What follows belongs to an exercise in optimizing a design on an open flow for small area and a short achievable clock period; a production flow would make more cautious choices.
At most, simulation tests tie the RTL to the original design; equivalence was not proved.
Some runs may be left out. An edit can pass the tests and still lose a function that they never use.
For runs 2 and 3, only the layout was checked, not whether the RTL still works.

[flow/config.mk]
export PLATFORM = sky130hd
export DESIGN_NAME = conv_kernel
export DESIGN_NICKNAME = conv_kernel
export VERILOG_FILES = /design/flow/design.v
export SDC_FILE = /design/flow/constraint.sdc
export NUM_CORES = 4
export LEC_CHECK = 0
export CAP_MARGIN = 20
export CORE_MARGIN = 2
export CORE_UTILIZATION = 40
export SLEW_MARGIN = 20
[flow/constraint.sdc]
create_clock -name core_clock -period 12.0 [get_ports {clk}]
set_input_delay 2.4000 -clock core_clock [delete_from_list [all_inputs] [get_ports {clk}]]
set_output_delay 2.4000 -clock core_clock [all_outputs]
set_load 0.01 [all_outputs]
[flow/design.v]
module floating_mult (
  input         s_axis_a_tvalid,
  input  [31:0] s_axis_a_tdata,
  input         s_axis_b_tvalid,
  input  [31:0] s_axis_b_tdata,
  output        m_axis_result_tvalid,
  output [31:0] m_axis_result_tdata
);
wire [31:0] a = s_axis_a_tdata;
wire [31:0] b = s_axis_b_tdata;
wire        sa = a[31];
wire        sb = b[31];
wire [7:0]  ea = a[30:23];
wire [7:0]  eb = b[30:23];
wire [22:0] fa = a[22:0];
wire [22:0] fb = b[22:0];
wire a_zero = (ea == 8'd0);
wire b_zero = (eb == 8'd0);
wire a_inf  = (ea == 8'hFF) && (fa == 23'd0);
wire b_inf  = (eb == 8'hFF) && (fb == 23'd0);
wire a_nan  = (ea == 8'hFF) && (fa != 23'd0);
wire b_nan  = (eb == 8'hFF) && (fb != 23'd0);
wire        s = sa ^ sb;
wire [47:0] p = {1'b1, fa} * {1'b1, fb};
wire signed [10:0] e0 = $signed({3'b000, ea}) + $signed({3'b000, eb}) - 11'sd127;
reg  [22:0] m;
reg         g;
reg         st;
reg  signed [10:0] e1;
always @(*) begin
  if (p[47]) begin
    m  = p[46:24];
    g  = p[23];
    st = |p[22:0];
    e1 = e0 + 11'sd1;
  end else begin
    m  = p[45:23];
    g  = p[22];
    st = |p[21:0];
    e1 = e0;
  end
end
wire        rnd = g & (st | m[0]);
wire [23:0] mr  = {1'b0, m} + {23'd0, rnd};
wire signed [10:0] e2 = mr[23] ? e1 + 11'sd1 : e1;
wire [22:0] mf  = mr[22:0];
reg [31:0] r;
always @(*) begin
  if (a_nan || b_nan || (a_inf && b_zero) || (b_inf && a_zero))
    r = 32'h7FC00000;
  else if (a_inf || b_inf)
    r = {s, 8'hFF, 23'd0};
  else if (a_zero || b_zero)
    r = {s, 31'd0};
  else if (e2 >= 11'sd255)
    r = {s, 8'hFF, 23'd0};
  else if (e2 <= 11'sd0)
    r = {s, 31'd0};
  else
    r = {s, e2[7:0], mf};
end
assign m_axis_result_tdata  = r;
assign m_axis_result_tvalid = 1'b1;
endmodule
module floating_adder (
  input         s_axis_a_tvalid,
  input  [31:0] s_axis_a_tdata,
  input         s_axis_a_tlast,
  input         s_axis_b_tvalid,
  input  [31:0] s_axis_b_tdata,
  output        m_axis_result_tvalid,
  output [31:0] m_axis_result_tdata,
  output        m_axis_result_tlast
);
wire [31:0] a = s_axis_a_tdata;
wire [31:0] b = s_axis_b_tdata;
wire a_zero = (a[30:23] == 8'd0);
wire b_zero = (b[30:23] == 8'd0);
wire a_inf  = (a[30:23] == 8'hFF) && (a[22:0] == 23'd0);
wire b_inf  = (b[30:23] == 8'hFF) && (b[22:0] == 23'd0);
wire a_nan  = (a[30:23] == 8'hFF) && (a[22:0] != 23'd0);
wire b_nan  = (b[30:23] == 8'hFF) && (b[22:0] != 23'd0);
wire        swap = (b[30:0] > a[30:0]);
wire [31:0] x = swap ? b : a;
wire [31:0] y = swap ? a : b;
wire        sx = x[31];
wire        sy = y[31];
wire [7:0]  ex = x[30:23];
wire [7:0]  ey = y[30:23];
wire [7:0]  d  = ex - ey;
wire        sub = sx ^ sy;
wire [26:0] mx = {1'b1, x[22:0], 3'b000};
wire [26:0] my = {1'b1, y[22:0], 3'b000};
wire        far    = (d >= 8'd27);
wire [26:0] my_sh  = far ? 27'd0 : (my >> d[4:0]);
wire [26:0] lost   = far ? my : (my & ~(27'h7FFFFFF << d[4:0]));
wire        sticky = |lost;
wire [26:0] my_al = {my_sh[26:1], my_sh[0] | sticky};
wire [27:0] s0 = sub ? ({1'b0, mx} - {1'b0, my_al}) : ({1'b0, mx} + {1'b0, my_al});
reg  [4:0]  lz;
always @(*) begin
  casez (s0[26:0])
    27'b1??????????????????????????: lz = 5'd0;
    27'b01?????????????????????????: lz = 5'd1;
    27'b001????????????????????????: lz = 5'd2;
    27'b0001???????????????????????: lz = 5'd3;
    27'b00001??????????????????????: lz = 5'd4;
    27'b000001?????????????????????: lz = 5'd5;
    27'b0000001????????????????????: lz = 5'd6;
    27'b00000001???????????????????: lz = 5'd7;
    27'b000000001??????????????????: lz = 5'd8;
    27'b0000000001?????????????????: lz = 5'd9;
    27'b00000000001????????????????: lz = 5'd10;
    27'b000000000001???????????????: lz = 5'd11;
    27'b0000000000001??????????????: lz = 5'd12;
    27'b00000000000001?????????????: lz = 5'd13;
    27'b000000000000001????????????: lz = 5'd14;
    27'b0000000000000001???????????: lz = 5'd15;
    27'b00000000000000001??????????: lz = 5'd16;
    27'b000000000000000001?????????: lz = 5'd17;
    27'b0000000000000000001????????: lz = 5'd18;
    27'b00000000000000000001???????: lz = 5'd19;
    27'b000000000000000000001??????: lz = 5'd20;
    27'b0000000000000000000001?????: lz = 5'd21;
    27'b00000000000000000000001????: lz = 5'd22;
    27'b000000000000000000000001???: lz = 5'd23;
    27'b0000000000000000000000001??: lz = 5'd24;
    27'b00000000000000000000000001?: lz = 5'd25;
    27'b000000000000000000000000001: lz = 5'd26;
    default:                          lz = 5'd27;
  endcase
end
wire [26:0] n  = s0[27] ? {s0[27:2], s0[1] | s0[0]} : (s0[26:0] << lz);
wire signed [9:0] en = s0[27] ? $signed({2'b00, ex}) + 10'sd1
                              : $signed({2'b00, ex}) - $signed({5'd0, lz});
wire        g   = n[2];
wire        st  = n[1] | n[0];
wire [22:0] m   = n[25:3];
wire        rnd = g & (st | m[0]);
wire [23:0] mr  = {1'b0, m} + {23'd0, rnd};
wire signed [9:0] e2 = mr[23] ? en + 10'sd1 : en;
reg [31:0] r;
always @(*) begin
  if (a_nan || b_nan || (a_inf && b_inf && (a[31] != b[31])))
    r = 32'h7FC00000;
  else if (a_inf)
    r = a;
  else if (b_inf)
    r = b;
  else if (a_zero && b_zero)
    r = {a[31] & b[31], 31'd0};
  else if (b_zero)
    r = a;
  else if (a_zero)
    r = b;
  else if (s0 == 28'd0)
    r = 32'd0;
  else if (e2 >= 10'sd255)
    r = {sx, 8'hFF, 23'd0};
  else if (e2 <= 10'sd0)
    r = {sx, 31'd0};
  else
    r = {sx, e2[7:0], mr[22:0]};
end
assign m_axis_result_tdata  = r;
assign m_axis_result_tvalid = 1'b1;
assign m_axis_result_tlast  = 1'b0;
endmodule
module conv_kernel(
	clk,
	rst_n,
	clear,
	i_pixel,
	i_weight,
	o_pixel
);
parameter	WIDTH	=	32;
input					clk;
input					rst_n;
input					clear;
input	[WIDTH-1:0]		i_pixel;
input	[WIDTH-1:0]		i_weight;
output	[WIDTH-1:0]		o_pixel;
reg		[WIDTH-1:0]		o_pixel;
reg		[WIDTH-1:0]		mult_a;
reg		[WIDTH-1:0]		mult_b;
wire	[WIDTH-1:0]		product;
reg		[WIDTH-1:0]		add_a;
reg		[WIDTH-1:0]		add_b;
wire	[WIDTH-1:0]		sum;
always @(posedge clk, negedge rst_n)	begin
	if(!rst_n) begin
		mult_a		<=	32'b0;
		mult_b		<=	32'b0;
	end
	else begin
		mult_a		<=	i_pixel;
		mult_b		<=	i_weight;
	end
end
always @(posedge clk, negedge rst_n)	begin
	if(!rst_n) begin
		add_a		<=	32'b0;
		add_b		<=	32'b0;
	end
	else if (clear) begin
		add_a		<=	32'b0;
		add_b		<=	32'b0;
	end			
	else begin
		add_a		<=	product;
		add_b		<=	sum;
	end
end
always @(posedge clk, negedge rst_n)	begin
	if(!rst_n) begin
		o_pixel		<=	32'b0;
	end
	else if (clear) begin
		o_pixel		<=	32'b0;
	end
	else begin
		o_pixel		<=	sum;
	end
end
floating_adder U_floating_adder (
  .s_axis_a_tvalid(),             
  .s_axis_a_tdata(add_a),               
  .s_axis_a_tlast(),               
  .s_axis_b_tvalid(),             
  .s_axis_b_tdata(add_b),               
  .m_axis_result_tvalid(),   
  .m_axis_result_tdata(sum),     
  .m_axis_result_tlast()     
);
floating_mult U_floating_mult (
  .s_axis_a_tvalid(),             
  .s_axis_a_tdata(mult_a),               
  .s_axis_b_tvalid(),             
  .s_axis_b_tdata(mult_b),               
  .m_axis_result_tvalid(),   
  .m_axis_result_tdata(product)     
);
endmodule
[flow/run.sh]
#!/bin/bash
# synth_recipe.tcl (not shown) runs the flow's synth.tcl, then flattens the netlist and writes it again
# the make line also repeats each setting of config.mk as NAME=value (left out here)
make -C /OpenROAD-flow-scripts/flow DESIGN_CONFIG=/design/flow/config.mk WORK_HOME=/design/flow/orfs CLKGATE_MAP_FILE= SYNTH_SCRIPT=/design/flow/synth_recipe.tcl finish
Run 1, signal wires by layer:
(2 px per um) Only two layers are drawn.
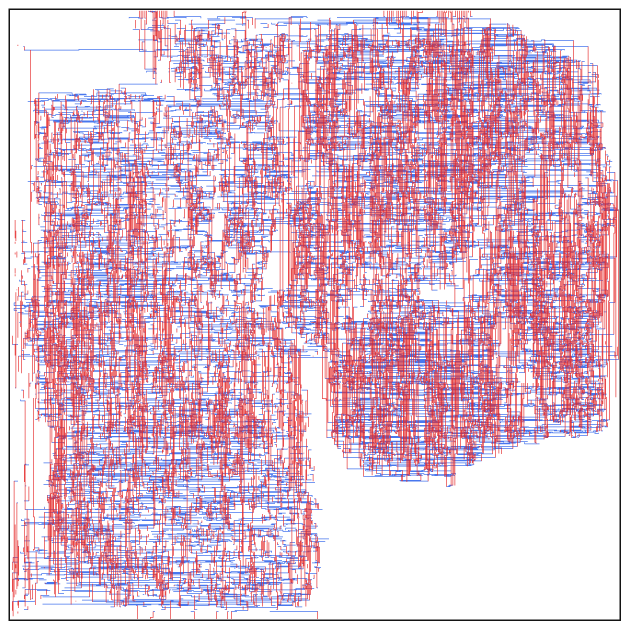
met1 -> blue  # wire length 55.8 mm
met2 -> red  # wire length 62.7 mm
drt wl/cell: 22.6 um
total track usage: 0.287

Run 1, signal metal coverage by tile:
(1 px per um) The die is cut into 30 by 30 equal tiles; black is low, pale yellow is high, scaled to the fullest tile. Values are wire area over tile area, all layers added.
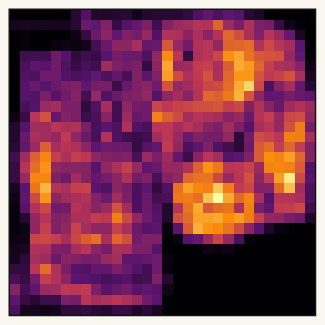
tiles over half the peak = 20%
nearly empty tiles = 16%
densest ninth of the die = middle right
emptiest ninth of the die = lower right
fullest tile = 0.74
WL final: 134000 um
via count: 34200

Run 1, cell outlines without signal wires:
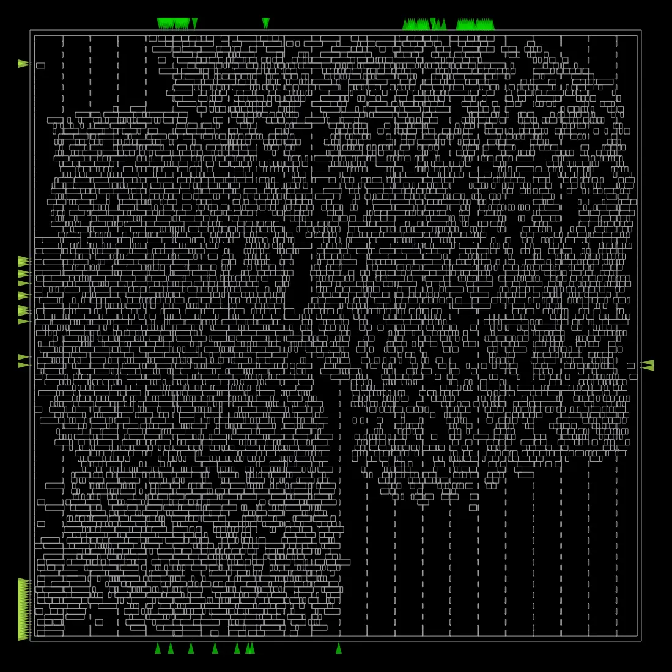
row cnt: 110
tap cells: 1176

## run 1: worst max-delay path by stage
| stage | slack (ps) | end |
|---|---|---|
| 5_1_grt | -150 | add_b[9]$_DFFE_PN0P_ |
| 3_5_place_dp | 140 | add_b[1]$_DFFE_PN0P_ |
| 3_3_place_gp | 210 | add_b[1]$_DFFE_PN0P_ |
| 4_1_cts | 50 | add_b[1]$_DFFE_PN0P_ |
| 2_1_floorplan | 20 | add_b[13]$_DFFE_PN0P_ |
| 6_report | 510 | add_b[0]$_DFFE_PN0P_ |
## run 1: cell usage after synthesis (all sizes together), types with 13 or more instances
cell type	count
o31ai	26
and3	30
inv	653
buf	59
a211oi	46
nand2b	25
nand3	96
ha	273
nor3	74
mux2	13
nand2	607
nor2	278
nor2b	22
fa	485
and2	247
mux2i	77
a21oi	280
a31oi	49
nor4	36
clkbuf	182
o2111ai	13
o211ai	30
o21a	21
dfrtp	128
a21o	48
o22ai	15
xnor2	102
o21bai	34
o211a	13
nand4	75
or2	14
xor2	49
or3	35
o21ai	200
## run 1: cell usage in the layout, fill, tap and decap left out, types with 34 or more instances in the layout
| master | synthesis | routed |
|---|---|---|
| inv_1 | 651 | 649 |
| nand2_1 | 604 | 602 |
| fa_1 | 485 | 485 |
| buf_4 | 11 | 292 |
| nor2_1 | 277 | 275 |
| a21oi_1 | 278 | 272 |
| ha_1 | 273 | 268 |
| and2_1 | 246 | 244 |
| o21ai_0 | 163 | 152 |
| dfrtp_1 | 128 | 119 |
| xnor2_1 | 100 | 97 |
| clkdlybuf4s50_1 | 0 | 97 |
| nand3_1 | 95 | 95 |
| mux2i_1 | 76 | 74 |
| nand4_1 | 73 | 73 |
| nor3_1 | 72 | 65 |
| xor2_1 | 49 | 49 |
| a21o_1 | 48 | 48 |
| a31oi_1 | 46 | 44 |
| a211oi_1 | 41 | 38 |
| or3_1 | 35 | 35 |
| o21bai_1 | 34 | 34 |
| nor4_1 | 34 | 34 |
## run 1: what timing repair did
action                                  in CTS  in global routing
endpoints found under the setup margin       0                 52
resized for setup                            0                 74
buffers inserted                             0                 17
hold buffers                                 0                  0
## run 1: metal layers
layer  GRT usage  wire, um
met2       0.476     62700
met4       0.129      6220
met5           0         0
met1       0.369     55800
met3      0.0450      9020
## run 1: flip-flops by register name (all words and copies together) (netlist names)
signal	cells
mult_a	32
mult_b	32
add_b	32
add_a	32
==> impl_metrics.toml, run 1 <==
[sta]
tightest_slew_ps = 1180
finalSetupViolations = 0
post-route-min-period_ps = 11490
fin_setup_tns_ps = 0

[cells_and_area]
nets = 5548
num-multi-input-gates = 3517
dominant_cells = "multi-input combinational cells"
antenna-diode-count = 1
final_util = 0.457

[grt]
grt_pass1_wl_um = 206000
grt_max_degree = 74
antenna_found_initial = 1

[hold_path]
hold_class = "reg -> reg"

[worst_setup_path]
crit_buf_inv = 7
cp.required_ps = 12370
endpoint_kind = "register"
reg2reg_to = "add_b[0]$_DFFE_PN0P_"
crit_fanout = 30

[place]
pre_cts_ws_ps = 144
place_area_sq_um = 40000

[route]
drc = 0
drtAntennaViolNets = 0

[run_status]
status = "complete, no violations"

[clock_network]
clk-insertion-delay-late_ps = 500
clk_pin_slew_worst_paths_ps = 70

[yosys]
synth_top_area_cell = "fa_1"
seq_area_frac_synth = 0.0885
synth_compound_area_frac = 0.173
post_synth.cell_area_avg_sq_um = 7.96
synth_xor_area_frac = 0.0373
yosys_most_used_dff = "dfrtp_1"

[floorplan]
core_sq_um = 89900
==> run 2: a larger rewrite; changed files in full <==
==> flow/design.v <==
module floating_mult (
  input  [31:0] a,
  input  [31:0] b,
  output [31:0] r
);
wire        sa = a[31];
wire        sb = b[31];
wire [7:0]  ea = a[30:23];
wire [7:0]  eb = b[30:23];
wire [22:0] fa = a[22:0];
wire [22:0] fb = b[22:0];
wire a_zero = (ea == 8'd0);
wire b_zero = (eb == 8'd0);
wire a_inf  = (ea == 8'hFF) && (fa == 23'd0);
wire b_inf  = (eb == 8'hFF) && (fb == 23'd0);
wire a_nan  = (ea == 8'hFF) && (fa != 23'd0);
wire b_nan  = (eb == 8'hFF) && (fb != 23'd0);
wire        s = sa ^ sb;
wire [47:0] p = {1'b1, fa} * {1'b1, fb};
wire signed [10:0] e0 = $signed({3'b000, ea}) + $signed({3'b000, eb}) - 11'sd127;
reg  [22:0] m;
reg         g;
reg         st;
reg  signed [10:0] e1;
always @(*) begin
  if (p[47]) begin
    m  = p[46:24];
    g  = p[23];
    st = |p[22:0];
    e1 = e0 + 11'sd1;
  end else begin
    m  = p[45:23];
    g  = p[22];
    st = |p[21:0];
    e1 = e0;
  end
end
wire        rnd = g & (st | m[0]);
wire [23:0] mr  = {1'b0, m} + {23'd0, rnd};
wire signed [10:0] e2 = mr[23] ? e1 + 11'sd1 : e1;
wire [22:0] mf  = mr[22:0];
reg [31:0] res;
always @(*) begin
  if (a_nan || b_nan || (a_inf && b_zero) || (b_inf && a_zero))
    res = 32'h7FC00000;
  else if (a_inf || b_inf)
    res = {s, 8'hFF, 23'd0};
  else if (a_zero || b_zero)
    res = {s, 31'd0};
  else if (e2 >= 11'sd255)
    res = {s, 8'hFF, 23'd0};
  else if (e2 <= 11'sd0)
    res = {s, 31'd0};
  else
    res = {s, e2[7:0], mf};
end
assign r = res;
endmodule
module floating_adder (
  input  [31:0] a,
  input  [31:0] b,
  output [31:0] r
);
wire        sa = a[31];
wire        sb = b[31];
wire [7:0]  ea = a[30:23];
wire [7:0]  eb = b[30:23];
wire [22:0] fa = a[22:0];
wire [22:0] fb = b[22:0];
wire a_zero = (ea == 8'd0);
wire b_zero = (eb == 8'd0);
wire a_max  = (ea == 8'hFF);
wire b_max  = (eb == 8'hFF);
wire a_inf  = a_max && (fa == 23'd0);
wire b_inf  = b_max && (fb == 23'd0);
wire a_nan  = a_max && (fa != 23'd0);
wire b_nan  = b_max && (fb != 23'd0);
wire sub = sa ^ sb;
wire [8:0] dab = {1'b0, ea} - {1'b0, eb};
wire [8:0] dba = {1'b0, eb} - {1'b0, ea};
wire       a_ge = ~dab[8];
wire [7:0] d  = a_ge ? dab[7:0] : dba[7:0];
wire [7:0]  ex = a_ge ? ea : eb;
wire        sx = a_ge ? sa : sb;
wire        sy = a_ge ? sb : sa;
wire [23:0] mx = a_ge ? {1'b1, fa} : {1'b1, fb};
wire [23:0] my = a_ge ? {1'b1, fb} : {1'b1, fa};
function [4:0] tz24;
  input [23:0] v;
  integer i;
  begin
    tz24 = 5'd23;
    for (i = 22; i >= 0; i = i - 1)
      if (v[i]) tz24 = i[4:0];
  end
endfunction
wire [4:0] tza = tz24({1'b1, fa});
wire [4:0] tzb = tz24({1'b1, fb});
wire [26:0] a27 = {1'b1, fa, 3'b000};
wire [26:0] b27 = {1'b1, fb, 3'b000};
wire        bigab = (dab[7:0] >= 8'd27);
wire        bigba = (dba[7:0] >= 8'd27);
wire [26:0] b_sh  = bigab ? 27'd0 : (b27 >> dab[4:0]);
wire [26:0] a_sh  = bigba ? 27'd0 : (a27 >> dba[4:0]);
wire        stb   = (dab[7:0] > ({3'd0, tzb} + 8'd2));
wire        sta   = (dba[7:0] > ({3'd0, tza} + 8'd2));
wire [26:0] y_al  = a_ge ? {b_sh[26:1], b_sh[0] | stb} : {a_sh[26:1], a_sh[0] | sta};
wire [26:0] x27    = {mx, 3'b000};
wire [27:0] s0 = sub ? ({1'b0, x27} - {1'b0, y_al}) : ({1'b0, x27} + {1'b0, y_al});
reg  [26:0] fn;
reg  [1:0]  fsel;    
always @(*) begin
  if (s0[27]) begin
    fn   = {s0[27:2], s0[1] | s0[0]};
    fsel = 2'd2;
  end else if (s0[26]) begin
    fn   = s0[26:0];
    fsel = 2'd1;
  end else begin
    fn   = {s0[25:0], 1'b0};
    fsel = 2'd0;
  end
end
wire        fg   = fn[2];
wire        fst  = fn[1] | fn[0];
wire [22:0] fm   = fn[25:3];
wire        frnd = fg & (fst | fm[0]);
wire [23:0] fmr  = {1'b0, fm} + {23'd0, frnd};
wire [9:0] fe = {2'b00, ex} - 10'd1 + {8'd0, fsel} + {9'd0, fmr[23]};
reg [31:0] rfar;
always @(*) begin
  if ($signed(fe) >= 10'sd255)
    rfar = {sx, 8'hFF, 23'd0};
  else if ($signed(fe) <= 10'sd0)
    rfar = {sx, 31'd0};
  else
    rfar = {sx, fe[7:0], fmr[22:0]};
end
wire [24:0] cx = {mx, 1'b0};
wire [24:0] cy = d[0] ? {1'b0, my} : {my, 1'b0};
wire [25:0] c1 = {1'b0, cx} - {1'b0, cy};
wire [25:0] c2 = {1'b0, cy} - {1'b0, cx};
wire        cneg = c1[25];
wire [24:0] c  = cneg ? c2[24:0] : c1[24:0];
wire        cs = cneg ? sy : sx;
function [4:0] lz25;
  input [24:0] v;
  integer i;
  begin
    lz25 = 5'd25;
    for (i = 0; i <= 24; i = i + 1)
      if (v[i]) lz25 = 5'd24 - i[4:0];
  end
endfunction
wire [4:0]  clz = lz25(c);
wire [24:0] cn  = c << clz;
wire [8:0]  ce  = {1'b0, ex} - {4'd0, clz};
reg [31:0] rclose;
always @(*) begin
  if (c == 25'd0)
    rclose = 32'd0;
  else if (ce[8] || ce[7:0] == 8'd0)
    rclose = {cs, 31'd0};
  else
    rclose = {cs, ce[7:0], cn[23:1]};
end
wire use_close = sub && (d[7:1] == 7'd0) && !c[24];
reg [31:0] res;
always @(*) begin
  if (a_nan || b_nan || (a_inf && b_inf && (sa != sb)))
    res = 32'h7FC00000;
  else if (a_inf)
    res = a;
  else if (b_inf)
    res = b;
  else if (a_zero && b_zero)
    res = {sa & sb, 31'd0};
  else if (b_zero)
    res = a;
  else if (a_zero)
    res = b;
  else if (use_close)
    res = rclose;
  else
    res = rfar;
end
assign r = res;
endmodule
module conv_kernel(
  input         clk,
  input         rst_n,
  input         clear,
  input  [31:0] i_pixel,
  input  [31:0] i_weight,
  output [31:0] o_pixel
);
reg  [31:0] mult_a;
reg  [31:0] mult_b;
reg  [31:0] add_a;
reg  [31:0] add_b;
wire [31:0] product;
wire [31:0] sum;
always @(posedge clk, negedge rst_n) begin
  if (!rst_n) begin
    mult_a <= 32'b0;
    mult_b <= 32'b0;
  end else begin
    mult_a <= i_pixel;
    mult_b <= i_weight;
  end
end
always @(posedge clk, negedge rst_n) begin
  if (!rst_n) begin
    add_a <= 32'b0;
    add_b <= 32'b0;
  end else if (clear) begin
    add_a <= 32'b0;
    add_b <= 32'b0;
  end else begin
    add_a <= product;
    add_b <= sum;
  end
end
assign o_pixel = add_b;
floating_mult U_floating_mult (.a(mult_a), .b(mult_b), .r(product));
floating_adder U_floating_adder (.a(add_a), .b(add_b), .r(sum));
endmodule
Run 2, signal metal coverage by tile:
(1 px per um) The die is cut into 32 by 32 equal tiles; black is low, pale yellow is high, scaled to the fullest tile. Values are wire area over tile area, all layers added.
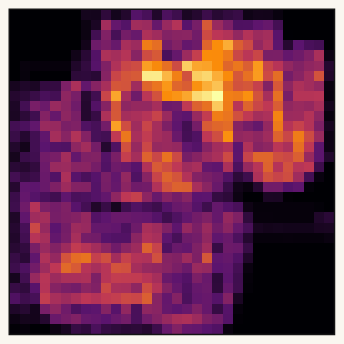
drt wl/cell: 22.9 um
total track usage: 0.286
via count: 38600
WL final: 150000 um

Run 2, supply network:
(1.5 px per um) Pins as bars on the die edge. Tap cells in gray.
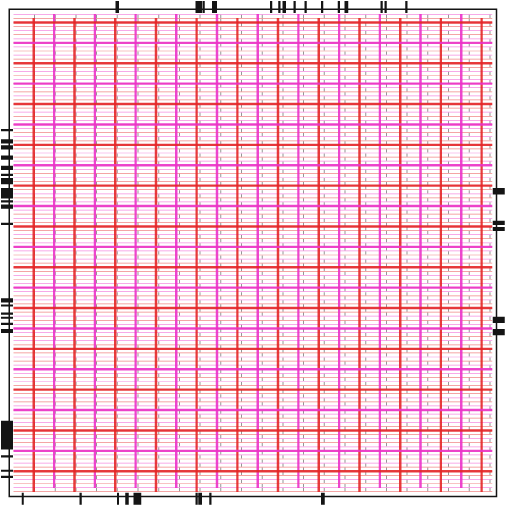
VSS -> red
VDD -> magenta
met5 straps = 23
rows = 117
met1 rails = 118
Die W: 324 um
Die Height: 324 um
core area: 102000 sq um

==> run 2 against run 1 <==
Cell count up 11%; synthesized cell count grew 15%; utilization is 2.5 points lower; final area increased by 6.9%; critical path type unchanged; largest cell class unchanged.
==> impl_metrics.toml, run 2 <==
[run_status]
status = "complete, no violations"

[cells_and_area]
multi_input_area_sq_um = 33800
final_cell_mix = "inv_1, nand2_1, fa_1"
nets = 6033
layout_commonest_cell = "inv_1"
antenna-diode-count = 0

[sta]
hold_violations = 0
fmax_ghz = 0.0877
post-route-min-period_ps = 11400
tightest_slew_ps = 1110
fin_setup_tns_ps = 0
rsz0062_at_grt = "false"
finalSetupViolations = 0
slew_headroom = 0.257

[worst_setup_path]
path_depth = 30
endpoint_kind = "register"
path_class = "reg -> reg"
regToRegSetupSlack_ps = 600
crit_fanout = 22
cp.required_ps = 12390
reg2reg_to = "add_a[8]$_DFF_PN0_"
slowest_stage = "dfrtp_1"
crit_path_max_incr_delay_ps = 980
rr_startpoint = "mult_b[6]$_DFF_PN0_"
crit_buf_inv = 2
reg2reg_depth = 30

[route]
drc = 0
drtAntennaViolNets = 0
dr.pass1.iters = 7
vias_per_cell = 5.90

[floorplan]
num_rows = 117
initial_core_util = 0.403

[yosys]
seq_area_frac_synth = 0.0783
synth_common_cells = "inv_1, nand2_1, fa_1, ha_1, nor2_1"
synth-seq-cells = 128
yosys_most_used_dff = "dfrtp_1"
synthCells = 5223
yosys_warnings = 3
postSynth.asyncResetShare = 1.00
synth_top_area_cell = "fa_1"
post-synth-top-count-cell = "inv_1"
post_synth.cell_area_avg_sq_um = 7.83

[hold_path]
holdPathStages = 2
min_from = "mult_a[31]$_DFF_PN0_"
hold_class = "reg -> reg"

[clock_network]
cts_buffers = 17
htreeDepth = 4
clk_pin_slew_worst_paths_ps = 70
clk-insertion-delay-late_ps = 520
cts_hold_buf = 0

[place]
place_inst = 6506
numPortBuffers = 98

[grt]
antenna_found_initial = 2
overflow = 0
grt_max_degree = 66
grt_pass1_wl_um = 229000
==> run 2: cells by family after synthesis <==
kind of cell / Yosys count / share of synthesized area
AO/OA/AOI/OAI: 1079 / 0.177
adder cells (fa/ha/maj): 808 / 0.337
XOR/XNOR: 160 / 0.0352
AND/OR/NAND/NOR: 1823 / 0.217
multiplexers: 205 / 0.0586
buffers and inverters: 1019 / 0.0965
other: 1 / 0.0000917
flip-flops: 128 / 0.0783
==> run 2: area by class of cell <==
cell class | count | share of cell area
clock buffers | 17 | 0.00969
repair inverters | 1 | 0.000171
inverters | 722 | 0.0618
clock inverters | 14 | 0.00356
well taps | 1368 | 0.0390
repair buffers | 211 | 0.0417
flip-flops and latches | 128 | 0.0733
multi-input cells | 4077 | 0.771
==> run 2: worst max-delay path by stage <==
stage / from / to / slack [ps]
final: mult_b[6]$_DFF_PN0_ / add_a[8]$_DFF_PN0_ / 600
after global routing: add_b[26]$_DFFE_PN0P_ / add_b[19]$_DFFE_PN0P_ / 0.6
after CTS: mult_a[14]$_DFF_PN0_ / add_a[8]$_DFF_PN0_ / 130
after detailed placement: add_a[23]$_DFF_PN0_ / add_b[19]$_DFFE_PN0P_ / 10
after global placement: mult_a[14]$_DFF_PN0_ / add_a[8]$_DFF_PN0_ / 130
after floorplan: add_b[23]$_DFFE_PN0P_ / add_b[21]$_DFFE_PN0P_ / 2240
==> run 2: layer usage <==
metal,track usage,wire length (um)
met5,0,13
met4,0.0988,5780
met3,0.0682,14000
met2,0.448,65800
met1,0.387,64200
==> run 2: worst min-delay path: cells and delay by family, from the launching register on <==
kind | cells | cell delay [ps]
flip-flops | 1 | 340
XOR/XNOR | 1 | 150
AND/OR/NAND/NOR | 1 | 50
==> run 2: repair_timing <==
action / in CTS / in global routing
pin swaps: 0 / 0
buffers inserted: 0 / 0
setup endpoints to repair: 1 / 52
gates resized for setup: 1 / 20
gates cloned: 0 / 1
==> run 2: through the flow <==
stage / worst slack, ps / instance area (sq um) / utilization
after floorplan: 2240 / 40900 / -
after global placement: 127 / 43200 / 0.426
after detailed placement: 14.9 / 43200 / 0.426
after CTS: 130 / 43800 / 0.431
after global routing: 0.597 / 43900 / 0.432
final: 603 / 43900 / 0.432
## Run 3: what changed since run 2
--- a/flow/config.mk
+++ b/flow/config.mk
@@ -8,4 +8,5 @@
 export CAP_MARGIN = 20
 export CORE_MARGIN = 2
 export CORE_UTILIZATION = 40
+export SETUP_SLACK_MARGIN = 5
 export SLEW_MARGIN = 20
Run 3, supply network:
(1.5 px per um) Pins as bars on the die edge. Tap cells in gray.
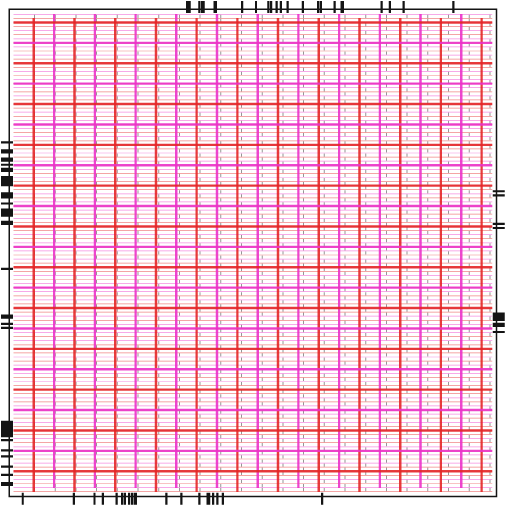
VDD -> magenta
VSS -> red
met4 straps = 23
tap cells = 1368
met5 straps = 23

Run 3, signal metal coverage by tile:
(1 px per um) The die is cut into 32 by 32 equal tiles; black is low, pale yellow is high, scaled to the fullest tile. Values are wire area over tile area, all layers added.
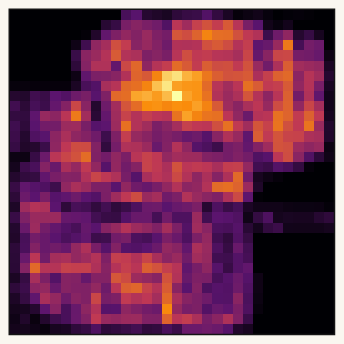
WL final: 160000 um
drt wl/cell: 23.3 um
total track usage: 0.301
via count: 40800

==> run 3 against run 2 <==
Worst setup slack improved by 1900 ps; synthesized cell count unchanged; utilization increased by 6.8 points; wire length increased by 7.0%; die area unchanged.
==> impl_metrics.toml, run 3 <==
[clock_network]
cts_hold_buf = 0
clk_pin_slew_worst_paths_ps = 70
cts_buffers = 17

[route]
vias_per_cell = 5.93
drtAntennaViolNets = 0
drc = 0

[yosys]
synth-seq-cells = 128
synth_top_area_cell = "fa_1"
postSynth.asyncResetShare = 1.00
synth_common_cells = "inv_1, nand2_1, fa_1, ha_1, nor2_1"

[worst_setup_path]
reg2reg_depth = 42
crit_path_max_incr_delay_ps = 620
slowest_stage = "or4_4"
crit_fanout = 6

[cells_and_area]
finalInstanceArea_sq_um = 50800
final_cell_mix = "inv_1, nand2_1, fa_1"
nets = 6377

[run_status]
status = "complete, no violations"

[sta]
fmax_ghz = 0.105
setup_slack_ps = 2510
rsz0062_at_grt = "true"
finalSetupViolations = 0
hold_violations = 0
post-route-min-period_ps = 9490

[floorplan]
initial_core_util = 0.403
num_rows = 117

[grt]
grt_max_degree = 66
overflow = 0
run 3: repair_timing:
action / 4_1_cts / 5_1_grt
setup buffers: 207 / 121
gates cloned: 7 / 8
endpoints found under the setup margin: 63 / 63
resized for setup: 456 / 325
pin swaps: 131 / 164
run 3: worst paths after layout:
kind	from	end	slack, ps
worst max-delay path	add_b[23]$_DFFE_PN0P_	add_b[21]$_DFFE_PN0P_	2510
worst min-delay path	add_b[28]$_DFFE_PN0P_	add_b[28]$_DFFE_PN0P_	600
worst max register to register	add_b[23]$_DFFE_PN0P_	add_b[21]$_DFFE_PN0P_	2510
worst min register to register	add_b[28]$_DFFE_PN0P_	add_b[28]$_DFFE_PN0P_	600
max in group asynchronous	rst_n	add_b[20]$_DFFE_PN0P_	8580
min in group asynchronous	rst_n	mult_a[10]$_DFF_PN0_	1920
run 3: layout make-up:
cell class / count / share of cell area
Multi-Input combinational cell: 4081 / 0.730
Timing Repair Buffer: 551 / 0.104
Sequential cell: 128 / 0.0661
Inverter: 722 / 0.0542
Tap cell: 1368 / 0.0337
Clock buffer: 17 / 0.00837
Clock inverter: 15 / 0.00342
Timing Repair inverter: 1 / 0.000148
run 3: cell families (layout without fill, tap and decap cells):
family / after synthesis / in the layout / synth area share
and+or+nand+nor: 1823 / 1826 / 0.217
AOI/OAI and AO/OA: 1079 / 1080 / 0.177
buffers and inverters: 1019 / 1306 / 0.0965
adders and majority gates: 808 / 808 / 0.337
muxes: 205 / 205 / 0.0586
xor gates and xnor gates: 160 / 160 / 0.0352
DFF: 128 / 128 / 0.0783
other: 1 / 2 / 0.0000917
run 3: per-layer routing:
layer  track usage  share of wire  wire [um]  up-vias
li1              -              -          -    18200
met1         0.394           0.40      64800    20300
met2         0.485           0.46      73400     1957
met3        0.0647          0.095      15200      405
met4         0.115          0.043       6950        4
met5             0        0.00015         24        -
run 3: worst reg2reg max path, delay by kind of cell, from the launching register on:
| family | cells | cell delay [ps] |
|---|---|---|
| mux | 1 | 310 |
| simple gates | 13 | 2900 |
| buf+inv | 6 | 770 |
| fa+ha+maj | 4 | 960 |
| flops | 1 | 440 |
| compound gates | 16 | 3730 |
| xor+xnor | 2 | 250 |
## Run 4: what changed since run 3
--- a/flow/design.v
+++ b/flow/design.v
@@ -96,15 +96,12 @@
 endfunction
 wire [4:0] tza = tz24({1'b1, fa});
 wire [4:0] tzb = tz24({1'b1, fb});
-wire [26:0] a27 = {1'b1, fa, 3'b000};
-wire [26:0] b27 = {1'b1, fb, 3'b000};
-wire        bigab = (dab[7:0] >= 8'd27);
-wire        bigba = (dba[7:0] >= 8'd27);
-wire [26:0] b_sh  = bigab ? 27'd0 : (b27 >> dab[4:0]);
-wire [26:0] a_sh  = bigba ? 27'd0 : (a27 >> dba[4:0]);
-wire        stb   = (dab[7:0] > ({3'd0, tzb} + 8'd2));
-wire        sta   = (dba[7:0] > ({3'd0, tza} + 8'd2));
-wire [26:0] y_al  = a_ge ? {b_sh[26:1], b_sh[0] | stb} : {a_sh[26:1], a_sh[0] | sta};
+wire [4:0] tzy = a_ge ? tzb : tza;
+wire        big    = (d >= 8'd27);
+wire [26:0] y27    = {my, 3'b000};
+wire [26:0] y_sh   = big ? 27'd0 : (y27 >> d[4:0]);
+wire        sticky = ({1'b0, d} > ({4'd0, tzy} + 9'd2));
+wire [26:0] y_al   = {y_sh[26:1], y_sh[0] | sticky};
 wire [26:0] x27    = {mx, 3'b000};
 wire [27:0] s0 = sub ? ({1'b0, x27} - {1'b0, y_al}) : ({1'b0, x27} + {1'b0, y_al});
 reg  [26:0] fn;
--- a/flow/config.mk
+++ b/flow/config.mk
@@ -8,5 +8,4 @@
 export CAP_MARGIN = 20
 export CORE_MARGIN = 2
 export CORE_UTILIZATION = 40
-export SETUP_SLACK_MARGIN = 5
 export SLEW_MARGIN = 20
Run 4, signal wires by layer:
(2 px per um) Only two layers are drawn.
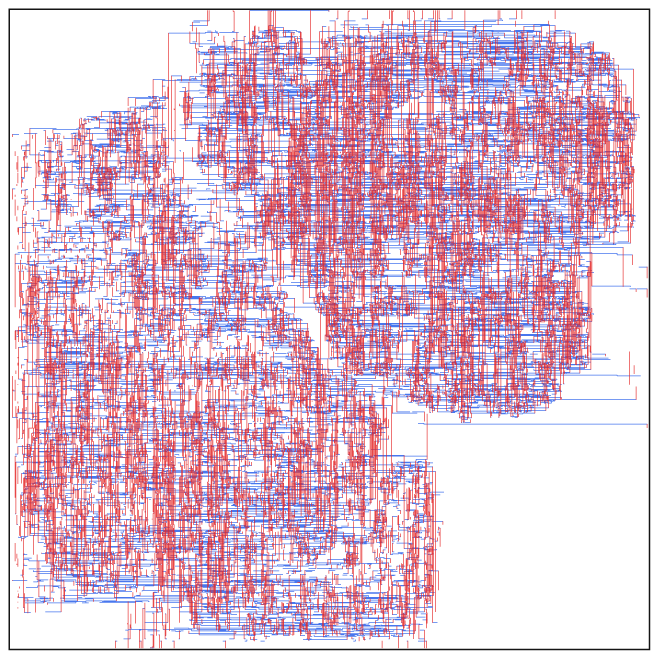
met2 -> red  # wire length 62.2 mm
met1 -> blue  # wire length 60.9 mm
WL final: 140000 um
total track usage: 0.276
via count: 37100
drt wl/cell: 22.3 um

Run 4, cell outlines without signal wires:
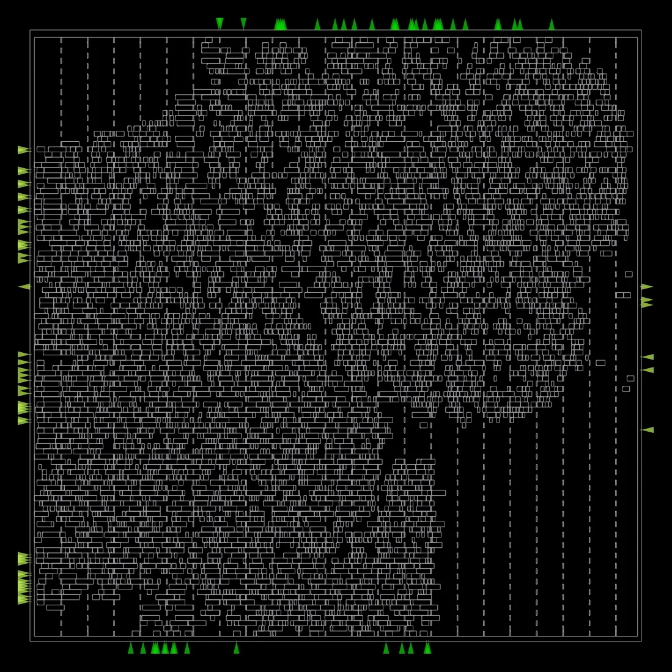
fill count: 10100
tap cells: 1287

==> run 4 against run 3 <==
Still clean on timing, DRC and antenna; worst setup slack lost 1700 ps; non-clock buffer count shrank 335; final area shrank 16%; global-route usage down 2.5 points; flip-flop and latch count stayed put; critical path depth increased by 3; first-iteration DRC count decreased by 0.24%; sequential share of layout area is 0.89 points higher; critical endpoint is now add_b[11]$_DFFE_PN0P_.
==> impl_metrics.toml, run 4 <==
[cells_and_area]
nets = 5878
final_cell_mix = "inv_1, nand2_1, fa_1"
finalInstanceArea_sq_um = 42700

[run_status]
status = "complete, no violations"

[worst_setup_path]
cp_common_cell = "a21oi_1"
crit_fanout = 53
slowest_stage = "dfrtp_1"

[yosys]
synth_area_leaders = "fa_1, ha_1, dfrtp_1, inv_1, nand2_1"
synth_top_area_cell = "fa_1"
synth_top_area_share = 0.247
synth_common_cells = "inv_1, nand2_1, fa_1, ha_1, nor2_1"
synth-seq-cells = 128
postSynth.asyncResetShare = 1.00

[sta]
rsz0062_at_grt = "false"
fmax_ghz = 0.0894
post-route-min-period_ps = 11180
fin_crit_sh = 0.932
finalSetupViolations = 0
hold_violations = 0
setup_slack_ps = 817

[clock_network]
cts_resized = 0
cts_hold_buf = 0
clk_pin_slew_worst_paths_ps = 70
cts_tree = "yes"
cts_setup_buffers = 0

[route]
vias_per_cell = 5.89
drtAntennaViolNets = 0
drc = 0
dr.pass1.iters = 5

[grt]
overflow = 0
grt_pass1_vias = 37200
antenna_found_initial = 1
grt_max_degree = 70

[hold_path]
hold_class = "reg -> reg"

[floorplan]
initial_core_util = 0.404
num_rows = 115

[power_and_ir_drop]
run 4: changes by cell type after synthesis, sizes merged, moves of 14 or more:
cell and change:
nor3 -16, a21o +28, nand2b -18, nand4 +16
nor2b -14, nand2 -31, mux2 -15, a21oi -17
mux2i -16
run 4: logic make-up (layout without fill, tap and decap cells):
| logic type | after synthesis | after routing | synth area share |
|---|---|---|---|
| other | 1 | 2 | 0.0000942 |
| adders and majority gates | 802 | 802 | 0.345 |
| AOI/OAI and AO/OA | 1042 | 1042 | 0.176 |
| xor gates and xnor gates | 157 | 157 | 0.0351 |
| and+or+nand+nor | 1755 | 1756 | 0.216 |
| muxes | 168 | 168 | 0.0486 |
| buffers and inverters | 1011 | 968 | 0.0988 |
| DFF | 128 | 128 | 0.0805 |
run 4: final cells by class:
class                   instances  area, sq um
diodes                          1         2.50
clock buffers                  18          429
clock inverters                14          180
fillers                     10100        55800
inverters                     720         2710
multi-input cells            3926        32700
flip-flops and latches        128         3210
well taps                    1287         1610
repair buffers                216         1900
run 4: worst max-delay path, delay by kind of cell, from the launching register on:
family | cells | cell delay [ps]
compound gates | 19 | 4090
buf+inv | 5 | 910
xor+xnor | 1 | 130
fa+ha+maj | 5 | 1780
mux | 2 | 690
simple gates | 13 | 2950
flops | 1 | 490
run 4: per-layer routing:
| layer | GRT usage | vias to the layer above | wire, um |
|---|---|---|---|
| li1 | - | 16800 | - |
| met5 | 0 | - | 0 |
| met3 | 0.0445 | 249 | 11500 |
| met2 | 0.431 | 1681 | 62200 |
| met1 | 0.381 | 18400 | 60900 |
| met4 | 0.109 | 0 | 5840 |
run 4: worst paths after layout:
path	from	endpoint	slack (ps)	cells past startpoint
min in group asynchronous	rst_n	mult_b[30]$_DFF_PN0_	1890	1
max in group asynchronous	rst_n	mult_a[20]$_DFF_PN0_	8910	3
max	add_b[27]$_DFFE_PN0P_	add_b[11]$_DFFE_PN0P_	820	45
max reg2reg	add_b[27]$_DFFE_PN0P_	add_b[11]$_DFFE_PN0P_	820	45
min	mult_a[31]$_DFF_PN0_	add_a[31]$_DFF_PN0_	510	2
min reg2reg	mult_a[31]$_DFF_PN0_	add_a[31]$_DFF_PN0_	510	2
## Run 5: large edit since run 4, in outline
flow/design.v: 224 -> 1193 lines; modules unchanged: 1
  floating_mult: edited, 58 -> 1004 lines
  floating_adder: edited, 127 -> 150 lines
==> module floating_adder as of run 5 <==
module floating_adder (
  input  [31:0] a,
  input  [31:0] b,
  output [31:0] r
);
wire        sa = a[31];
wire        sb = b[31];
wire [7:0]  ea = a[30:23];
wire [7:0]  eb = b[30:23];
wire [22:0] fa = a[22:0];
wire [22:0] fb = b[22:0];
wire [23:0] ma = {1'b1, fa};
wire [23:0] mb = {1'b1, fb};
wire a_zero = (ea == 8'd0);
wire b_zero = (eb == 8'd0);
wire a_max  = (ea == 8'hFF);
wire b_max  = (eb == 8'hFF);
wire a_inf  = a_max && (fa == 23'd0);
wire b_inf  = b_max && (fb == 23'd0);
wire a_nan  = a_max && (fa != 23'd0);
wire b_nan  = b_max && (fb != 23'd0);
wire sub = sa ^ sb;
wire [8:0] dab  = {1'b0, ea} - {1'b0, eb};
wire [8:0] dba  = {1'b0, eb} - {1'b0, ea};
wire       a_ge = ~dab[8];
wire [7:0]  ex = a_ge ? ea : eb;
wire        sx = a_ge ? sa : sb;
wire [23:0] mx = a_ge ? ma : mb;
function [4:0] tz24;
  input [23:0] v;
  integer i;
  begin
    tz24 = 5'd23;
    for (i = 22; i >= 0; i = i - 1)
      if (v[i]) tz24 = i[4:0];
  end
endfunction
wire [4:0] tza = tz24(ma);
wire [4:0] tzb = tz24(mb);
wire [26:0] a27   = {ma, 3'b000};
wire [26:0] b27   = {mb, 3'b000};
wire        bigab = (dab[7:0] >= 8'd27);
wire        bigba = (dba[7:0] >= 8'd27);
wire [26:0] b_sh  = bigab ? 27'd0 : (b27 >> dab[4:0]);
wire [26:0] a_sh  = bigba ? 27'd0 : (a27 >> dba[4:0]);
wire        stb   = (dab[7:0] > ({3'd0, tzb} + 8'd2));
wire        sta   = (dba[7:0] > ({3'd0, tza} + 8'd2));
wire [26:0] y_al  = a_ge ? {b_sh[26:1], b_sh[0] | stb} : {a_sh[26:1], a_sh[0] | sta};
wire [23:0] zh = sub ? ~y_al[26:3] : y_al[26:3];
wire [2:0]  yl = y_al[2:0];
wire [3:0]  lo = sub ? ({1'b0, ~yl} + 4'd1) : {1'b0, yl};
wire [2:0]  tl = lo[2:0];
wire        c3 = lo[3];
wire [24:0] h0 = {1'b0, mx} + {1'b0, zh};
wire [24:0] h1 = {1'b0, mx} + {1'b0, zh} + 25'd1;
wire [24:0] h  = c3 ? h1 : h0;
wire caseR = ~sub & h0[24];
wire caseL = sub & ~h[23];
wire        rR   = h0[0] & ((|tl) | h0[1]);
wire [22:0] fR   = rR ? h1[23:1] : h0[23:1];
wire        rN   = tl[2] & (tl[1] | tl[0] | h0[0]);
wire [23:0] mN   = (rN | c3) ? h1[23:0] : h0[23:0];
wire        oN   = ~mN[23];
wire        rL   = tl[1] & (tl[0] | tl[2]);
wire [23:0] mL   = (rL & tl[2]) ? {h1[22:0], 1'b0} : {h[22:0], tl[2] | rL};
wire        oL   = ~mL[23];
wire [22:0] ff = caseR ? fR : caseL ? mL[22:0] : mN[22:0];
wire [9:0] exm1 = {2'b00, ex} - 10'd1;
wire [9:0] ex0  = {2'b00, ex};
wire [9:0] exp1 = {2'b00, ex} + 10'd1;
wire [9:0] fe   = caseR ? exp1 :
                  caseL ? (oL ? ex0 : exm1) :
                          (oN ? exp1 : ex0);
reg [31:0] rfar;
always @(*) begin
  if (fe >= 10'd255)
    rfar = {sx, 8'hFF, 23'd0};
  else if (fe == 10'd0)
    rfar = {sx, 31'd0};
  else
    rfar = {sx, fe[7:0], ff};
end
wire        e_eq = (ea == eb);
wire        e_a1 = (dab == 9'd1);
wire        e_b1 = (dba == 9'd1);
wire [25:0] cab  = {1'b0, ma, 1'b0} - {2'b00, mb};
wire [25:0] cba  = {1'b0, mb, 1'b0} - {2'b00, ma};
wire [25:0] cea  = {1'b0, ma, 1'b0} - {1'b0, mb, 1'b0};
wire [25:0] ceb  = {1'b0, mb, 1'b0} - {1'b0, ma, 1'b0};
wire        eneg = cea[25];
reg [24:0] c;
reg        cs;
always @(*) begin
  if (e_a1) begin
    c  = cab[24:0];
    cs = sa;
  end else if (e_b1) begin
    c  = cba[24:0];
    cs = sb;
  end else if (eneg) begin
    c  = ceb[24:0];
    cs = sb;
  end else begin
    c  = cea[24:0];
    cs = sa;
  end
end
function [4:0] lz25;
  input [24:0] v;
  integer i;
  begin
    lz25 = 5'd25;
    for (i = 0; i <= 24; i = i + 1)
      if (v[i]) lz25 = 5'd24 - i[4:0];
  end
endfunction
wire [4:0]  clz = lz25(c);
wire [24:0] cn  = c << clz;
wire [8:0]  ce  = {1'b0, ex} - {4'd0, clz};
reg [31:0] rclose;
always @(*) begin
  if (c == 25'd0)
    rclose = 32'd0;
  else if (ce[8] || ce[7:0] == 8'd0)
    rclose = {cs, 31'd0};
  else
    rclose = {cs, ce[7:0], cn[23:1]};
end
wire use_close = sub && (e_eq || e_a1 || e_b1) && !c[24];
reg [31:0] res;
always @(*) begin
  if (a_nan || b_nan || (a_inf && b_inf && (sa != sb)))
    res = 32'h7FC00000;
  else if (a_inf)
    res = a;
  else if (b_inf)
    res = b;
  else if (a_zero && b_zero)
    res = {sa & sb, 31'd0};
  else if (b_zero)
    res = a;
  else if (a_zero)
    res = b;
  else if (use_close)
    res = rclose;
  else
    res = rfar;
end
assign r = res;
endmodule
Run 5, signal wires by layer:
(2 px per um) Only two layers are drawn.
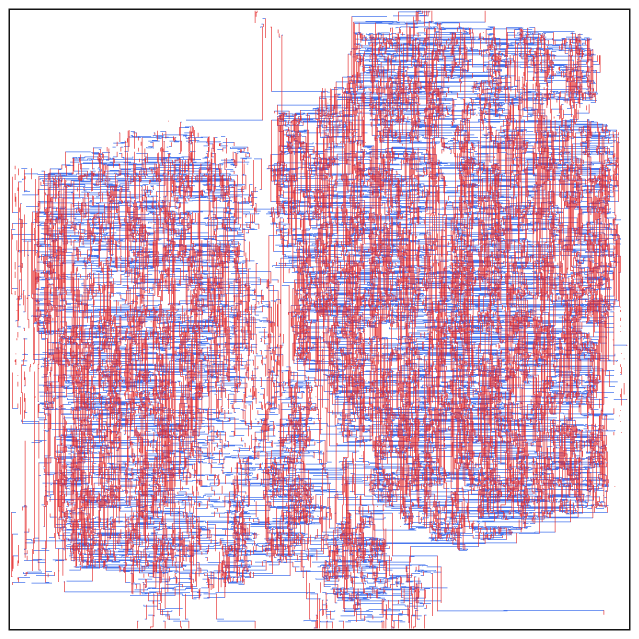
met2 -> red  # wire length 64.3 mm
met1 -> blue  # wire length 59.9 mm

Run 5, M3 wires:
(1 px per um)
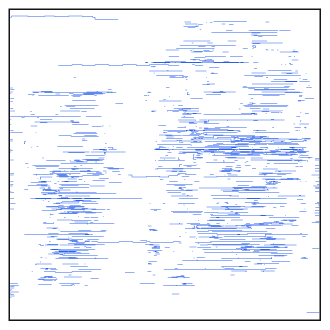
share of all routed wire = 8.7%
main direction = horizontal
wire length on this layer = 12800 um
nets with wire on the layer = 653
longest straight run = 101 um

==> run 5 against run 4 <==
First-iteration DRC count is 25% higher; register-to-register slack better by 70 ps; still clean; sequential share of layout area is 0.47 points higher.
==> impl_metrics.toml, run 5 <==
[run_status]
status = "complete, no violations"

[clock_network]
clk_pin_slew_worst_paths_ps = 80

[sta]
rsz0062_at_grt = "false"
hold_violations = 0
post-route-min-period_ps = 11110
finalSetupViolations = 0
fin_crit_sh = 0.926

[hold_path]
hold_class = "reg -> reg"

[cells_and_area]
finalInstanceArea_sq_um = 40200
antenna-diode-count = 0
ff_latch_area_sq_um = 3200
multi_input_area_sq_um = 31300
final_cell_mix = "inv_1, nand2_1, xnor2_1"

[grt]
grt_pass1_vias = 36100
overflow = 0
grtUsageMet1 = 0.394

[route]
drt-total-wl_um = 147000
vias = 37700
drtAntennaViolNets = 0

[yosys]
synth_top_area_cell = "fa_1"
synth-seq-cells = 128
synth_top_area_share = 0.144
synth_area_leaders = "fa_1, dfrtp_1, ha_1, xnor2_1, a22oi_1"

[worst_setup_path]
crit_fanout = 22
critical-path-top-delay-family = "adder cells"

[floorplan]
num_rows = 112
initial_core_util = 0.402
-- run 5: changes by cell type after synthesis, sizes merged, moves of 61 or more --
cell   change
ha        -61
xor2     +116
a22oi    +255
fa       -222
xnor2    +223
inv      -282
nand2    -253
and2     -216
-- run 5: final timing paths --
kind,start,end,slack (ps),cells after the start
worst max register to register,mult_b[1]$_DFF_PN0_,add_a[13]$_DFF_PN0_,890,42
worst max-delay path,mult_b[1]$_DFF_PN0_,add_a[13]$_DFF_PN0_,890,42
worst min register to register,add_a[31]$_DFF_PN0_,add_b[31]$_DFFE_PN0P_,600,2
max in group asynchronous,rst_n,mult_a[1]$_DFF_PN0_,8850,2
worst min-delay path,add_a[31]$_DFF_PN0_,add_b[31]$_DFFE_PN0P_,600,2
min in group asynchronous,rst_n,mult_a[24]$_DFF_PN0_,1900,1
-- run 5: metal layers --
| metal | part of all wire | up-vias |
|---|---|---|
| li1 | - | 17200 |
| met1 | 0.41 | 18200 |
| met2 | 0.44 | 1925 |
| met3 | 0.087 | 407 |
| met4 | 0.066 | 0 |
| met5 | 0 | - |
-- run 5: cell families after synthesis --
| logic type | count (synthesis) | share of synthesized area |
|---|---|---|
| AOI/OAI and AO/OA | 1450 | 0.263 |
| and+or+nand+nor | 1349 | 0.177 |
| buffers and inverters | 779 | 0.0806 |
| adders and majority gates | 519 | 0.228 |
| xor gates and xnor gates | 497 | 0.117 |
| muxes | 158 | 0.0475 |
| DFF | 128 | 0.0858 |
| other | 1 | 0.000100 |
-- run 5: per-stage QoR --
step / util / worst slack (ps)
finish: 0.433 / 892
global route: 0.433 / 90.6
CTS: 0.432 / 422
detailed placement: 0.426 / 485
global placement: 0.426 / 637
floorplan: - / 1990
-- run 5: area by class of cell --
type,count,share of cell area
multi-input combinational,3975,0.777
sequential,128,0.0797
timing repair buffer,221,0.0477
inverter,442,0.0413
tap,1254,0.0390
clock buffer,19,0.0113
clock inverter,13,0.00364
-- run 5: timing repair --
action | CTS | global route
gates resized for setup | 0 | 1
hold buffers | 0 | 0
buffers inserted | 0 | 3
endpoints found under the setup margin | 0 | 22
-- run 5: worst min-delay path, cell delays in order (launching register included) --
cell	delay, ps
dfrtp_1	390
o21ai_0	80
a311oi_1	90
--- run 6: outline of the changes from run 5 ---
flow/design.v: 1193 -> 1194 lines; modules unchanged: 1
  floating_mult: edited, 1004 -> 1007 lines
  floating_adder: edited, 150 -> 148 lines
==> module floating_adder as of run 6 <==
module floating_adder (
  input  [31:0] a,
  input  [31:0] b,
  output [31:0] r
);
wire        sa = a[31];
wire        sb = b[31];
wire [7:0]  ea = a[30:23];
wire [7:0]  eb = b[30:23];
wire [22:0] fa = a[22:0];
wire [22:0] fb = b[22:0];
wire [23:0] ma = {1'b1, fa};
wire [23:0] mb = {1'b1, fb};
wire a_zero = (ea == 8'd0);
wire b_zero = (eb == 8'd0);
wire a_max  = (ea == 8'hFF);
wire b_max  = (eb == 8'hFF);
wire a_inf  = a_max && (fa == 23'd0);
wire b_inf  = b_max && (fb == 23'd0);
wire a_nan  = a_max && (fa != 23'd0);
wire b_nan  = b_max && (fb != 23'd0);
wire sub = sa ^ sb;
wire [8:0] dab  = {1'b0, ea} - {1'b0, eb};
wire [8:0] dba  = {1'b0, eb} - {1'b0, ea};
wire       a_ge = ~dab[8];
wire [7:0]  ex = a_ge ? ea : eb;
wire        sx = a_ge ? sa : sb;
wire [23:0] mx = a_ge ? ma : mb;
function [4:0] tz24;
  input [23:0] v;
  integer i;
  begin
    tz24 = 5'd23;
    for (i = 22; i >= 0; i = i - 1)
      if (v[i]) tz24 = i[4:0];
  end
endfunction
wire [4:0] tza = tz24(ma);
wire [4:0] tzb = tz24(mb);
wire [26:0] a27   = {ma, 3'b000};
wire [26:0] b27   = {mb, 3'b000};
wire        bigab = (dab[7:0] >= 8'd27);
wire        bigba = (dba[7:0] >= 8'd27);
wire [26:0] b_sh  = bigab ? 27'd0 : (b27 >> dab[4:0]);
wire [26:0] a_sh  = bigba ? 27'd0 : (a27 >> dba[4:0]);
wire        stb   = (dab[7:0] > ({3'd0, tzb} + 8'd2));
wire        sta   = (dba[7:0] > ({3'd0, tza} + 8'd2));
wire [26:0] y_al  = a_ge ? {b_sh[26:1], b_sh[0] | stb} : {a_sh[26:1], a_sh[0] | sta};
wire [23:0] zh = sub ? ~y_al[26:3] : y_al[26:3];
wire [2:0]  yl = y_al[2:0];
wire [3:0]  lo = sub ? ({1'b0, ~yl} + 4'd1) : {1'b0, yl};
wire [2:0]  tl = lo[2:0];
wire        c3 = lo[3];
wire [24:0] h0 = {1'b0, mx} + {1'b0, zh};
wire [24:0] h1 = {1'b0, mx} + {1'b0, zh} + 25'd1;
wire [24:0] h  = c3 ? h1 : h0;
wire caseR = ~sub & h0[24];
wire caseL = sub & ~h[23];
wire        rR   = h0[0] & ((|tl) | h0[1]);
wire [22:0] fR   = rR ? h1[23:1] : h0[23:1];
wire        rN   = tl[2] & (tl[1] | tl[0] | h0[0]);
wire [23:0] mN   = (rN | c3) ? h1[23:0] : h0[23:0];
wire        oN   = ~mN[23];
wire        rL   = tl[1] & (tl[0] | tl[2]);
wire [23:0] mL   = (rL & tl[2]) ? {h1[22:0], 1'b0} : {h[22:0], tl[2] | rL};
wire        oL   = ~mL[23];
wire [22:0] ff = caseR ? fR : caseL ? mL[22:0] : mN[22:0];
wire [7:0] exm1  = ex - 8'd1;
wire [7:0] exp1  = ex + 8'd1;
wire       ex254 = (ex == 8'd254);
wire       ex1   = (ex == 8'd1);
reg [31:0] rfar;
always @(*) begin
  if (caseR)
    rfar = ex254 ? {sx, 8'hFF, 23'd0} : {sx, exp1, fR};
  else if (caseL)
    rfar = (ex1 && !oL) ? {sx, 31'd0} : {sx, oL ? ex : exm1, mL[22:0]};
  else
    rfar = (ex254 && oN) ? {sx, 8'hFF, 23'd0} : {sx, oN ? exp1 : ex, mN[22:0]};
end
wire        e_eq = (ea == eb);
wire        e_a1 = (dab == 9'd1);
wire        e_b1 = (dba == 9'd1);
wire [25:0] cab  = {1'b0, ma, 1'b0} - {2'b00, mb};
wire [25:0] cba  = {1'b0, mb, 1'b0} - {2'b00, ma};
wire [25:0] cea  = {1'b0, ma, 1'b0} - {1'b0, mb, 1'b0};
wire [25:0] ceb  = {1'b0, mb, 1'b0} - {1'b0, ma, 1'b0};
wire        eneg = cea[25];
reg [24:0] c;
reg        cs;
always @(*) begin
  if (e_a1) begin
    c  = cab[24:0];
    cs = sa;
  end else if (e_b1) begin
    c  = cba[24:0];
    cs = sb;
  end else if (eneg) begin
    c  = ceb[24:0];
    cs = sb;
  end else begin
    c  = cea[24:0];
    cs = sa;
  end
end
function [4:0] lz25;
  input [24:0] v;
  integer i;
  begin
    lz25 = 5'd25;
    for (i = 0; i <= 24; i = i + 1)
      if (v[i]) lz25 = 5'd24 - i[4:0];
  end
endfunction
wire [4:0]  clz = lz25(c);
wire [24:0] cn  = c << clz;
wire [8:0]  ce  = {1'b0, ex} - {4'd0, clz};
reg [31:0] rclose;
always @(*) begin
  if (c == 25'd0)
    rclose = 32'd0;
  else if (ce[8] || ce[7:0] == 8'd0)
    rclose = {cs, 31'd0};
  else
    rclose = {cs, ce[7:0], cn[23:1]};
end
wire use_close = sub && (e_eq || e_a1 || e_b1) && !c[24];
reg [31:0] res;
always @(*) begin
  if (a_nan || b_nan || (a_inf && b_inf && (sa != sb)))
    res = 32'h7FC00000;
  else if (a_inf)
    res = a;
  else if (b_inf)
    res = b;
  else if (a_zero && b_zero)
    res = {sa & sb, 31'd0};
  else if (b_zero)
    res = a;
  else if (a_zero)
    res = b;
  else if (use_close)
    res = rclose;
  else
    res = rfar;
end
assign r = res;
endmodule
--- a/flow/config.mk
+++ b/flow/config.mk
@@ -8,4 +8,4 @@
 export CAP_MARGIN = 20
 export CORE_MARGIN = 2
-export CORE_UTILIZATION = 40
+export CORE_UTILIZATION = 65
 export SLEW_MARGIN = 20
Run 6, signal metal coverage by tile:
(1.5 px per um) The die is cut into 25 by 25 equal tiles; black is low, pale yellow is high, scaled to the fullest tile. Values are wire area over tile area, all layers added.
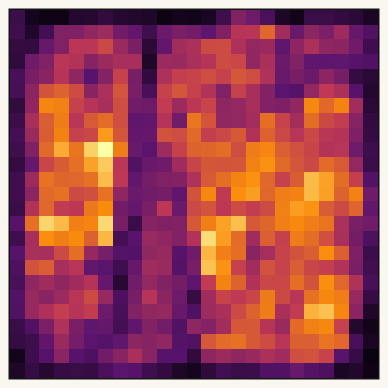
fullest tile = 1.0
mean over tiles = 0.45
tiles over half the peak = 37%
drt wl/cell: 26.3 um
via count: 39700
total track usage: 0.475
WL final: 146000 um

Run 6, M3 wires:
(1.5 px per um)
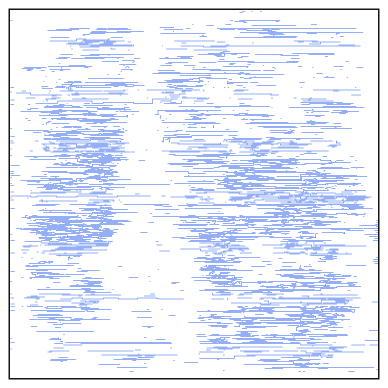
met3 Use GR: 0.126

==> run 6 against run 5 <==
Final area down 0.82%; critical path depth down 13; worst setup slack better by 920 ps; global-route usage up 17 points.
==> impl_metrics.toml, run 6 <==
[clock_network]
cts_setup_buffers = 0
cts_hold_buf = 0
cts_root_buffer = "clkbuf_16"
clk_pin_slew_worst_paths_ps = 60
cts_resized = 0

[cells_and_area]
multi_input_area_sq_um = 31500
fillers = 4843
nets = 5390
finalInstanceArea_sq_um = 39900
syn2layout_area_growth_pct = 5.31
final_cell_mix = "inv_1, nand2_1, a21oi_1"
ff_latch_area_sq_um = 3200

[grt]
grt_pass1_vias = 38200
overflow = 0

[sta]
tightest_slew_ps = 1070
rsz0062_at_grt = "false"
hold_violations = 0
post-route-min-period_ps = 10190
fin_crit_sh = 0.849
finalSetupViolations = 0

[route]
drtIter0Drc = 6349
drtAntennaViolNets = 0
vias_per_cell = 7.16

[hold_path]
holdPathStages = 2
hold_class = "reg -> reg"
min_from = "mult_b[31]$_DFF_PN0_"
holdPathEnd = "add_a[31]$_DFF_PN0_"

[yosys]
synthSimpleGateAreaFrac = 0.160
yosys_most_used_dff = "dfrtp_1"
synth_edf_count = 0
synth_xor_area_frac = 0.118
yosys_warnings = 3
synth-seq-cells = 128
muxShareOfSynthArea = 0.0412
synth_area_leaders = "fa_1, ha_1, dfrtp_1, xnor2_1, a22oi_1"
synth_top_family_by_area = "compound AO/OA/AOI/OAI gates"
synth_compound_area_frac = 0.273
synth-adder-area-share = 0.236
synth_top_area_share = 0.143
synth_top_area_cell = "fa_1"

[place]
hpwl_um = 107000

[worst_setup_path]
rr_startpoint = "add_a[23]$_DFF_PN0_"
crit_fanout = 37
reg2reg_to = "add_b[11]$_DFFE_PN0P_"
reg2reg_depth = 29
regToRegSetupSlack_ps = 1810

[floorplan]
fp.dieArea_sq_um = 60200
initial_core_util = 0.656
core_sq_um = 57700
num_rows = 88

[run_status]
status = "complete, no violations"
[run 6: logic make-up after synthesis]
group	count (synthesis)
compound gates	1501
xor+xnor	506
fa+ha+maj	552
buf+inv	833
flops	128
mux	131
other cells	1
simple gates	1233
[run 6: area by class of cell]
cell class	count	area share
Inverter	494	0.0465
Multi-Input combinational cell	3925	0.789
Clock inverter	12	0.00333
Tap cell	765	0.0240
Sequential cell	128	0.0803
Clock buffer	20	0.0117
Antenna cell	1	0.0000628
Timing Repair Buffer	205	0.0448
[run 6: through the flow]
stage | std cells | setup WS [ps] | util
after floorplan | 4886 | 3910 | -
after global placement | 5517 | 2230 | 0.680
after detailed placement | 5517 | 2270 | 0.681
after CTS | 5549 | 2220 | 0.691
after global routing | 5549 | 1260 | 0.691
final | 5550 | 1810 | 0.691
[run 6: worst max path at each step]
stage                                      from                     to  slack, ps  cells after the start
after floorplan           add_b[23]$_DFFE_PN0P_  add_b[27]$_DFFE_PN0P_       3910                     32
after global placement      add_a[23]$_DFF_PN0_  add_b[11]$_DFFE_PN0P_       2230                     30
after detailed placement    add_a[23]$_DFF_PN0_  add_b[11]$_DFFE_PN0P_       2270                     30
after CTS                   add_a[23]$_DFF_PN0_  add_b[11]$_DFFE_PN0P_       2220                     30
after global routing        add_a[23]$_DFF_PN0_  add_b[11]$_DFFE_PN0P_       1260                     30
final                       add_a[23]$_DFF_PN0_  add_b[11]$_DFFE_PN0P_       1810                     29
[run 6: layer usage]
layer  vias to the layer above  track usage  share of wire
met5                         -      0.00408        0.00021
met4                         4        0.376          0.099
met3                       994        0.126           0.13
met2                      3202        0.719           0.42
met1                     18400        0.573           0.35
li1                      17100            -              -
[run 6: worst max-delay path, delay by kind of cell (launching register included)]
family / cells / cell delay (ps)
simple gates: 7 / 2220
compound gates: 14 / 4450
mux: 2 / 650
buf+inv: 2 / 170
fa+ha+maj: 3 / 1870
flops: 1 / 480
xor+xnor: 1 / 210
## Run 7: what changed since run 6
--- a/flow/config.mk
+++ b/flow/config.mk
@@ -7,5 +7,5 @@
 export LEC_CHECK = 0
 export CAP_MARGIN = 20
 export CORE_MARGIN = 2
-export CORE_UTILIZATION = 65
+export CORE_UTILIZATION = 40
 export SLEW_MARGIN = 20
Run 7, signal wires by layer:
(2 px per um) Only two layers are drawn.
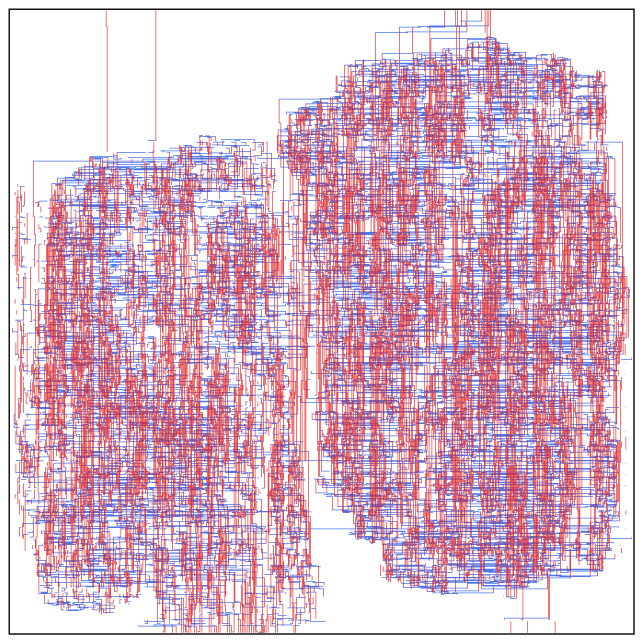
total track usage: 0.313
drt wl/cell: 25.8 um
via count: 38100

Run 7, supply network:
(1.5 px per um) Pins as bars on the die edge. Tap cells in gray.
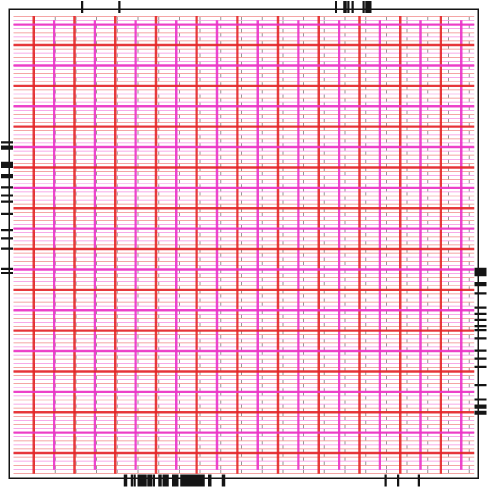
VSS -> red
VDD -> magenta
signal pins = 99
met4 straps = 22

==> run 7 against run 6 <==
Flip-flop and latch count did not move; clock skew fell by 3.3 ps; first-iteration DRC count fell by 25%; critical path type unchanged; highest routed layer unchanged.
==> impl_metrics.toml, run 7 <==
[run_status]
status = "complete, no violations"

[yosys]
synth_edf_count = 0
synth_top_area_cell = "fa_1"
synth_top_area_share = 0.143
synth-seq-cells = 128
yosys_most_used_dff = "dfrtp_1"
synth_area_leaders = "fa_1, ha_1, dfrtp_1, xnor2_1, a22oi_1"
yosys_warnings = 3
netlist_area_sq_um = 37900
synthCells = 4885

[grt]
grt_pass1_vias = 37400
overflow = 0

[clock_network]
cts_resized = 0
cts_setup_buffers = 0
cts_hold_buf = 0
cts_root_buffer = "clkbuf_16"
clk_pin_slew_worst_paths_ps = 70

[route]
top_layer = "met5"
met1_length_um = 61000
drt-total-wl_um = 156000
drtAntennaViolNets = 0
wl_met3_um = 13400
wl_met2_um = 70800

[sta]
tightest_slew_ps = 1240
setup_slack_ps = 1970
fmax_ghz = 0.0997
rsz0062_at_grt = "false"
finalSetupViolations = 0
post-route-min-period_ps = 10030
fin_crit_sh = 0.836

[cells_and_area]
ff_latch_area_sq_um = 3200
antenna-diode-count = 0
fillers = 9682
stdcell_count = 6042
nets = 5394
multi_input_area_sq_um = 31500

[floorplan]
num_rows = 112
fp.dieArea_sq_um = 97100
initial_core_util = 0.405
core_sq_um = 93600

[worst_setup_path]
crit_fanout = 16
regToRegSetupSlack_ps = 1970

[place]
place_inst = 6010
globalplace.congestion = 0.990

[hold_path]
hold_class = "reg -> reg"
run 7: routing by layer:
metal | vias up | global-route usage
li1 | 17100 | -
met1 | 18300 | 0.394
met2 | 2079 | 0.505
met3 | 510 | 0.0471
met4 | 2 | 0.189
met5 | - | 0
run 7: worst max-delay path, delay by kind of cell (launching register included):
family          cells  cell delay [ps]
compound gates     15             4750
simple gates        9             2150
fa+ha+maj           4             1450
flops               1              600
xor+xnor            1              190
buf+inv             3              770
run 7: path summary, 6_finish.rpt:
kind | start | endpoint | depth (start not counted)
max | add_a[0]$_DFF_PN0_ | add_b[21]$_DFFE_PN0P_ | 32
min | add_b[29]$_DFFE_PN0P_ | add_b[29]$_DFFE_PN0P_ | 2
max reg2reg | add_a[0]$_DFF_PN0_ | add_b[21]$_DFFE_PN0P_ | 32
min reg2reg | add_b[29]$_DFFE_PN0P_ | add_b[29]$_DFFE_PN0P_ | 2
max in group asynchronous | rst_n | mult_a[22]$_DFF_PN0_ | 2
min in group asynchronous | rst_n | add_b[19]$_DFFE_PN0P_ | 1
run 7: per-stage QoR:
step	hold slack (ps)	util	instance area, sq um
after detailed placement	651	0.427	39900
after global routing	723	0.433	40600
after CTS	661	0.433	40500
after floorplan	502	-	37900
final	668	0.433	40600
after global placement	632	0.427	39900
run 7: cell families (layout without fill, tap and decap cells):
logic type      count (synthesis)  in the layout  share of synthesized area
other cells                     1              2                  0.0000990
buf+inv                       833            735                     0.0874
simple gates                 1233           1233                      0.160
compound gates               1501           1501                      0.273
xor+xnor                      506            506                      0.118
mux                           131            131                     0.0412
flops                         128            128                     0.0846
fa+ha+maj                     552            552                      0.236
run 7: final cells by class:
type / count / area share
Inverter: 494 / 0.0457
Sequential cell: 128 / 0.0790
Clock inverter: 14 / 0.00413
Clock buffer: 18 / 0.0108
Timing Repair Buffer: 209 / 0.0448
Multi-Input combinational cell: 3925 / 0.777
Tap cell: 1254 / 0.0387
## Run 8: what changed since run 7
--- a/flow/config.mk
+++ b/flow/config.mk
@@ -8,4 +8,6 @@
 export CAP_MARGIN = 20
 export CORE_MARGIN = 2
 export CORE_UTILIZATION = 40
+export SETUP_SLACK_MARGIN = 2.5
 export SLEW_MARGIN = 20
+export TNS_END_PERCENT = 5
Run 8, cell outlines without signal wires:
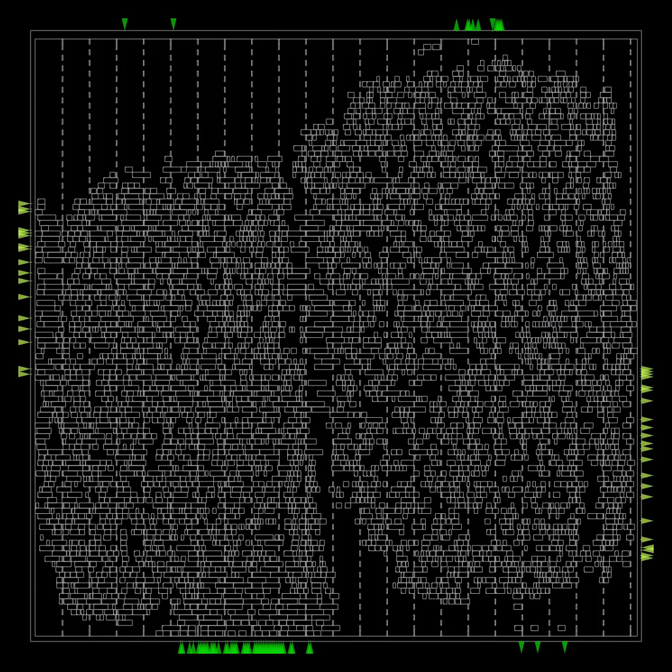
Layout Cells excl Fill: 6046
tap cells: 1254

Run 8, M3 wires:
(1 px per um)
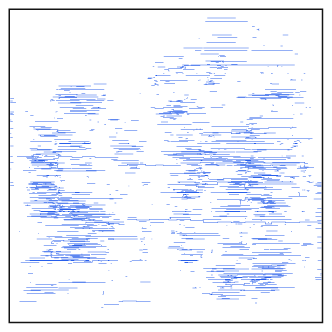
met3 Use GR: 0.0443
WL final: 156000 um
via count: 38200

==> run 8 against run 7 <==
Flip-flop and latch count unchanged; highest routed layer is now met4; first-iteration DRC count decreased by 4.0%; count of clock-buffer cells in the layout did not move; register-to-register slack improved by 620 ps; via count rose by 0.31%; maximum frequency grew 6.6%; still clean; critical path depth is 4 lower; cell count about the same; synthesized cell count unchanged.
==> impl_metrics.toml, run 8 <==
[run_status]
status = "complete, no violations"

[cells_and_area]
antenna-diode-count = 0
final_cell_mix = "inv_1, nand2_1, a21oi_1"
nets = 5398

[floorplan]
die-width_um = 312
initial_core_util = 0.405
num_rows = 112
ios = 99
fp.dieArea_sq_um = 97100
core_sq_um = 93600

[grt]
overflow = 0
grtUsageTotal = 0.313
grt_pass1_vias = 37500
grt_max_degree = 67

[yosys]
netlist_area_sq_um = 37900
yosys_most_used_dff = "dfrtp_1"
synthCells = 4885
synth_top_area_share = 0.143
yosys_warnings = 3
post_synth.cell_area_avg_sq_um = 7.75
synth-seq-cells = 128
synth_edf_count = 0
synth_top_area_cell = "fa_1"
postSynth.asyncResetShare = 1.00
synth_area_leaders = "fa_1, ha_1, dfrtp_1, xnor2_1, a22oi_1"

[route]
drtIter0Drc = 4545
met1_length_um = 61300
wl_met2_um = 70900
dr.pass1.iters = 6
wl_per_cell_um = 25.8
top_layer = "met4"
wl_met3_um = 13200
drtAntennaViolNets = 0

[hold_path]
hold_class = "reg -> reg"
min_from = "add_b[29]$_DFFE_PN0P_"

[sta]
finalSetupViolations = 0
post-route-min-period_ps = 9410
fmax_ghz = 0.106
rsz0062_at_grt = "true"
tightest_slew_ps = 1090
fin_crit_sh = 0.784
hold_slack_ps = 668

[clock_network]
cts_hold_buf = 0
cts_tree = "yes"
cts_root_buffer = "clkbuf_16"
clk_pin_slew_worst_paths_ps = 80

[worst_setup_path]
crit_buf_inv = 2
critical-path-top-delay-family = "simple AND/OR/NAND/NOR gates"
crit_fanout = 16
startpoint = "add_b[23]$_DFFE_PN0P_"
rr_startpoint = "add_b[23]$_DFFE_PN0P_"

[place]
hpwl_um = 117000
numPortBuffers = 98
globalplace.congestion = 0.990
## run 8: final timing paths
kind                                         end  depth (start not counted)  slack (ps)
setup / recovery           add_b[19]$_DFFE_PN0P_                         28        2590
hold / removal             add_b[29]$_DFFE_PN0P_                          2         670
setup reg to reg           add_b[19]$_DFFE_PN0P_                         28        2590
hold reg to reg            add_b[29]$_DFFE_PN0P_                          2         670
max in group asynchronous   mult_a[22]$_DFF_PN0_                          2        8630
min in group asynchronous  add_b[19]$_DFFE_PN0P_                          1        1960
## run 8: cells by family after synthesis
family          after synthesis  synth area share
compound gates             1501             0.273
xor+xnor                    506             0.118
fa+ha+maj                   552             0.236
buf+inv                     833            0.0874
flops                       128            0.0846
mux                         131            0.0412
other cells                   1         0.0000990
simple gates               1233             0.160
## run 8: worst min-delay path: stages (launching register included)
cell	delay [ps]
dfrtp_1	480
nand2_1	90
o31ai_1	60
## run 8: metal layers
layer | global-route usage | vias up
met5 | 0 | -
met4 | 0.192 | 0
met3 | 0.0443 | 507
met2 | 0.504 | 2040
met1 | 0.396 | 18500
li1 | - | 17200
## run 8: area by class of cell
type / count / area [sq um]
Fill cell: 9668 / 52900
Clock inverter: 14 / 168
Timing Repair Buffer: 212 / 1850
Inverter: 494 / 1860
Tap cell: 1254 / 1570
Clock buffer: 18 / 439
Sequential cell: 128 / 3200
Multi-Input combinational cell: 3926 / 31600
## run 8: timing repair
action | CTS | global route
resized for setup | 5 | 23
cloned | 0 | 1
buffers inserted | 0 | 3
pin swaps | 0 | 4
setup endpoints to repair | 19 | 31
endpoints found under the hold margin | 0 | 0
## run 8: metrics by stage
step	instance area (sq um)	instances	setup WS (ps)	util
final	40700	6046	2590	0.435
after global routing	40700	6046	2320	0.435
after CTS	40600	6042	2340	0.433
after detailed placement	39900	6010	2260	0.427
after global placement	39900	6010	2250	0.427
after floorplan	37900	4886	3910	-
--- run 9: outline of the changes from run 8 ---
flow/design.v: 1194 -> 1224 lines; modules unchanged: 0
  booth_enc: new, 34 lines
  floating_mult: edited, 1007 -> 970 lines
  floating_adder: edited, 148 -> 160 lines
  conv_kernel: edited, 39 -> 60 lines
==> module conv_kernel as of run 9 <==
module conv_kernel(
  input         clk,
  input         rst_n,
  input         clear,
  input  [31:0] i_pixel,
  input  [31:0] i_weight,
  output [31:0] o_pixel
);
reg  [31:0] mult_a;
reg         mult_b_s;
reg  [7:0]  mult_b_e;
reg         mult_b_fz;
reg  [4:0]  mult_b_tz;
reg  [35:0] mult_b_bd;
reg  [31:0] add_a;
reg  [31:0] add_b;
wire [31:0] product;
wire [31:0] sum;
wire        w_s;
wire [7:0]  w_e;
wire        w_fz;
wire [4:0]  w_tz;
wire [35:0] w_bd;
booth_enc U_booth_enc (.b(i_weight), .sb(w_s), .eb(w_e), .fbz(w_fz), .tzb(w_tz), .bd(w_bd));
always @(posedge clk, negedge rst_n) begin
  if (!rst_n) begin
    mult_a    <= 32'b0;
    mult_b_s  <= 1'b0;
    mult_b_e  <= 8'b0;
    mult_b_fz <= 1'b0;
    mult_b_tz <= 5'b0;
    mult_b_bd <= 36'b0;
  end else begin
    mult_a    <= i_pixel;
    mult_b_s  <= w_s;
    mult_b_e  <= w_e;
    mult_b_fz <= w_fz;
    mult_b_tz <= w_tz;
    mult_b_bd <= w_bd;
  end
end
always @(posedge clk, negedge rst_n) begin
  if (!rst_n) begin
    add_a <= 32'b0;
    add_b <= 32'b0;
  end else if (clear) begin
    add_a <= 32'b0;
    add_b <= 32'b0;
  end else begin
    add_a <= product;
    add_b <= sum;
  end
end
assign o_pixel = add_b;
floating_mult U_floating_mult (
  .a(mult_a), .sb(mult_b_s), .eb(mult_b_e), .fbz(mult_b_fz), .tzb(mult_b_tz), .bd(mult_b_bd),
  .r(product)
);
floating_adder U_floating_adder (.a(add_a), .b(add_b), .r(sum));
endmodule
==> module floating_adder as of run 9 <==
module floating_adder (
  input  [31:0] a,
  input  [31:0] b,
  output [31:0] r
);
wire        sa = a[31];
wire        sb = b[31];
wire [7:0]  ea = a[30:23];
wire [7:0]  eb = b[30:23];
wire [22:0] fa = a[22:0];
wire [22:0] fb = b[22:0];
wire [23:0] ma = {1'b1, fa};
wire [23:0] mb = {1'b1, fb};
wire a_zero = (ea == 8'd0);
wire b_zero = (eb == 8'd0);
wire a_max  = (ea == 8'hFF);
wire b_max  = (eb == 8'hFF);
wire a_inf  = a_max && (fa == 23'd0);
wire b_inf  = b_max && (fb == 23'd0);
wire a_nan  = a_max && (fa != 23'd0);
wire b_nan  = b_max && (fb != 23'd0);
wire sub = sa ^ sb;
wire [8:0] dab  = {1'b0, ea} - {1'b0, eb};
wire [8:0] dba  = {1'b0, eb} - {1'b0, ea};
wire       a_ge = ~dab[8];
wire [7:0]  ex = a_ge ? ea : eb;
wire        sx = a_ge ? sa : sb;
wire [23:0] mx = a_ge ? ma : mb;
function [4:0] tz24;
  input [23:0] v;
  integer i;
  begin
    tz24 = 5'd23;
    for (i = 22; i >= 0; i = i - 1)
      if (v[i]) tz24 = i[4:0];
  end
endfunction
wire [4:0] tza = tz24(ma);
wire [4:0] tzb = tz24(mb);
wire [26:0] a27   = {ma, 3'b000};
wire [26:0] b27   = {mb, 3'b000};
wire        bigab = (dab[7:0] >= 8'd27);
wire        bigba = (dba[7:0] >= 8'd27);
wire [26:0] b_sh  = bigab ? 27'd0 : (b27 >> dab[4:0]);
wire [26:0] a_sh  = bigba ? 27'd0 : (a27 >> dba[4:0]);
wire        stb   = (dab[7:0] > ({3'd0, tzb} + 8'd2));
wire        sta   = (dba[7:0] > ({3'd0, tza} + 8'd2));
wire [26:0] y_al  = a_ge ? {b_sh[26:1], b_sh[0] | stb} : {a_sh[26:1], a_sh[0] | sta};
wire [23:0] zh = sub ? ~y_al[26:3] : y_al[26:3];
wire [2:0]  yl = y_al[2:0];
wire [3:0]  lo = sub ? ({1'b0, ~yl} + 4'd1) : {1'b0, yl};
wire [2:0]  tl = lo[2:0];
wire        c3 = lo[3];
wire [24:0] h0 = {1'b0, mx} + {1'b0, zh};
wire [24:0] h1 = {1'b0, mx} + {1'b0, zh} + 25'd1;
wire [24:0] h  = c3 ? h1 : h0;
wire caseR = ~sub & h0[24];
wire caseL = sub & ~h[23];
wire caseN = ~caseR & ~caseL;
wire        rR   = h0[0] & ((|tl) | h0[1]);
wire [22:0] fR   = rR ? h1[23:1] : h0[23:1];
wire        rN   = tl[2] & (tl[1] | tl[0] | h0[0]);
wire [22:0] fN   = (rN | c3) ? h1[22:0] : h0[22:0];
wire        oN   = rN & ~c3 & ~h1[23];
wire        rL   = tl[1] & (tl[0] | tl[2]);
wire [22:0] fL   = (rL & tl[2]) ? {h1[21:0], 1'b0} : {h[21:0], tl[2] | rL};
wire        oL   = rL & tl[2] & ~h1[22];
wire [7:0] exm1  = ex - 8'd1;
wire [7:0] exp1  = ex + 8'd1;
wire       ex254 = (ex == 8'd254);
wire       ex1   = (ex == 8'd1);
wire [30:0] pR  = ex254 ? {8'hFF, 23'd0} : {exp1, fR};
wire [30:0] pN0 = {ex, fN};
wire [30:0] pN1 = ex254 ? {8'hFF, 23'd0} : {exp1, 23'd0};
wire [30:0] pL0 = ex1 ? 31'd0 : {exm1, fL};
wire [30:0] pL1 = {ex, 23'd0};
wire [30:0] pfar = ({31{caseR}}               & pR)
                 | ({31{caseN & ~oN}}         & pN0)
                 | ({31{caseN &  oN}}         & pN1)
                 | ({31{caseL & ~oL}}         & pL0)
                 | ({31{caseL &  oL}}         & pL1);
wire [31:0] rfar = {sx, pfar};
wire        e_eq = (ea == eb);
wire        e_a1 = (dab == 9'd1);
wire        e_b1 = (dba == 9'd1);
wire [25:0] cab  = {1'b0, ma, 1'b0} - {2'b00, mb};
wire [25:0] cba  = {1'b0, mb, 1'b0} - {2'b00, ma};
wire [25:0] cea  = {1'b0, ma, 1'b0} - {1'b0, mb, 1'b0};
wire [25:0] ceb  = {1'b0, mb, 1'b0} - {1'b0, ma, 1'b0};
wire        eneg = cea[25];
wire d0   = ~(ea[0] ^ eb[0]);
wire a_gt = (ea > eb);
wire [24:0] c1 = a_gt ? cab[24:0] : cba[24:0];
wire [24:0] c0 = eneg ? ceb[24:0] : cea[24:0];
wire [24:0] c  = d0 ? c0 : c1;
wire        cs = d0 ? (eneg ? sb : sa) : (a_gt ? sa : sb);
wire [31:0] cz = {c, 7'h7F};
reg  [15:0] v1;  reg [15:0] l1;
reg  [7:0]  v2;  reg [15:0] l2;
reg  [3:0]  v3;  reg [11:0] l3;
reg  [1:0]  v4;  reg [7:0]  l4;
reg  [4:0]  clz;
integer k;
always @(*) begin
  for (k = 0; k < 16; k = k + 1) begin
    v1[k] = cz[2*k+1] | cz[2*k];
    l1[k] = ~cz[2*k+1];
  end
  for (k = 0; k < 8; k = k + 1) begin
    v2[k] = v1[2*k+1] | v1[2*k];
    l2[2*k+1 -: 2] = v1[2*k+1] ? {1'b0, l1[2*k+1]} : {1'b1, l1[2*k]};
  end
  for (k = 0; k < 4; k = k + 1) begin
    v3[k] = v2[2*k+1] | v2[2*k];
    l3[3*k+2 -: 3] = v2[2*k+1] ? {1'b0, l2[4*k+3 -: 2]} : {1'b1, l2[4*k+1 -: 2]};
  end
  for (k = 0; k < 2; k = k + 1) begin
    v4[k] = v3[2*k+1] | v3[2*k];
    l4[4*k+3 -: 4] = v3[2*k+1] ? {1'b0, l3[6*k+5 -: 3]} : {1'b1, l3[6*k+2 -: 3]};
  end
  clz = v4[1] ? {1'b0, l4[7:4]} : {1'b1, l4[3:0]};
end
wire [24:0] n16 = clz[4] ? {c[8:0], 16'd0} : c;
wire [24:0] n8  = clz[3] ? {n16[16:0], 8'd0} : n16;
wire [24:0] n4  = clz[2] ? {n8[20:0], 4'd0} : n8;
wire [24:0] n2  = clz[1] ? {n4[22:0], 2'd0} : n4;
wire [24:0] cn  = clz[0] ? {n2[23:0], 1'b0} : n2;
wire [8:0]  ce  = {1'b0, ex} - {4'd0, clz};
wire        czero = e_eq && (fa == fb);
reg [31:0] rclose;
always @(*) begin
  if (czero)
    rclose = 32'd0;
  else if (ce[8] || ce[7:0] == 8'd0)
    rclose = {cs, 31'd0};
  else
    rclose = {cs, ce[7:0], cn[23:1]};
end
wire use_close = sub && (e_eq || e_a1 || e_b1) && !c[24];
reg [31:0] res;
always @(*) begin
  if (a_nan || b_nan || (a_inf && b_inf && (sa != sb)))
    res = 32'h7FC00000;
  else if (a_inf)
    res = a;
  else if (b_inf)
    res = b;
  else if (a_zero && b_zero)
    res = {sa & sb, 31'd0};
  else if (b_zero)
    res = a;
  else if (a_zero)
    res = b;
  else if (use_close)
    res = rclose;
  else
    res = rfar;
end
assign r = res;
endmodule
==> module booth_enc as of run 9 <==
module booth_enc (
  input  [31:0] b,
  output        sb,
  output [7:0]  eb,
  output        fbz,
  output [4:0]  tzb,
  output [35:0] bd
);
wire [26:0] bx = {2'b00, 1'b1, b[22:0], 1'b0};
assign sb  = b[31];
assign eb  = b[30:23];
assign fbz = (b[22:0] == 23'd0);
function [4:0] tz24e;
  input [23:0] v;
  integer i;
  begin
    tz24e = 5'd23;
    for (i = 22; i >= 0; i = i - 1)
      if (v[i]) tz24e = i[4:0];
  end
endfunction
assign tzb = tz24e({1'b1, b[22:0]});
genvar gi;
generate
  for (gi = 0; gi < 12; gi = gi + 1) begin : dig
    wire x2 = bx[2*gi+2];
    wire x1 = bx[2*gi+1];
    wire x0 = bx[2*gi];
    assign bd[3*gi]   = x2 & ~(x1 & x0);
    assign bd[3*gi+1] = x1 ^ x0;
    assign bd[3*gi+2] = (x2 & ~x1 & ~x0) | (~x2 & x1 & x0);
  end
endgenerate
endmodule
--- a/flow/config.mk
+++ b/flow/config.mk
@@ -9,5 +9,5 @@
 export CORE_MARGIN = 2
 export CORE_UTILIZATION = 40
-export SETUP_SLACK_MARGIN = 2.5
+export SETUP_SLACK_MARGIN = 5
 export SLEW_MARGIN = 20
 export TNS_END_PERCENT = 5
Run 9, signal metal coverage by tile:
(1 px per um) The die is cut into 31 by 31 equal tiles; black is low, pale yellow is high, scaled to the fullest tile. Values are wire area over tile area, all layers added.
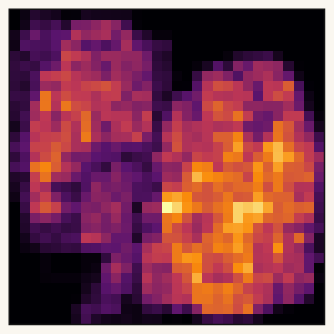
nearly empty tiles = 18%
mean over tiles = 0.29
emptiest ninth of the die = lower left
fullest tile = 0.89
tiles over half the peak = 27%

Run 9, M3 wires:
(1 px per um)
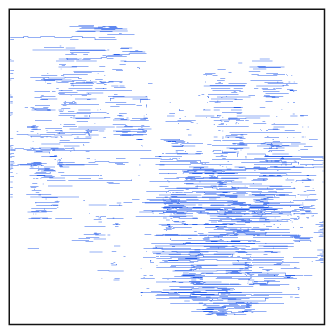
longest straight run = 114 um
share of all routed wire = 11%
wire length on this layer = 18200 um
nets with wire on the layer = 752
main direction = horizontal
WL final: 164000 um
met3 Use GR: 0.0732
via count: 39300

==> run 9 against run 8 <==
Still clean; maximum frequency is 27% higher; critical path depth is 3 higher; global-route usage rose by 0.84 points; worst setup slack improved by 2000 ps.
==> impl_metrics.toml, run 9 <==
[run_status]
status = "complete, no violations"

[place]
numPortBuffers = 98
hpwl_um = 119000
pre_cts_ws_ps = 2730
place_area_sq_um = 40400

[clock_network]
cts_root_buffer = "clkbuf_16"
cts_tree = "yes"
cts_hold_buf = 0
clk_pin_slew_worst_paths_ps = 80

[worst_setup_path]
crit_fanout = 5

[route]
drtAntennaViolNets = 0
wl_per_cell_um = 26.5
dr.pass1.iters = 9

[yosys]
yosys_most_used_dff = "dfrtp_1"
synth_top_area_share = 0.137
post_synth.cell_area_avg_sq_um = 7.88
synth_area_leaders = "fa_1, ha_1, dfrtp_1, xnor2_1, a22oi_1"
netlist_area_sq_um = 38400
synth-seq-cells = 147
synthCells = 4871
yosys_warnings = 4

[sta]
setup_slack_ps = 4600
post-route-min-period_ps = 7400
tightest_slew_ps = 1130
fin_crit_sh = 0.616
hold_slack_ps = 668

[grt]
overflow = 0
grt_pass1_vias = 37300
grtUsageTotal = 0.321
grt_max_degree = 85
grtUsageMet1 = 0.416
globalRoute.busiestLayer = "met2"
grt_use_met2 = 0.500

[floorplan]
ios = 99
initial_core_util = 0.404
core_sq_um = 95000
num_rows = 113
die-width_um = 314

[cells_and_area]
finalInstanceArea_sq_um = 43700
fillers = 9513

[hold_path]
hold_class = "reg -> reg"
run 9: path summary, 6_finish.rpt:
path,startpoint,to,slack [ps],cells past startpoint
setup reg to reg,add_a[23]$_DFF_PN0_,add_b[22]$_DFFE_PN0P_,4600,31
setup / recovery,add_a[23]$_DFF_PN0_,add_b[22]$_DFFE_PN0P_,4600,31
hold / removal,add_b[24]$_DFFE_PN0P_,add_b[24]$_DFFE_PN0P_,670,2
min in group asynchronous,rst_n,mult_b_bd[1]$_DFF_PN0_,1940,1
hold reg to reg,add_b[24]$_DFFE_PN0P_,add_b[24]$_DFFE_PN0P_,670,2
max in group asynchronous,rst_n,add_b[16]$_DFFE_PN0P_,8500,2
run 9: kinds of logic after synthesis:
group | after synthesis | synth area share
simple gates | 1211 | 0.155
mux | 131 | 0.0429
flops | 147 | 0.0958
other cells | 1 | 0.0000977
buf+inv | 786 | 0.0824
compound gates | 1515 | 0.271
fa+ha+maj | 557 | 0.233
xor+xnor | 523 | 0.120
run 9: stage by stage:
step | cells | utilization
2_1_floorplan | 4872 | -
3_3_place_gp | 6007 | 0.425
3_5_place_dp | 6007 | 0.425
4_1_cts | 6131 | 0.452
5_1_grt | 6171 | 0.460
6_report | 6172 | 0.460
run 9: final cells by class:
class,count,area share
multi-input combinational,3943,0.753
sequential,147,0.0862
timing repair buffer,331,0.0699
inverter,451,0.0401
tap,1265,0.0362
clock buffer,17,0.00974
clock inverter,15,0.00409
timing repair inverter,2,0.000344
antenna,1,0.0000573
run 9: routing by layer:
layer	up-vias	wire (um)
met5	-	0
li1	17400	-
met2	2418	72200
met3	501	18200
met4	0	9770
met1	19000	63600
run 9: worst max-delay path: cells and delay by family, from the launching register on:
kind	cells	cell delay, ps
AOI/OAI and AO/OA	12	2620
adders and majority gates	3	1180
buffers and inverters	8	1220
xor gates and xnor gates	2	370
muxes	2	660
DFF	1	440
and+or+nand+nor	4	820
run 9: repair_timing:
action,in CTS,in global routing
buffers inserted,83,37
endpoints found under the setup margin,62,62
cloned,9,3
resized for setup,284,92
pin swaps,59,63
## Run 10: what changed since run 9
--- a/flow/config.mk
+++ b/flow/config.mk
@@ -8,6 +8,6 @@
 export CAP_MARGIN = 20
 export CORE_MARGIN = 2
 export CORE_UTILIZATION = 40
-export SETUP_SLACK_MARGIN = 5
+export SETUP_SLACK_MARGIN = 4
 export SLEW_MARGIN = 20
 export TNS_END_PERCENT = 5
Run 10, M3 wires:
(1 px per um)
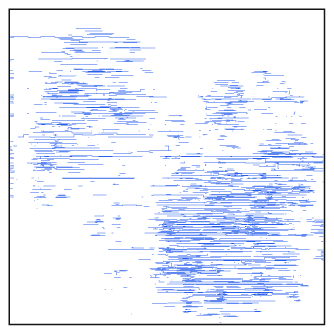
via count: 38900
WL final: 158000 um
met3 Use GR: 0.0735

Run 10, signal wires by layer:
(2 px per um) Only two layers are drawn.
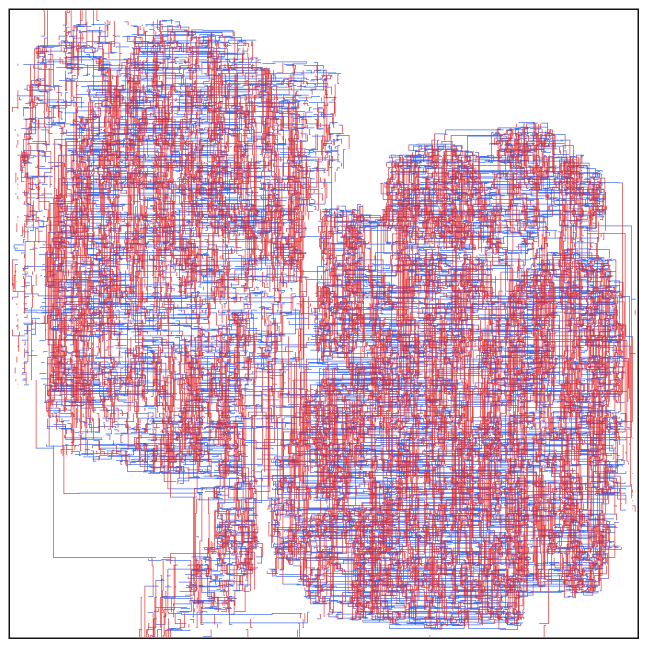
met2 -> red  # wire length 68.1 mm
met1 -> blue  # wire length 61.6 mm
total track usage: 0.309
drt wl/cell: 25.9 um

==> run 10 against run 9 <==
Synthesized cell count is the same; cell count fell by 1.3%; flip-flop and latch count unchanged; maximum frequency is 6.7% lower; sequential share of layout area increased by 0.20 points.
==> impl_metrics.toml, run 10 <==
[cells_and_area]
sh_seq_area = 0.0883
multi_input_area_share = 0.765
stdcell_count = 6093
final_util = 0.443
fillers = 9662
area_share_nonclk_buffers = 0.0536

[place]
numPortBuffers = 98
place_inst = 6009
pre_cts_ws_ps = 2610

[yosys]
synth_top_area_share = 0.137
netlist_area_sq_um = 38400
synth_area_leaders = "fa_1, ha_1, dfrtp_1, xnor2_1, a22oi_1"
yosys_most_used_dff = "dfrtp_1"
synth-seq-cells = 147

[worst_setup_path]
crit_path_end = "add_b[29]$_DFFE_PN0P_"
startpoint = "add_a[8]$_DFF_PN0_"
regToRegSetupSlack_ps = 4080
crit_fanout = 10
reg2reg_depth = 30

[grt]
grt_max_degree = 85

[clock_network]
clk_pin_slew_worst_paths_ps = 90
cts_root_buffer = "clkbuf_16"

[floorplan]
die-width_um = 314
core_sq_um = 95000

[run_status]
status = "complete, no violations"

[sta]
post-route-min-period_ps = 7920

[hold_path]
hold_class = "reg -> reg"
[run 10: cell counts after synthesis]
Identical to the previous run, type by type.
[run 10: routing by layer]
metal	routed length (um)	vias to the layer above	global-route usage
met5	0	-	0
met4	10500	0	0.178
met3	17700	536	0.0735
met2	68100	2419	0.469
met1	61600	18700	0.401
li1	-	17200	-
[run 10: stage by stage]
stage / hold slack, ps
after CTS: 674
after global routing: 705
final: 677
after floorplan: 501
after global placement: 636
after detailed placement: 659
[run 10: timing repair]
action / CTS / global route
pin swaps: 8 / 23
cloned: 1 / 4
gates resized for setup: 50 / 117
endpoints found under the hold margin: 0 / 0
setup endpoints to repair: 62 / 61
setup buffers: 10 / 39
[run 10: kinds of logic after synthesis]
group | synth area share
buf+inv | 0.0824
xor+xnor | 0.120
simple gates | 0.155
other cells | 0.0000977
compound gates | 0.271
fa+ha+maj | 0.233
flops | 0.0958
mux | 0.0429
[run 10: worst max-delay path: cells and delay by family (launching register included)]
family          cells  cell delay (ps)
mux                 1              210
flops               1              430
fa+ha+maj           2              660
xor+xnor            2              540
buf+inv             3              550
simple gates       10             2420
compound gates     12             3010
[run 10: worst min path at each step]
| stage | from | end | slack, ps | cells after the start |
|---|---|---|---|---|
| global route | add_a[31]$_DFF_PN0_ | add_b[31]$_DFFE_PN0P_ | 710 | 2 |
| global placement | add_b[25]$_DFFE_PN0P_ | add_b[25]$_DFFE_PN0P_ | 640 | 2 |
| floorplan | add_b[31]$_DFFE_PN0P_ | add_b[31]$_DFFE_PN0P_ | 500 | 2 |
| CTS | add_b[25]$_DFFE_PN0P_ | add_b[25]$_DFFE_PN0P_ | 670 | 2 |
| detailed placement | add_b[29]$_DFFE_PN0P_ | add_b[29]$_DFFE_PN0P_ | 660 | 2 |
| finish | add_b[29]$_DFFE_PN0P_ | add_b[29]$_DFFE_PN0P_ | 680 | 2 |
## Run 11: what changed since run 10
--- a/flow/design.v
+++ b/flow/design.v
@@ -1056,7 +1056,8 @@
 wire [2:0]  tl = lo[2:0];
 wire        c3 = lo[3];
 wire [24:0] h0 = {1'b0, mx} + {1'b0, zh};
-wire [24:0] h1 = {1'b0, mx} + {1'b0, zh} + 25'd1;
+wire [25:0] h1w = {1'b0, mx, 1'b1} + {1'b0, zh, 1'b1};
+wire [24:0] h1  = h1w[25:1];
 wire [24:0] h  = c3 ? h1 : h0;
 wire caseR = ~sub & h0[24];
 wire caseL = sub & ~h[23];
--- a/flow/config.mk
+++ b/flow/config.mk
@@ -8,6 +8,6 @@
 export CAP_MARGIN = 20
 export CORE_MARGIN = 2
 export CORE_UTILIZATION = 40
-export SETUP_SLACK_MARGIN = 4
+export SETUP_SLACK_MARGIN = 5
 export SLEW_MARGIN = 20
-export TNS_END_PERCENT = 5
+export TNS_END_PERCENT = 0
Run 11, M3 wires:
(1 px per um)
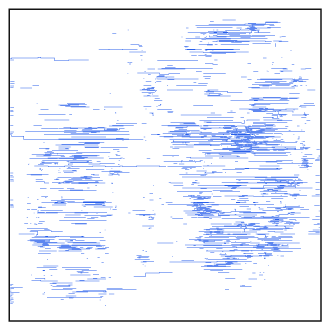
WL final: 157000 um
via count: 38600

Run 11, signal wires by layer:
(2 px per um) Only two layers are drawn.
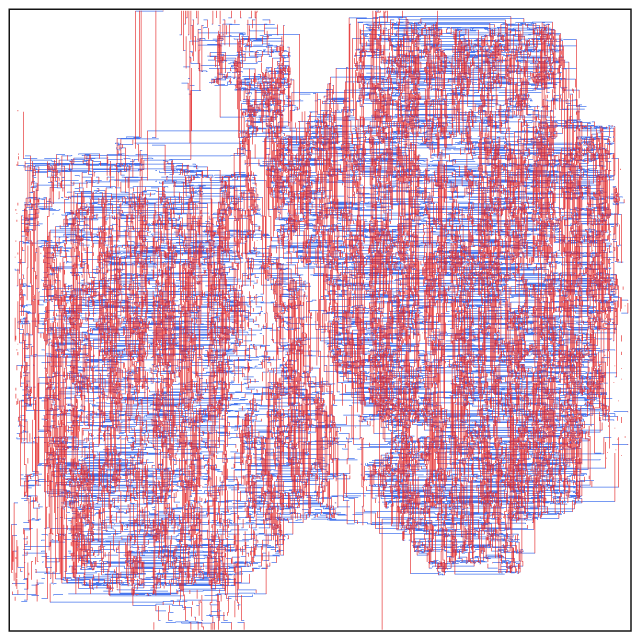
met1 -> blue  # wire length 60.7 mm
met2 -> red  # wire length 69.7 mm

==> run 11 against run 10 <==
Flip-flop and latch count unchanged; global-route usage up 0.80 points; critical path type unchanged; synthesized cell count decreased by 2.1%; final area is 3.8% higher; via count down 0.96%; critical path depth down 2; register-to-register slack better by 920 ps; first-iteration DRC count is 0.23% lower.
==> impl_metrics.toml, run 11 <==
[run_status]
status = "complete, no violations"

[route]
wl_met2_um = 69700
wl_per_cell_um = 25.8
top_layer = "met5"
wl_met3_um = 15500
met1_length_um = 60700

[place]
place_inst = 5884
numPortBuffers = 98

[yosys]
synth_top_area_share = 0.140
synth-seq-cells = 147
yosys_most_used_dff = "dfrtp_1"
synth_area_leaders = "fa_1, ha_1, dfrtp_1, xnor2_1, a22oi_1"
netlist_area_sq_um = 37500

[floorplan]
die_y_um = 310
core_sq_um = 93000
die-width_um = 310
ios = 99

[grt]
grtUsageTotal = 0.317
grt_max_degree = 85

[hold_path]
hold_class = "reg -> reg"

[cells_and_area]
final_util = 0.469
stdcell_count = 6068
final_cell_mix = "inv_1, xnor2_1, nand2_1"
antenna-diode-count = 0

[worst_setup_path]
crit_path_max_incr_delay_ps = 510
endpoint_kind = "register"
regToRegSetupSlack_ps = 4990
crit_buf_inv = 5
crit_fanout = 26
critical-path-top-delay-family = "compound AO/OA/AOI/OAI gates"

[clock_network]
cts_buffers = 17
cts_root_buffer = "clkbuf_16"

[sta]
hold_slack_ps = 572
[run 11: cell families (layout without fill, tap and decap cells)]
| family | count (synthesis) | after routing | share of synthesized area |
|---|---|---|---|
| buffers and inverters | 814 | 854 | 0.0846 |
| other | 1 | 2 | 0.000100 |
| multiplexers | 182 | 182 | 0.0592 |
| AO/OA/AOI/OAI | 1472 | 1476 | 0.262 |
| adder cells (fa/ha/maj) | 559 | 559 | 0.239 |
| XOR/XNOR | 485 | 485 | 0.114 |
| flip-flops | 147 | 147 | 0.0981 |
| AND/OR/NAND/NOR | 1108 | 1109 | 0.143 |
[run 11: worst paths after layout]
check | start | to | cells past startpoint
min reg2reg | add_b[31]$_DFFE_PN0P_ | add_b[31]$_DFFE_PN0P_ | 2
min in group asynchronous | rst_n | mult_b_tz[4]$_DFF_PN0_ | 1
max reg2reg | add_b[21]$_DFFE_PN0P_ | add_b[14]$_DFFE_PN0P_ | 28
min | add_b[31]$_DFFE_PN0P_ | add_b[31]$_DFFE_PN0P_ | 2
max | add_b[21]$_DFFE_PN0P_ | add_b[14]$_DFFE_PN0P_ | 28
max in group asynchronous | rst_n | add_b[14]$_DFFE_PN0P_ | 2
[run 11: routing by layer]
layer / GRT usage / up-vias
met5: 0 / -
met4: 0.196 / 2
met3: 0.0693 / 519
met2: 0.493 / 2321
met1: 0.400 / 18700
li1: - / 17100
[run 11: layout make-up]
| class | count | area [sq um] |
|---|---|---|
| multi-input combinational | 3813 | 32500 |
| timing repair buffer | 356 | 3430 |
| inverter | 465 | 1830 |
| clock inverter | 14 | 184 |
| fill | 9268 | 49400 |
| clock buffer | 18 | 429 |
| tap | 1254 | 1570 |
| sequential | 147 | 3760 |
| timing repair inverter | 1 | 5.00 |
[run 11: timing repair]
| action | 4_1_cts | 5_1_grt |
|---|---|---|
| endpoints found under the setup margin | 62 | 62 |
| pin swaps | 28 | 65 |
| gates cloned | 9 | 4 |
| gates resized for setup | 253 | 301 |
| buffers inserted | 58 | 81 |
## Run 12: what changed since run 11
--- a/flow/config.mk
+++ b/flow/config.mk
@@ -10,4 +10,4 @@
 export CORE_UTILIZATION = 40
 export SETUP_SLACK_MARGIN = 5
 export SLEW_MARGIN = 20
-export TNS_END_PERCENT = 0
+export TNS_END_PERCENT = 5
Run 12, signal metal coverage by tile:
(1 px per um) The die is cut into 31 by 31 equal tiles; black is low, pale yellow is high, scaled to the fullest tile. Values are wire area over tile area, all layers added.
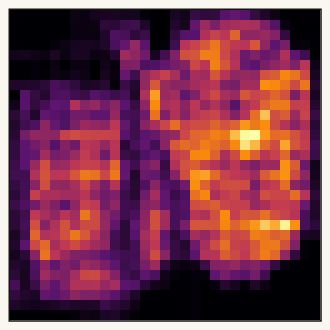
emptiest ninth of the die = upper left
fullest tile = 0.92
mean over tiles = 0.28
nearly empty tiles = 15%
densest ninth of the die = middle right
total track usage: 0.317
WL final: 157000 um

Run 12, cell outlines without signal wires:
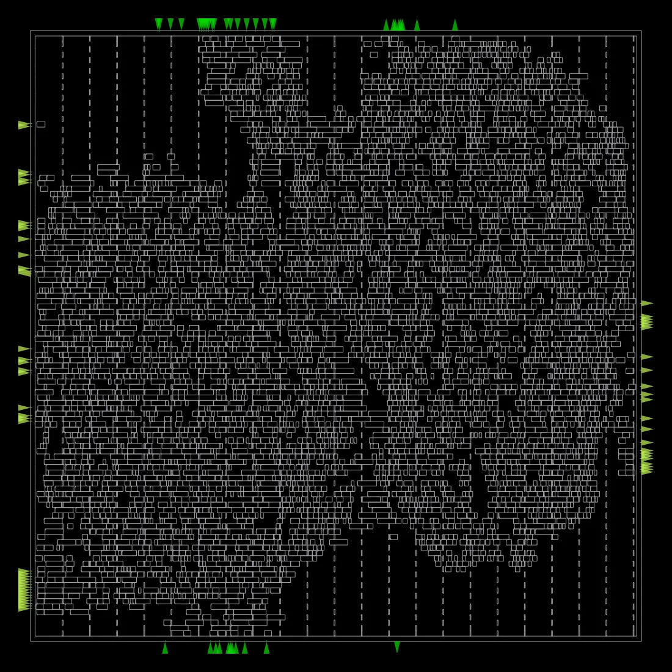
row cnt: 112
Seq/total area: 0.0858
Layout Cells excl Fill: 6079
fill count: 9249

==> run 12 against run 11 <==
Maximum frequency hardly changed; count of clock-buffer cells in the layout shrank 1; via count grew 0.66%; register-to-register slack about the same; critical endpoint is now add_b[1]$_DFFE_PN0P_; utilization up 0.065 points; still clean.
==> impl_metrics.toml, run 12 <==
[worst_setup_path]
endpoint_kind = "register"
regToRegSetupSlack_ps = 4990
reg2reg_depth = 27
path_class = "reg -> reg"
crit_path_max_incr_delay_ps = 630
crit_fanout = 8

[yosys]
yosys_most_used_dff = "dfrtp_1"
synth-seq-cells = 147
synth_area_leaders = "fa_1, ha_1, dfrtp_1, xnor2_1, a22oi_1"
netlist_area_sq_um = 37500
post-synth-top-count-cell = "inv_1"
synth_top_area_cell = "fa_1"
synth_top_area_share = 0.140

[route]
vias = 38800
wl_met3_um = 15200
drtIter0Drc = 5055
top_layer = "met5"
dr.pass1.iters = 6
met1_length_um = 61100
wl_per_cell_um = 25.8
wl_met2_um = 70200
drc = 0
vias_per_cell = 6.38

[cells_and_area]
final_cell_mix = "inv_1, xnor2_1, nand2_1"
nets = 5438
drive_above_1_share = 0.155
final_util = 0.470
syn2layout_area_growth_pct = 16.6

[clock_network]
cts_root_buffer = "clkbuf_16"
cts_max_path_buffers = 2
cts_buffers = 17
clk-insertion-delay-late_ps = 510

[grt]
grt_max_degree = 85
grt_pass1_vias = 37100

[floorplan]
die-width_um = 310
ios = 99
fp.dieArea_sq_um = 96200
die_y_um = 310
core_sq_um = 93000

[sta]
hold_violations = 0
hold_slack_ps = 578
fmax_ghz = 0.143
rsz0062_at_grt = "true"
slew_headroom = 0.207

[hold_path]
hold_class = "reg -> reg"
holdPathStages = 2

[place]
place_inst = 5884
numPortBuffers = 98

[run_status]
status = "complete, no violations"
run 12: worst paths after layout:
path                                       start                     to
hold reg to reg            add_b[31]$_DFFE_PN0P_  add_b[31]$_DFFE_PN0P_
max in group asynchronous                  rst_n    add_a[12]$_DFF_PN0_
setup / recovery           add_b[23]$_DFFE_PN0P_   add_b[1]$_DFFE_PN0P_
setup reg to reg           add_b[23]$_DFFE_PN0P_   add_b[1]$_DFFE_PN0P_
min in group asynchronous                  rst_n    mult_b_fz$_DFF_PN0_
hold / removal             add_b[31]$_DFFE_PN0P_  add_b[31]$_DFFE_PN0P_
run 12: cell type report:
| type | instances | area [sq um] | share of cell area |
|---|---|---|---|
| repair buffers | 369 | 3610 | 0.0826 |
| clock inverters | 14 | 144 | 0.00329 |
| inverters | 465 | 1840 | 0.0420 |
| clock buffers | 17 | 425 | 0.00973 |
| repair inverters | 1 | 5.00 | 0.000114 |
| well taps | 1254 | 1570 | 0.0359 |
| multi-input cells | 3811 | 32400 | 0.741 |
| diodes | 1 | 2.50 | 0.0000572 |
| flip-flops and latches | 147 | 3750 | 0.0858 |
run 12: worst max-delay path, delay by kind of cell (launching register included):
kind | cells | cell delay (ps)
and+or+nand+nor | 4 | 1120
xor gates and xnor gates | 2 | 440
AOI/OAI and AO/OA | 15 | 3500
adders and majority gates | 4 | 1190
DFF | 1 | 470
buffers and inverters | 2 | 200
run 12: cells by family after synthesis:
logic type	share of synthesized area
AO/OA/AOI/OAI	0.262
XOR/XNOR	0.114
adder cells (fa/ha/maj)	0.239
buffers and inverters	0.0846
flip-flops	0.0981
multiplexers	0.0592
other	0.000100
AND/OR/NAND/NOR	0.143
run 12: layer usage:
layer	vias to the layer above	GRT usage
met5	-	0
met4	4	0.190
met3	567	0.0572
met2	2410	0.501
met1	18700	0.404
li1	17100	-
run 12: repair_timing:
| action | in CTS | in global routing |
|---|---|---|
| hold buffers | 0 | 0 |
| gates resized for setup | 256 | 274 |
| buffers inserted | 46 | 104 |
| pin swaps | 31 | 66 |
| gates cloned | 7 | 6 |
| endpoints found under the setup margin | 62 | 62 |
## Run 13: what changed since run 12
--- a/flow/config.mk
+++ b/flow/config.mk
@@ -5,9 +5,9 @@
 export SDC_FILE = /design/flow/constraint.sdc
 export NUM_CORES = 4
 export LEC_CHECK = 0
-export CAP_MARGIN = 20
+export CAP_MARGIN = 5
 export CORE_MARGIN = 2
 export CORE_UTILIZATION = 40
 export SETUP_SLACK_MARGIN = 5
-export SLEW_MARGIN = 20
+export SLEW_MARGIN = 5
 export TNS_END_PERCENT = 5
Run 13, M3 wires:
(1 px per um)
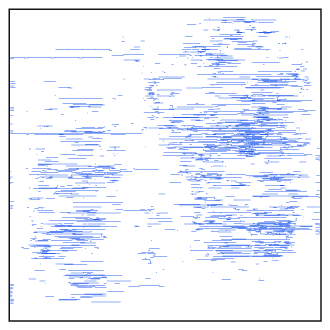
wire length on this layer = 15200 um
main direction = horizontal
share of all routed wire = 9.7%

Run 13, signal wires by layer:
(2 px per um) Only two layers are drawn.
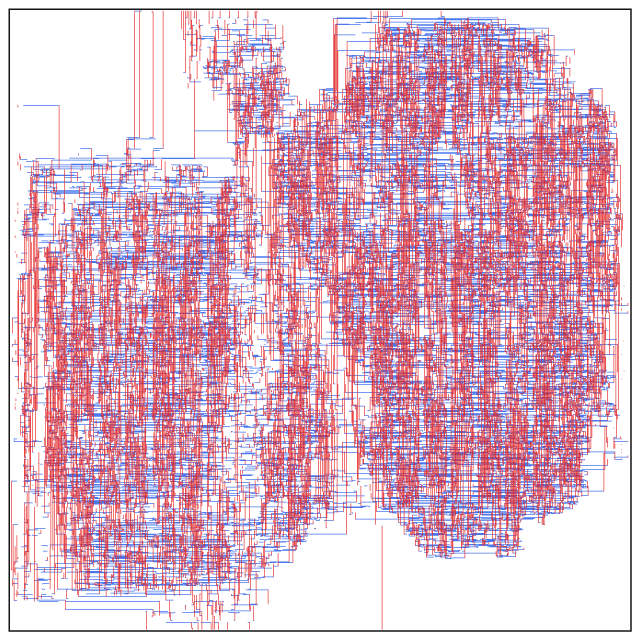
drt wl/cell: 25.8 um
via count: 38800

==> run 13 against run 12 <==
Still clean; synthesized area unchanged; die area unchanged; flip-flop and latch count unchanged; register-to-register slack about the same; first-iteration DRC count unchanged; critical path type unchanged.
==> impl_metrics.toml, run 13 <==
[run_status]
status = "complete, no violations"

[floorplan]
core_sq_um = 93000
die-width_um = 310
die_y_um = 310

[cells_and_area]
final_util = 0.470
drive_above_1_share = 0.155
final_cell_mix = "inv_1, xnor2_1, nand2_1"
ff_latch_area_sq_um = 3750
syn2layout_area_growth_pct = 16.6
multi_input_area_sq_um = 32400

[worst_setup_path]
path_class = "reg -> reg"
crit_fanout = 8

[yosys]
synth-adder-area-share = 0.239
synth_xor_area_frac = 0.114
synth-seq-cells = 147
netlist_area_sq_um = 37500
synth_compound_area_frac = 0.262
muxShareOfSynthArea = 0.0592
yosys_most_used_dff = "dfrtp_1"
post-synth-top-count-cell = "inv_1"
synth_top_area_cell = "fa_1"
synthSimpleGateAreaFrac = 0.143
synth_top_family_by_area = "compound AO/OA/AOI/OAI gates"
synth_top_area_share = 0.140

[route]
wl_met3_um = 15200
drtIter0Drc = 5055
drc = 0
drt-total-wl_um = 157000
vias_per_cell = 6.38
met1_length_um = 61100
dr.pass1.iters = 6

[clock_network]
cts_max_path_buffers = 2
cts_root_buffer = "clkbuf_16"
cts_hold_buf = 0
cts_buffers = 17

[grt]
grt_pass1_vias = 37100
grt_max_degree = 85
grtUsageMet1 = 0.404
globalRoute.busiestLayer = "met2"
use_met3 = 0.0572

[hold_path]
hold_class = "reg -> reg"

[place]
numPortBuffers = 98

[sta]
slew_headroom = 0.207
[run 13: timing repair]
action                     4_1_cts  5_1_grt
buffers inserted                46      104
resized for setup              256      274
cloned                           7        6
pin swaps                       31       66
setup endpoints to repair       62       62
[run 13: path summary, 6_finish.rpt]
kind,from,endpoint,slack (ps),cells past startpoint
min in group asynchronous,rst_n,mult_b_fz$_DFF_PN0_,1950,1
setup reg to reg,add_b[23]$_DFFE_PN0P_,add_b[1]$_DFFE_PN0P_,4990,27
max in group asynchronous,rst_n,add_a[12]$_DFF_PN0_,8500,2
hold reg to reg,add_b[31]$_DFFE_PN0P_,add_b[31]$_DFFE_PN0P_,580,2
hold / removal,add_b[31]$_DFFE_PN0P_,add_b[31]$_DFFE_PN0P_,580,2
setup / recovery,add_b[23]$_DFFE_PN0P_,add_b[1]$_DFFE_PN0P_,4990,27
[run 13: metrics by stage]
step	cells	hold WS, ps	setup slack [ps]
after CTS	5968	573	4940
after floorplan	4769	502	4990
after detailed placement	5884	552	2950
after global placement	5884	560	2980
after global routing	6078	624	4820
final	6079	578	4990
[run 13: area by class of cell]
| class | instances | area share |
|---|---|---|
| clock inverters | 14 | 0.00329 |
| diodes | 1 | 0.0000572 |
| multi-input cells | 3811 | 0.741 |
| clock buffers | 17 | 0.00973 |
| repair buffers | 369 | 0.0826 |
| well taps | 1254 | 0.0359 |
| inverters | 465 | 0.0420 |
| repair inverters | 1 | 0.000114 |
| flip-flops and latches | 147 | 0.0858 |
[run 13: worst max-delay path: stages (launching register included)]
cell      delay (ps)
dfrtp_2          470
inv_1            150
ha_4             150
inv_1             50
fa_2             370
a21o_1           210
a221oi_2         270
xor2_1           310
nand2_1          160
a2111o_2         530
o22ai_2          170
xnor2_2          130
ha_2             250
fa_1             420
a21o_1           210
a21oi_2          200
o21ai_0          160
a21boi_2         240
o21ai_2          130
a41o_1           290
o31a_1           280
nor3_4           250
nor2_1            80
nor3_1           630
o211ai_1         200
a22oi_1          320
a21oi_1           90
o31ai_1          200

==> notes/layouts.md <==
Pictures saved along the way, in no particular order.

Cell outlines without signal wires.
Plate I
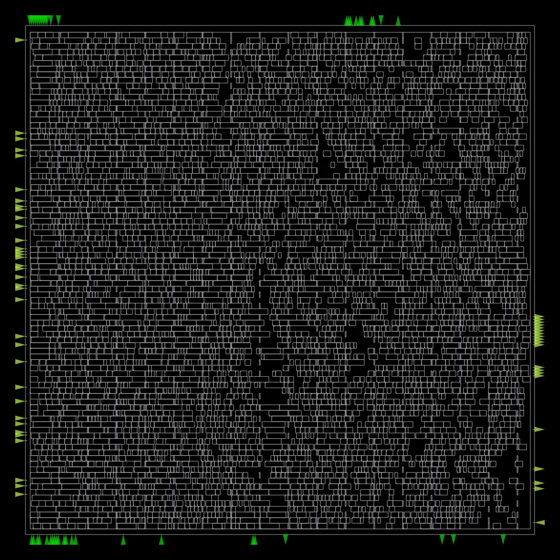
Plate II
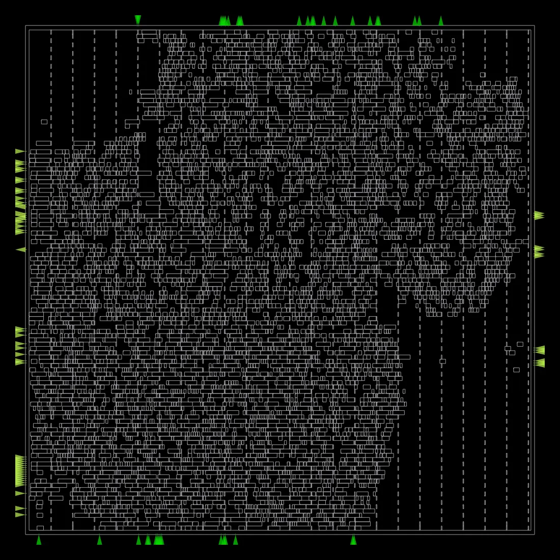
Plate III
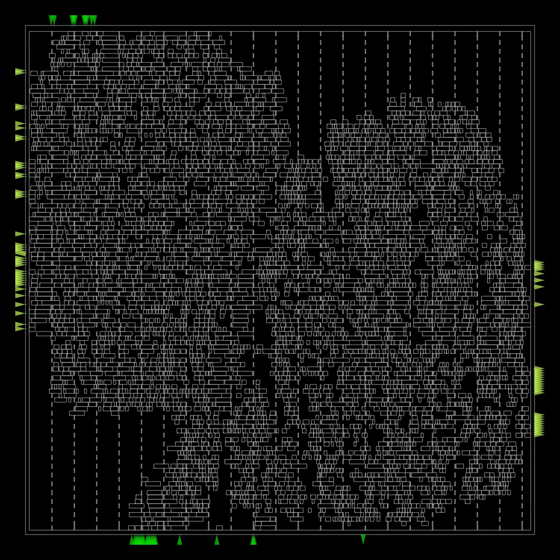
Plate IV
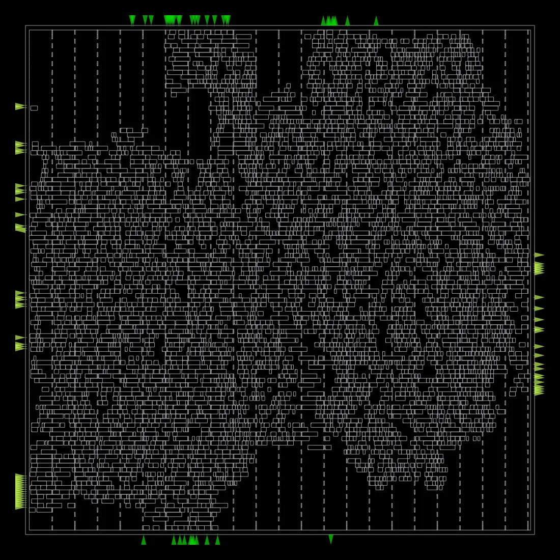
Plate V
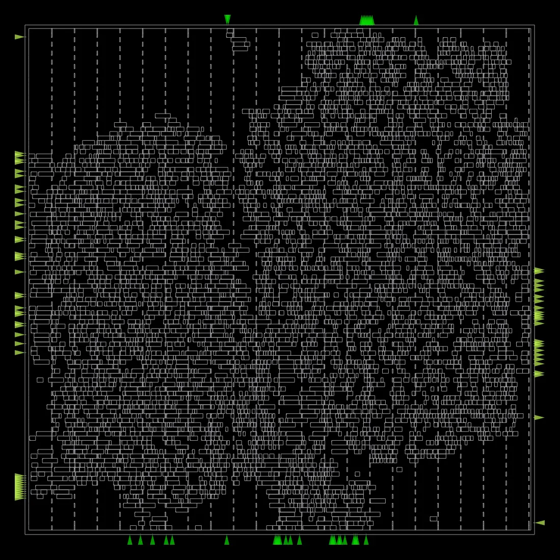
Plate VI
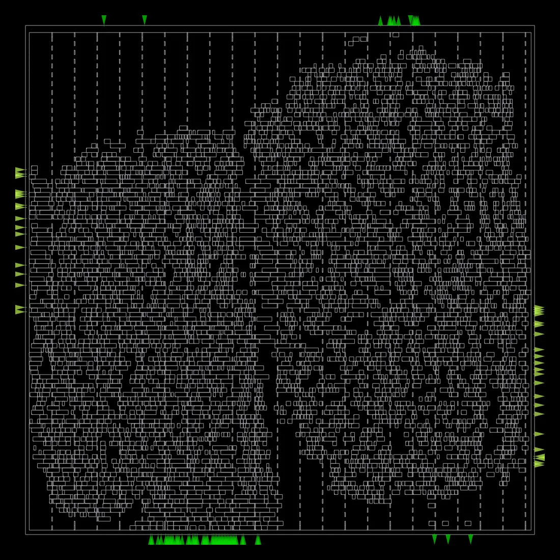
Plate VI: run 7
Plate I: run 6
Plate IV: run 11
Plate II: run 2
Plate V: run 5
Plate III: run 9
- highest utilization: Plate I


==> screenshots <==
Supply network.
picture 1
(1.5 px per um) Pins as bars on the die edge. Tap cells in gray.
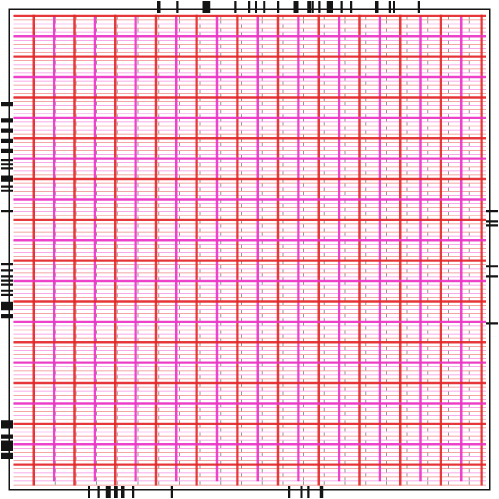
picture 2
(1.5 px per um) Pins as bars on the die edge. Tap cells in gray.
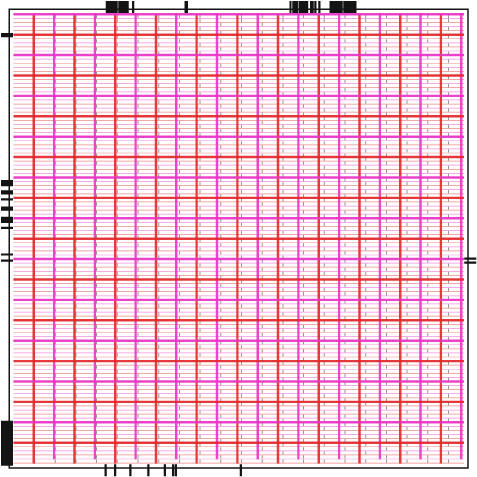
picture 3
(2 px per um) Pins as bars on the die edge. Tap cells in gray.
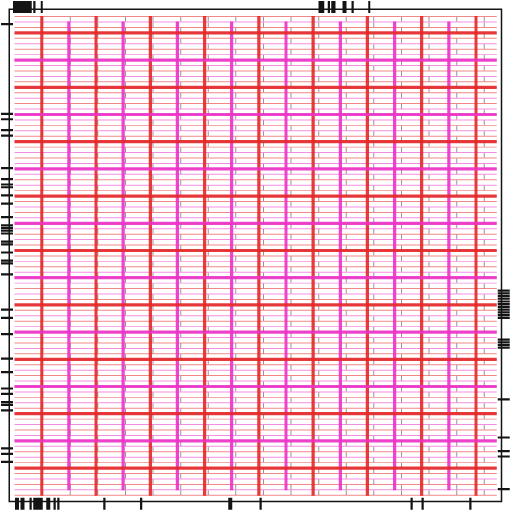
picture 4
(1.5 px per um) Pins as bars on the die edge. Tap cells in gray.
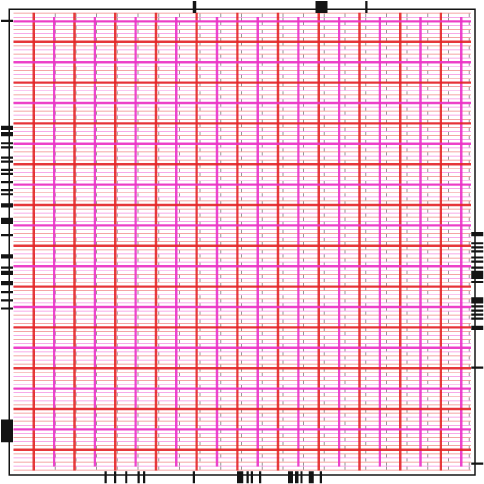
- smallest die: picture 3
picture 2 -> run 1
picture 3 -> run 6
picture 1 -> run 4
picture 4 -> run 5

Key to picture 1:
VDD -> magenta
VSS -> red
met5 straps = 23
signal pins = 99
met4 straps = 23
tap cells = 1287
rows = 115

afterwards: timing with drivers on the ports:
No port has a modelled driver above. Below, the same layouts with a new extraction and two added sets of constraints.
Step 1: set_driving_cell puts a clkbuf_16 on clk and a buf_2 on each other input, an assumption about the parent block.
Step 2 times the ports against the registers' clock, not the clock port: input delays grow and output delays shrink by t, the midpoint of the rising clock arrivals with the driver on.
Slacks: ideal / step 1 / step 2; pairs: ideal / step 1.
run | t, ns | setup WS [ns] | hold slack, ns | worst setup path at the end | worst data-port slew with drivers (ns)
run 1 | 0.555 | 0.512 / 0.512 / 0.512 | 0.529 / 0.529 / 0.529 | register to register | 0.06
run 2 | 0.564 | 0.603 / 0.603 / 0.603 | 0.581 / 0.581 / 0.581 | register to register | 0.09
run 3 | 0.558 | 2.507 / 2.507 / 2.507 | 0.598 / 0.598 / 0.598 | register to register | 0.08
run 4 | 0.552 | 0.817 / 0.817 / 0.817 | 0.515 / 0.515 / 0.515 | register to register | 0.08
run 5 | 0.569 | 0.892 / 0.892 / 0.892 | 0.603 / 0.603 / 0.603 | register to register | 0.07
run 6 | 0.528 | 1.808 / 1.808 / 1.808 | 0.524 / 0.524 / 0.524 | register to register | 0.06
run 7 | 0.555 | 1.973 / 1.973 / 1.973 | 0.668 / 0.668 / 0.668 | register to register | 0.05
run 8 | 0.552 | 2.590 / 2.590 / 2.590 | 0.668 / 0.668 / 0.668 | register to register | 0.05
run 9 | 0.558 | 4.605 / 4.605 / 4.605 | 0.668 / 0.668 / 0.668 | register to register | 0.04
run 10 | 0.550 | 4.077 / 4.077 / 4.077 | 0.677 / 0.677 / 0.677 | register to register | 0.04
run 11 | 0.558 | 4.995 / 4.995 / 4.995 | 0.572 / 0.572 / 0.572 | register to register | 0.06
run 12 | 0.561 | 4.992 / 4.992 / 4.992 | 0.578 / 0.578 / 0.578 | register to register | 0.06
run 13 | 0.561 | 4.992 / 4.992 / 4.992 | 0.578 / 0.578 / 0.578 | register to register | 0.06
After both steps setup and hold are still met in every run listed.
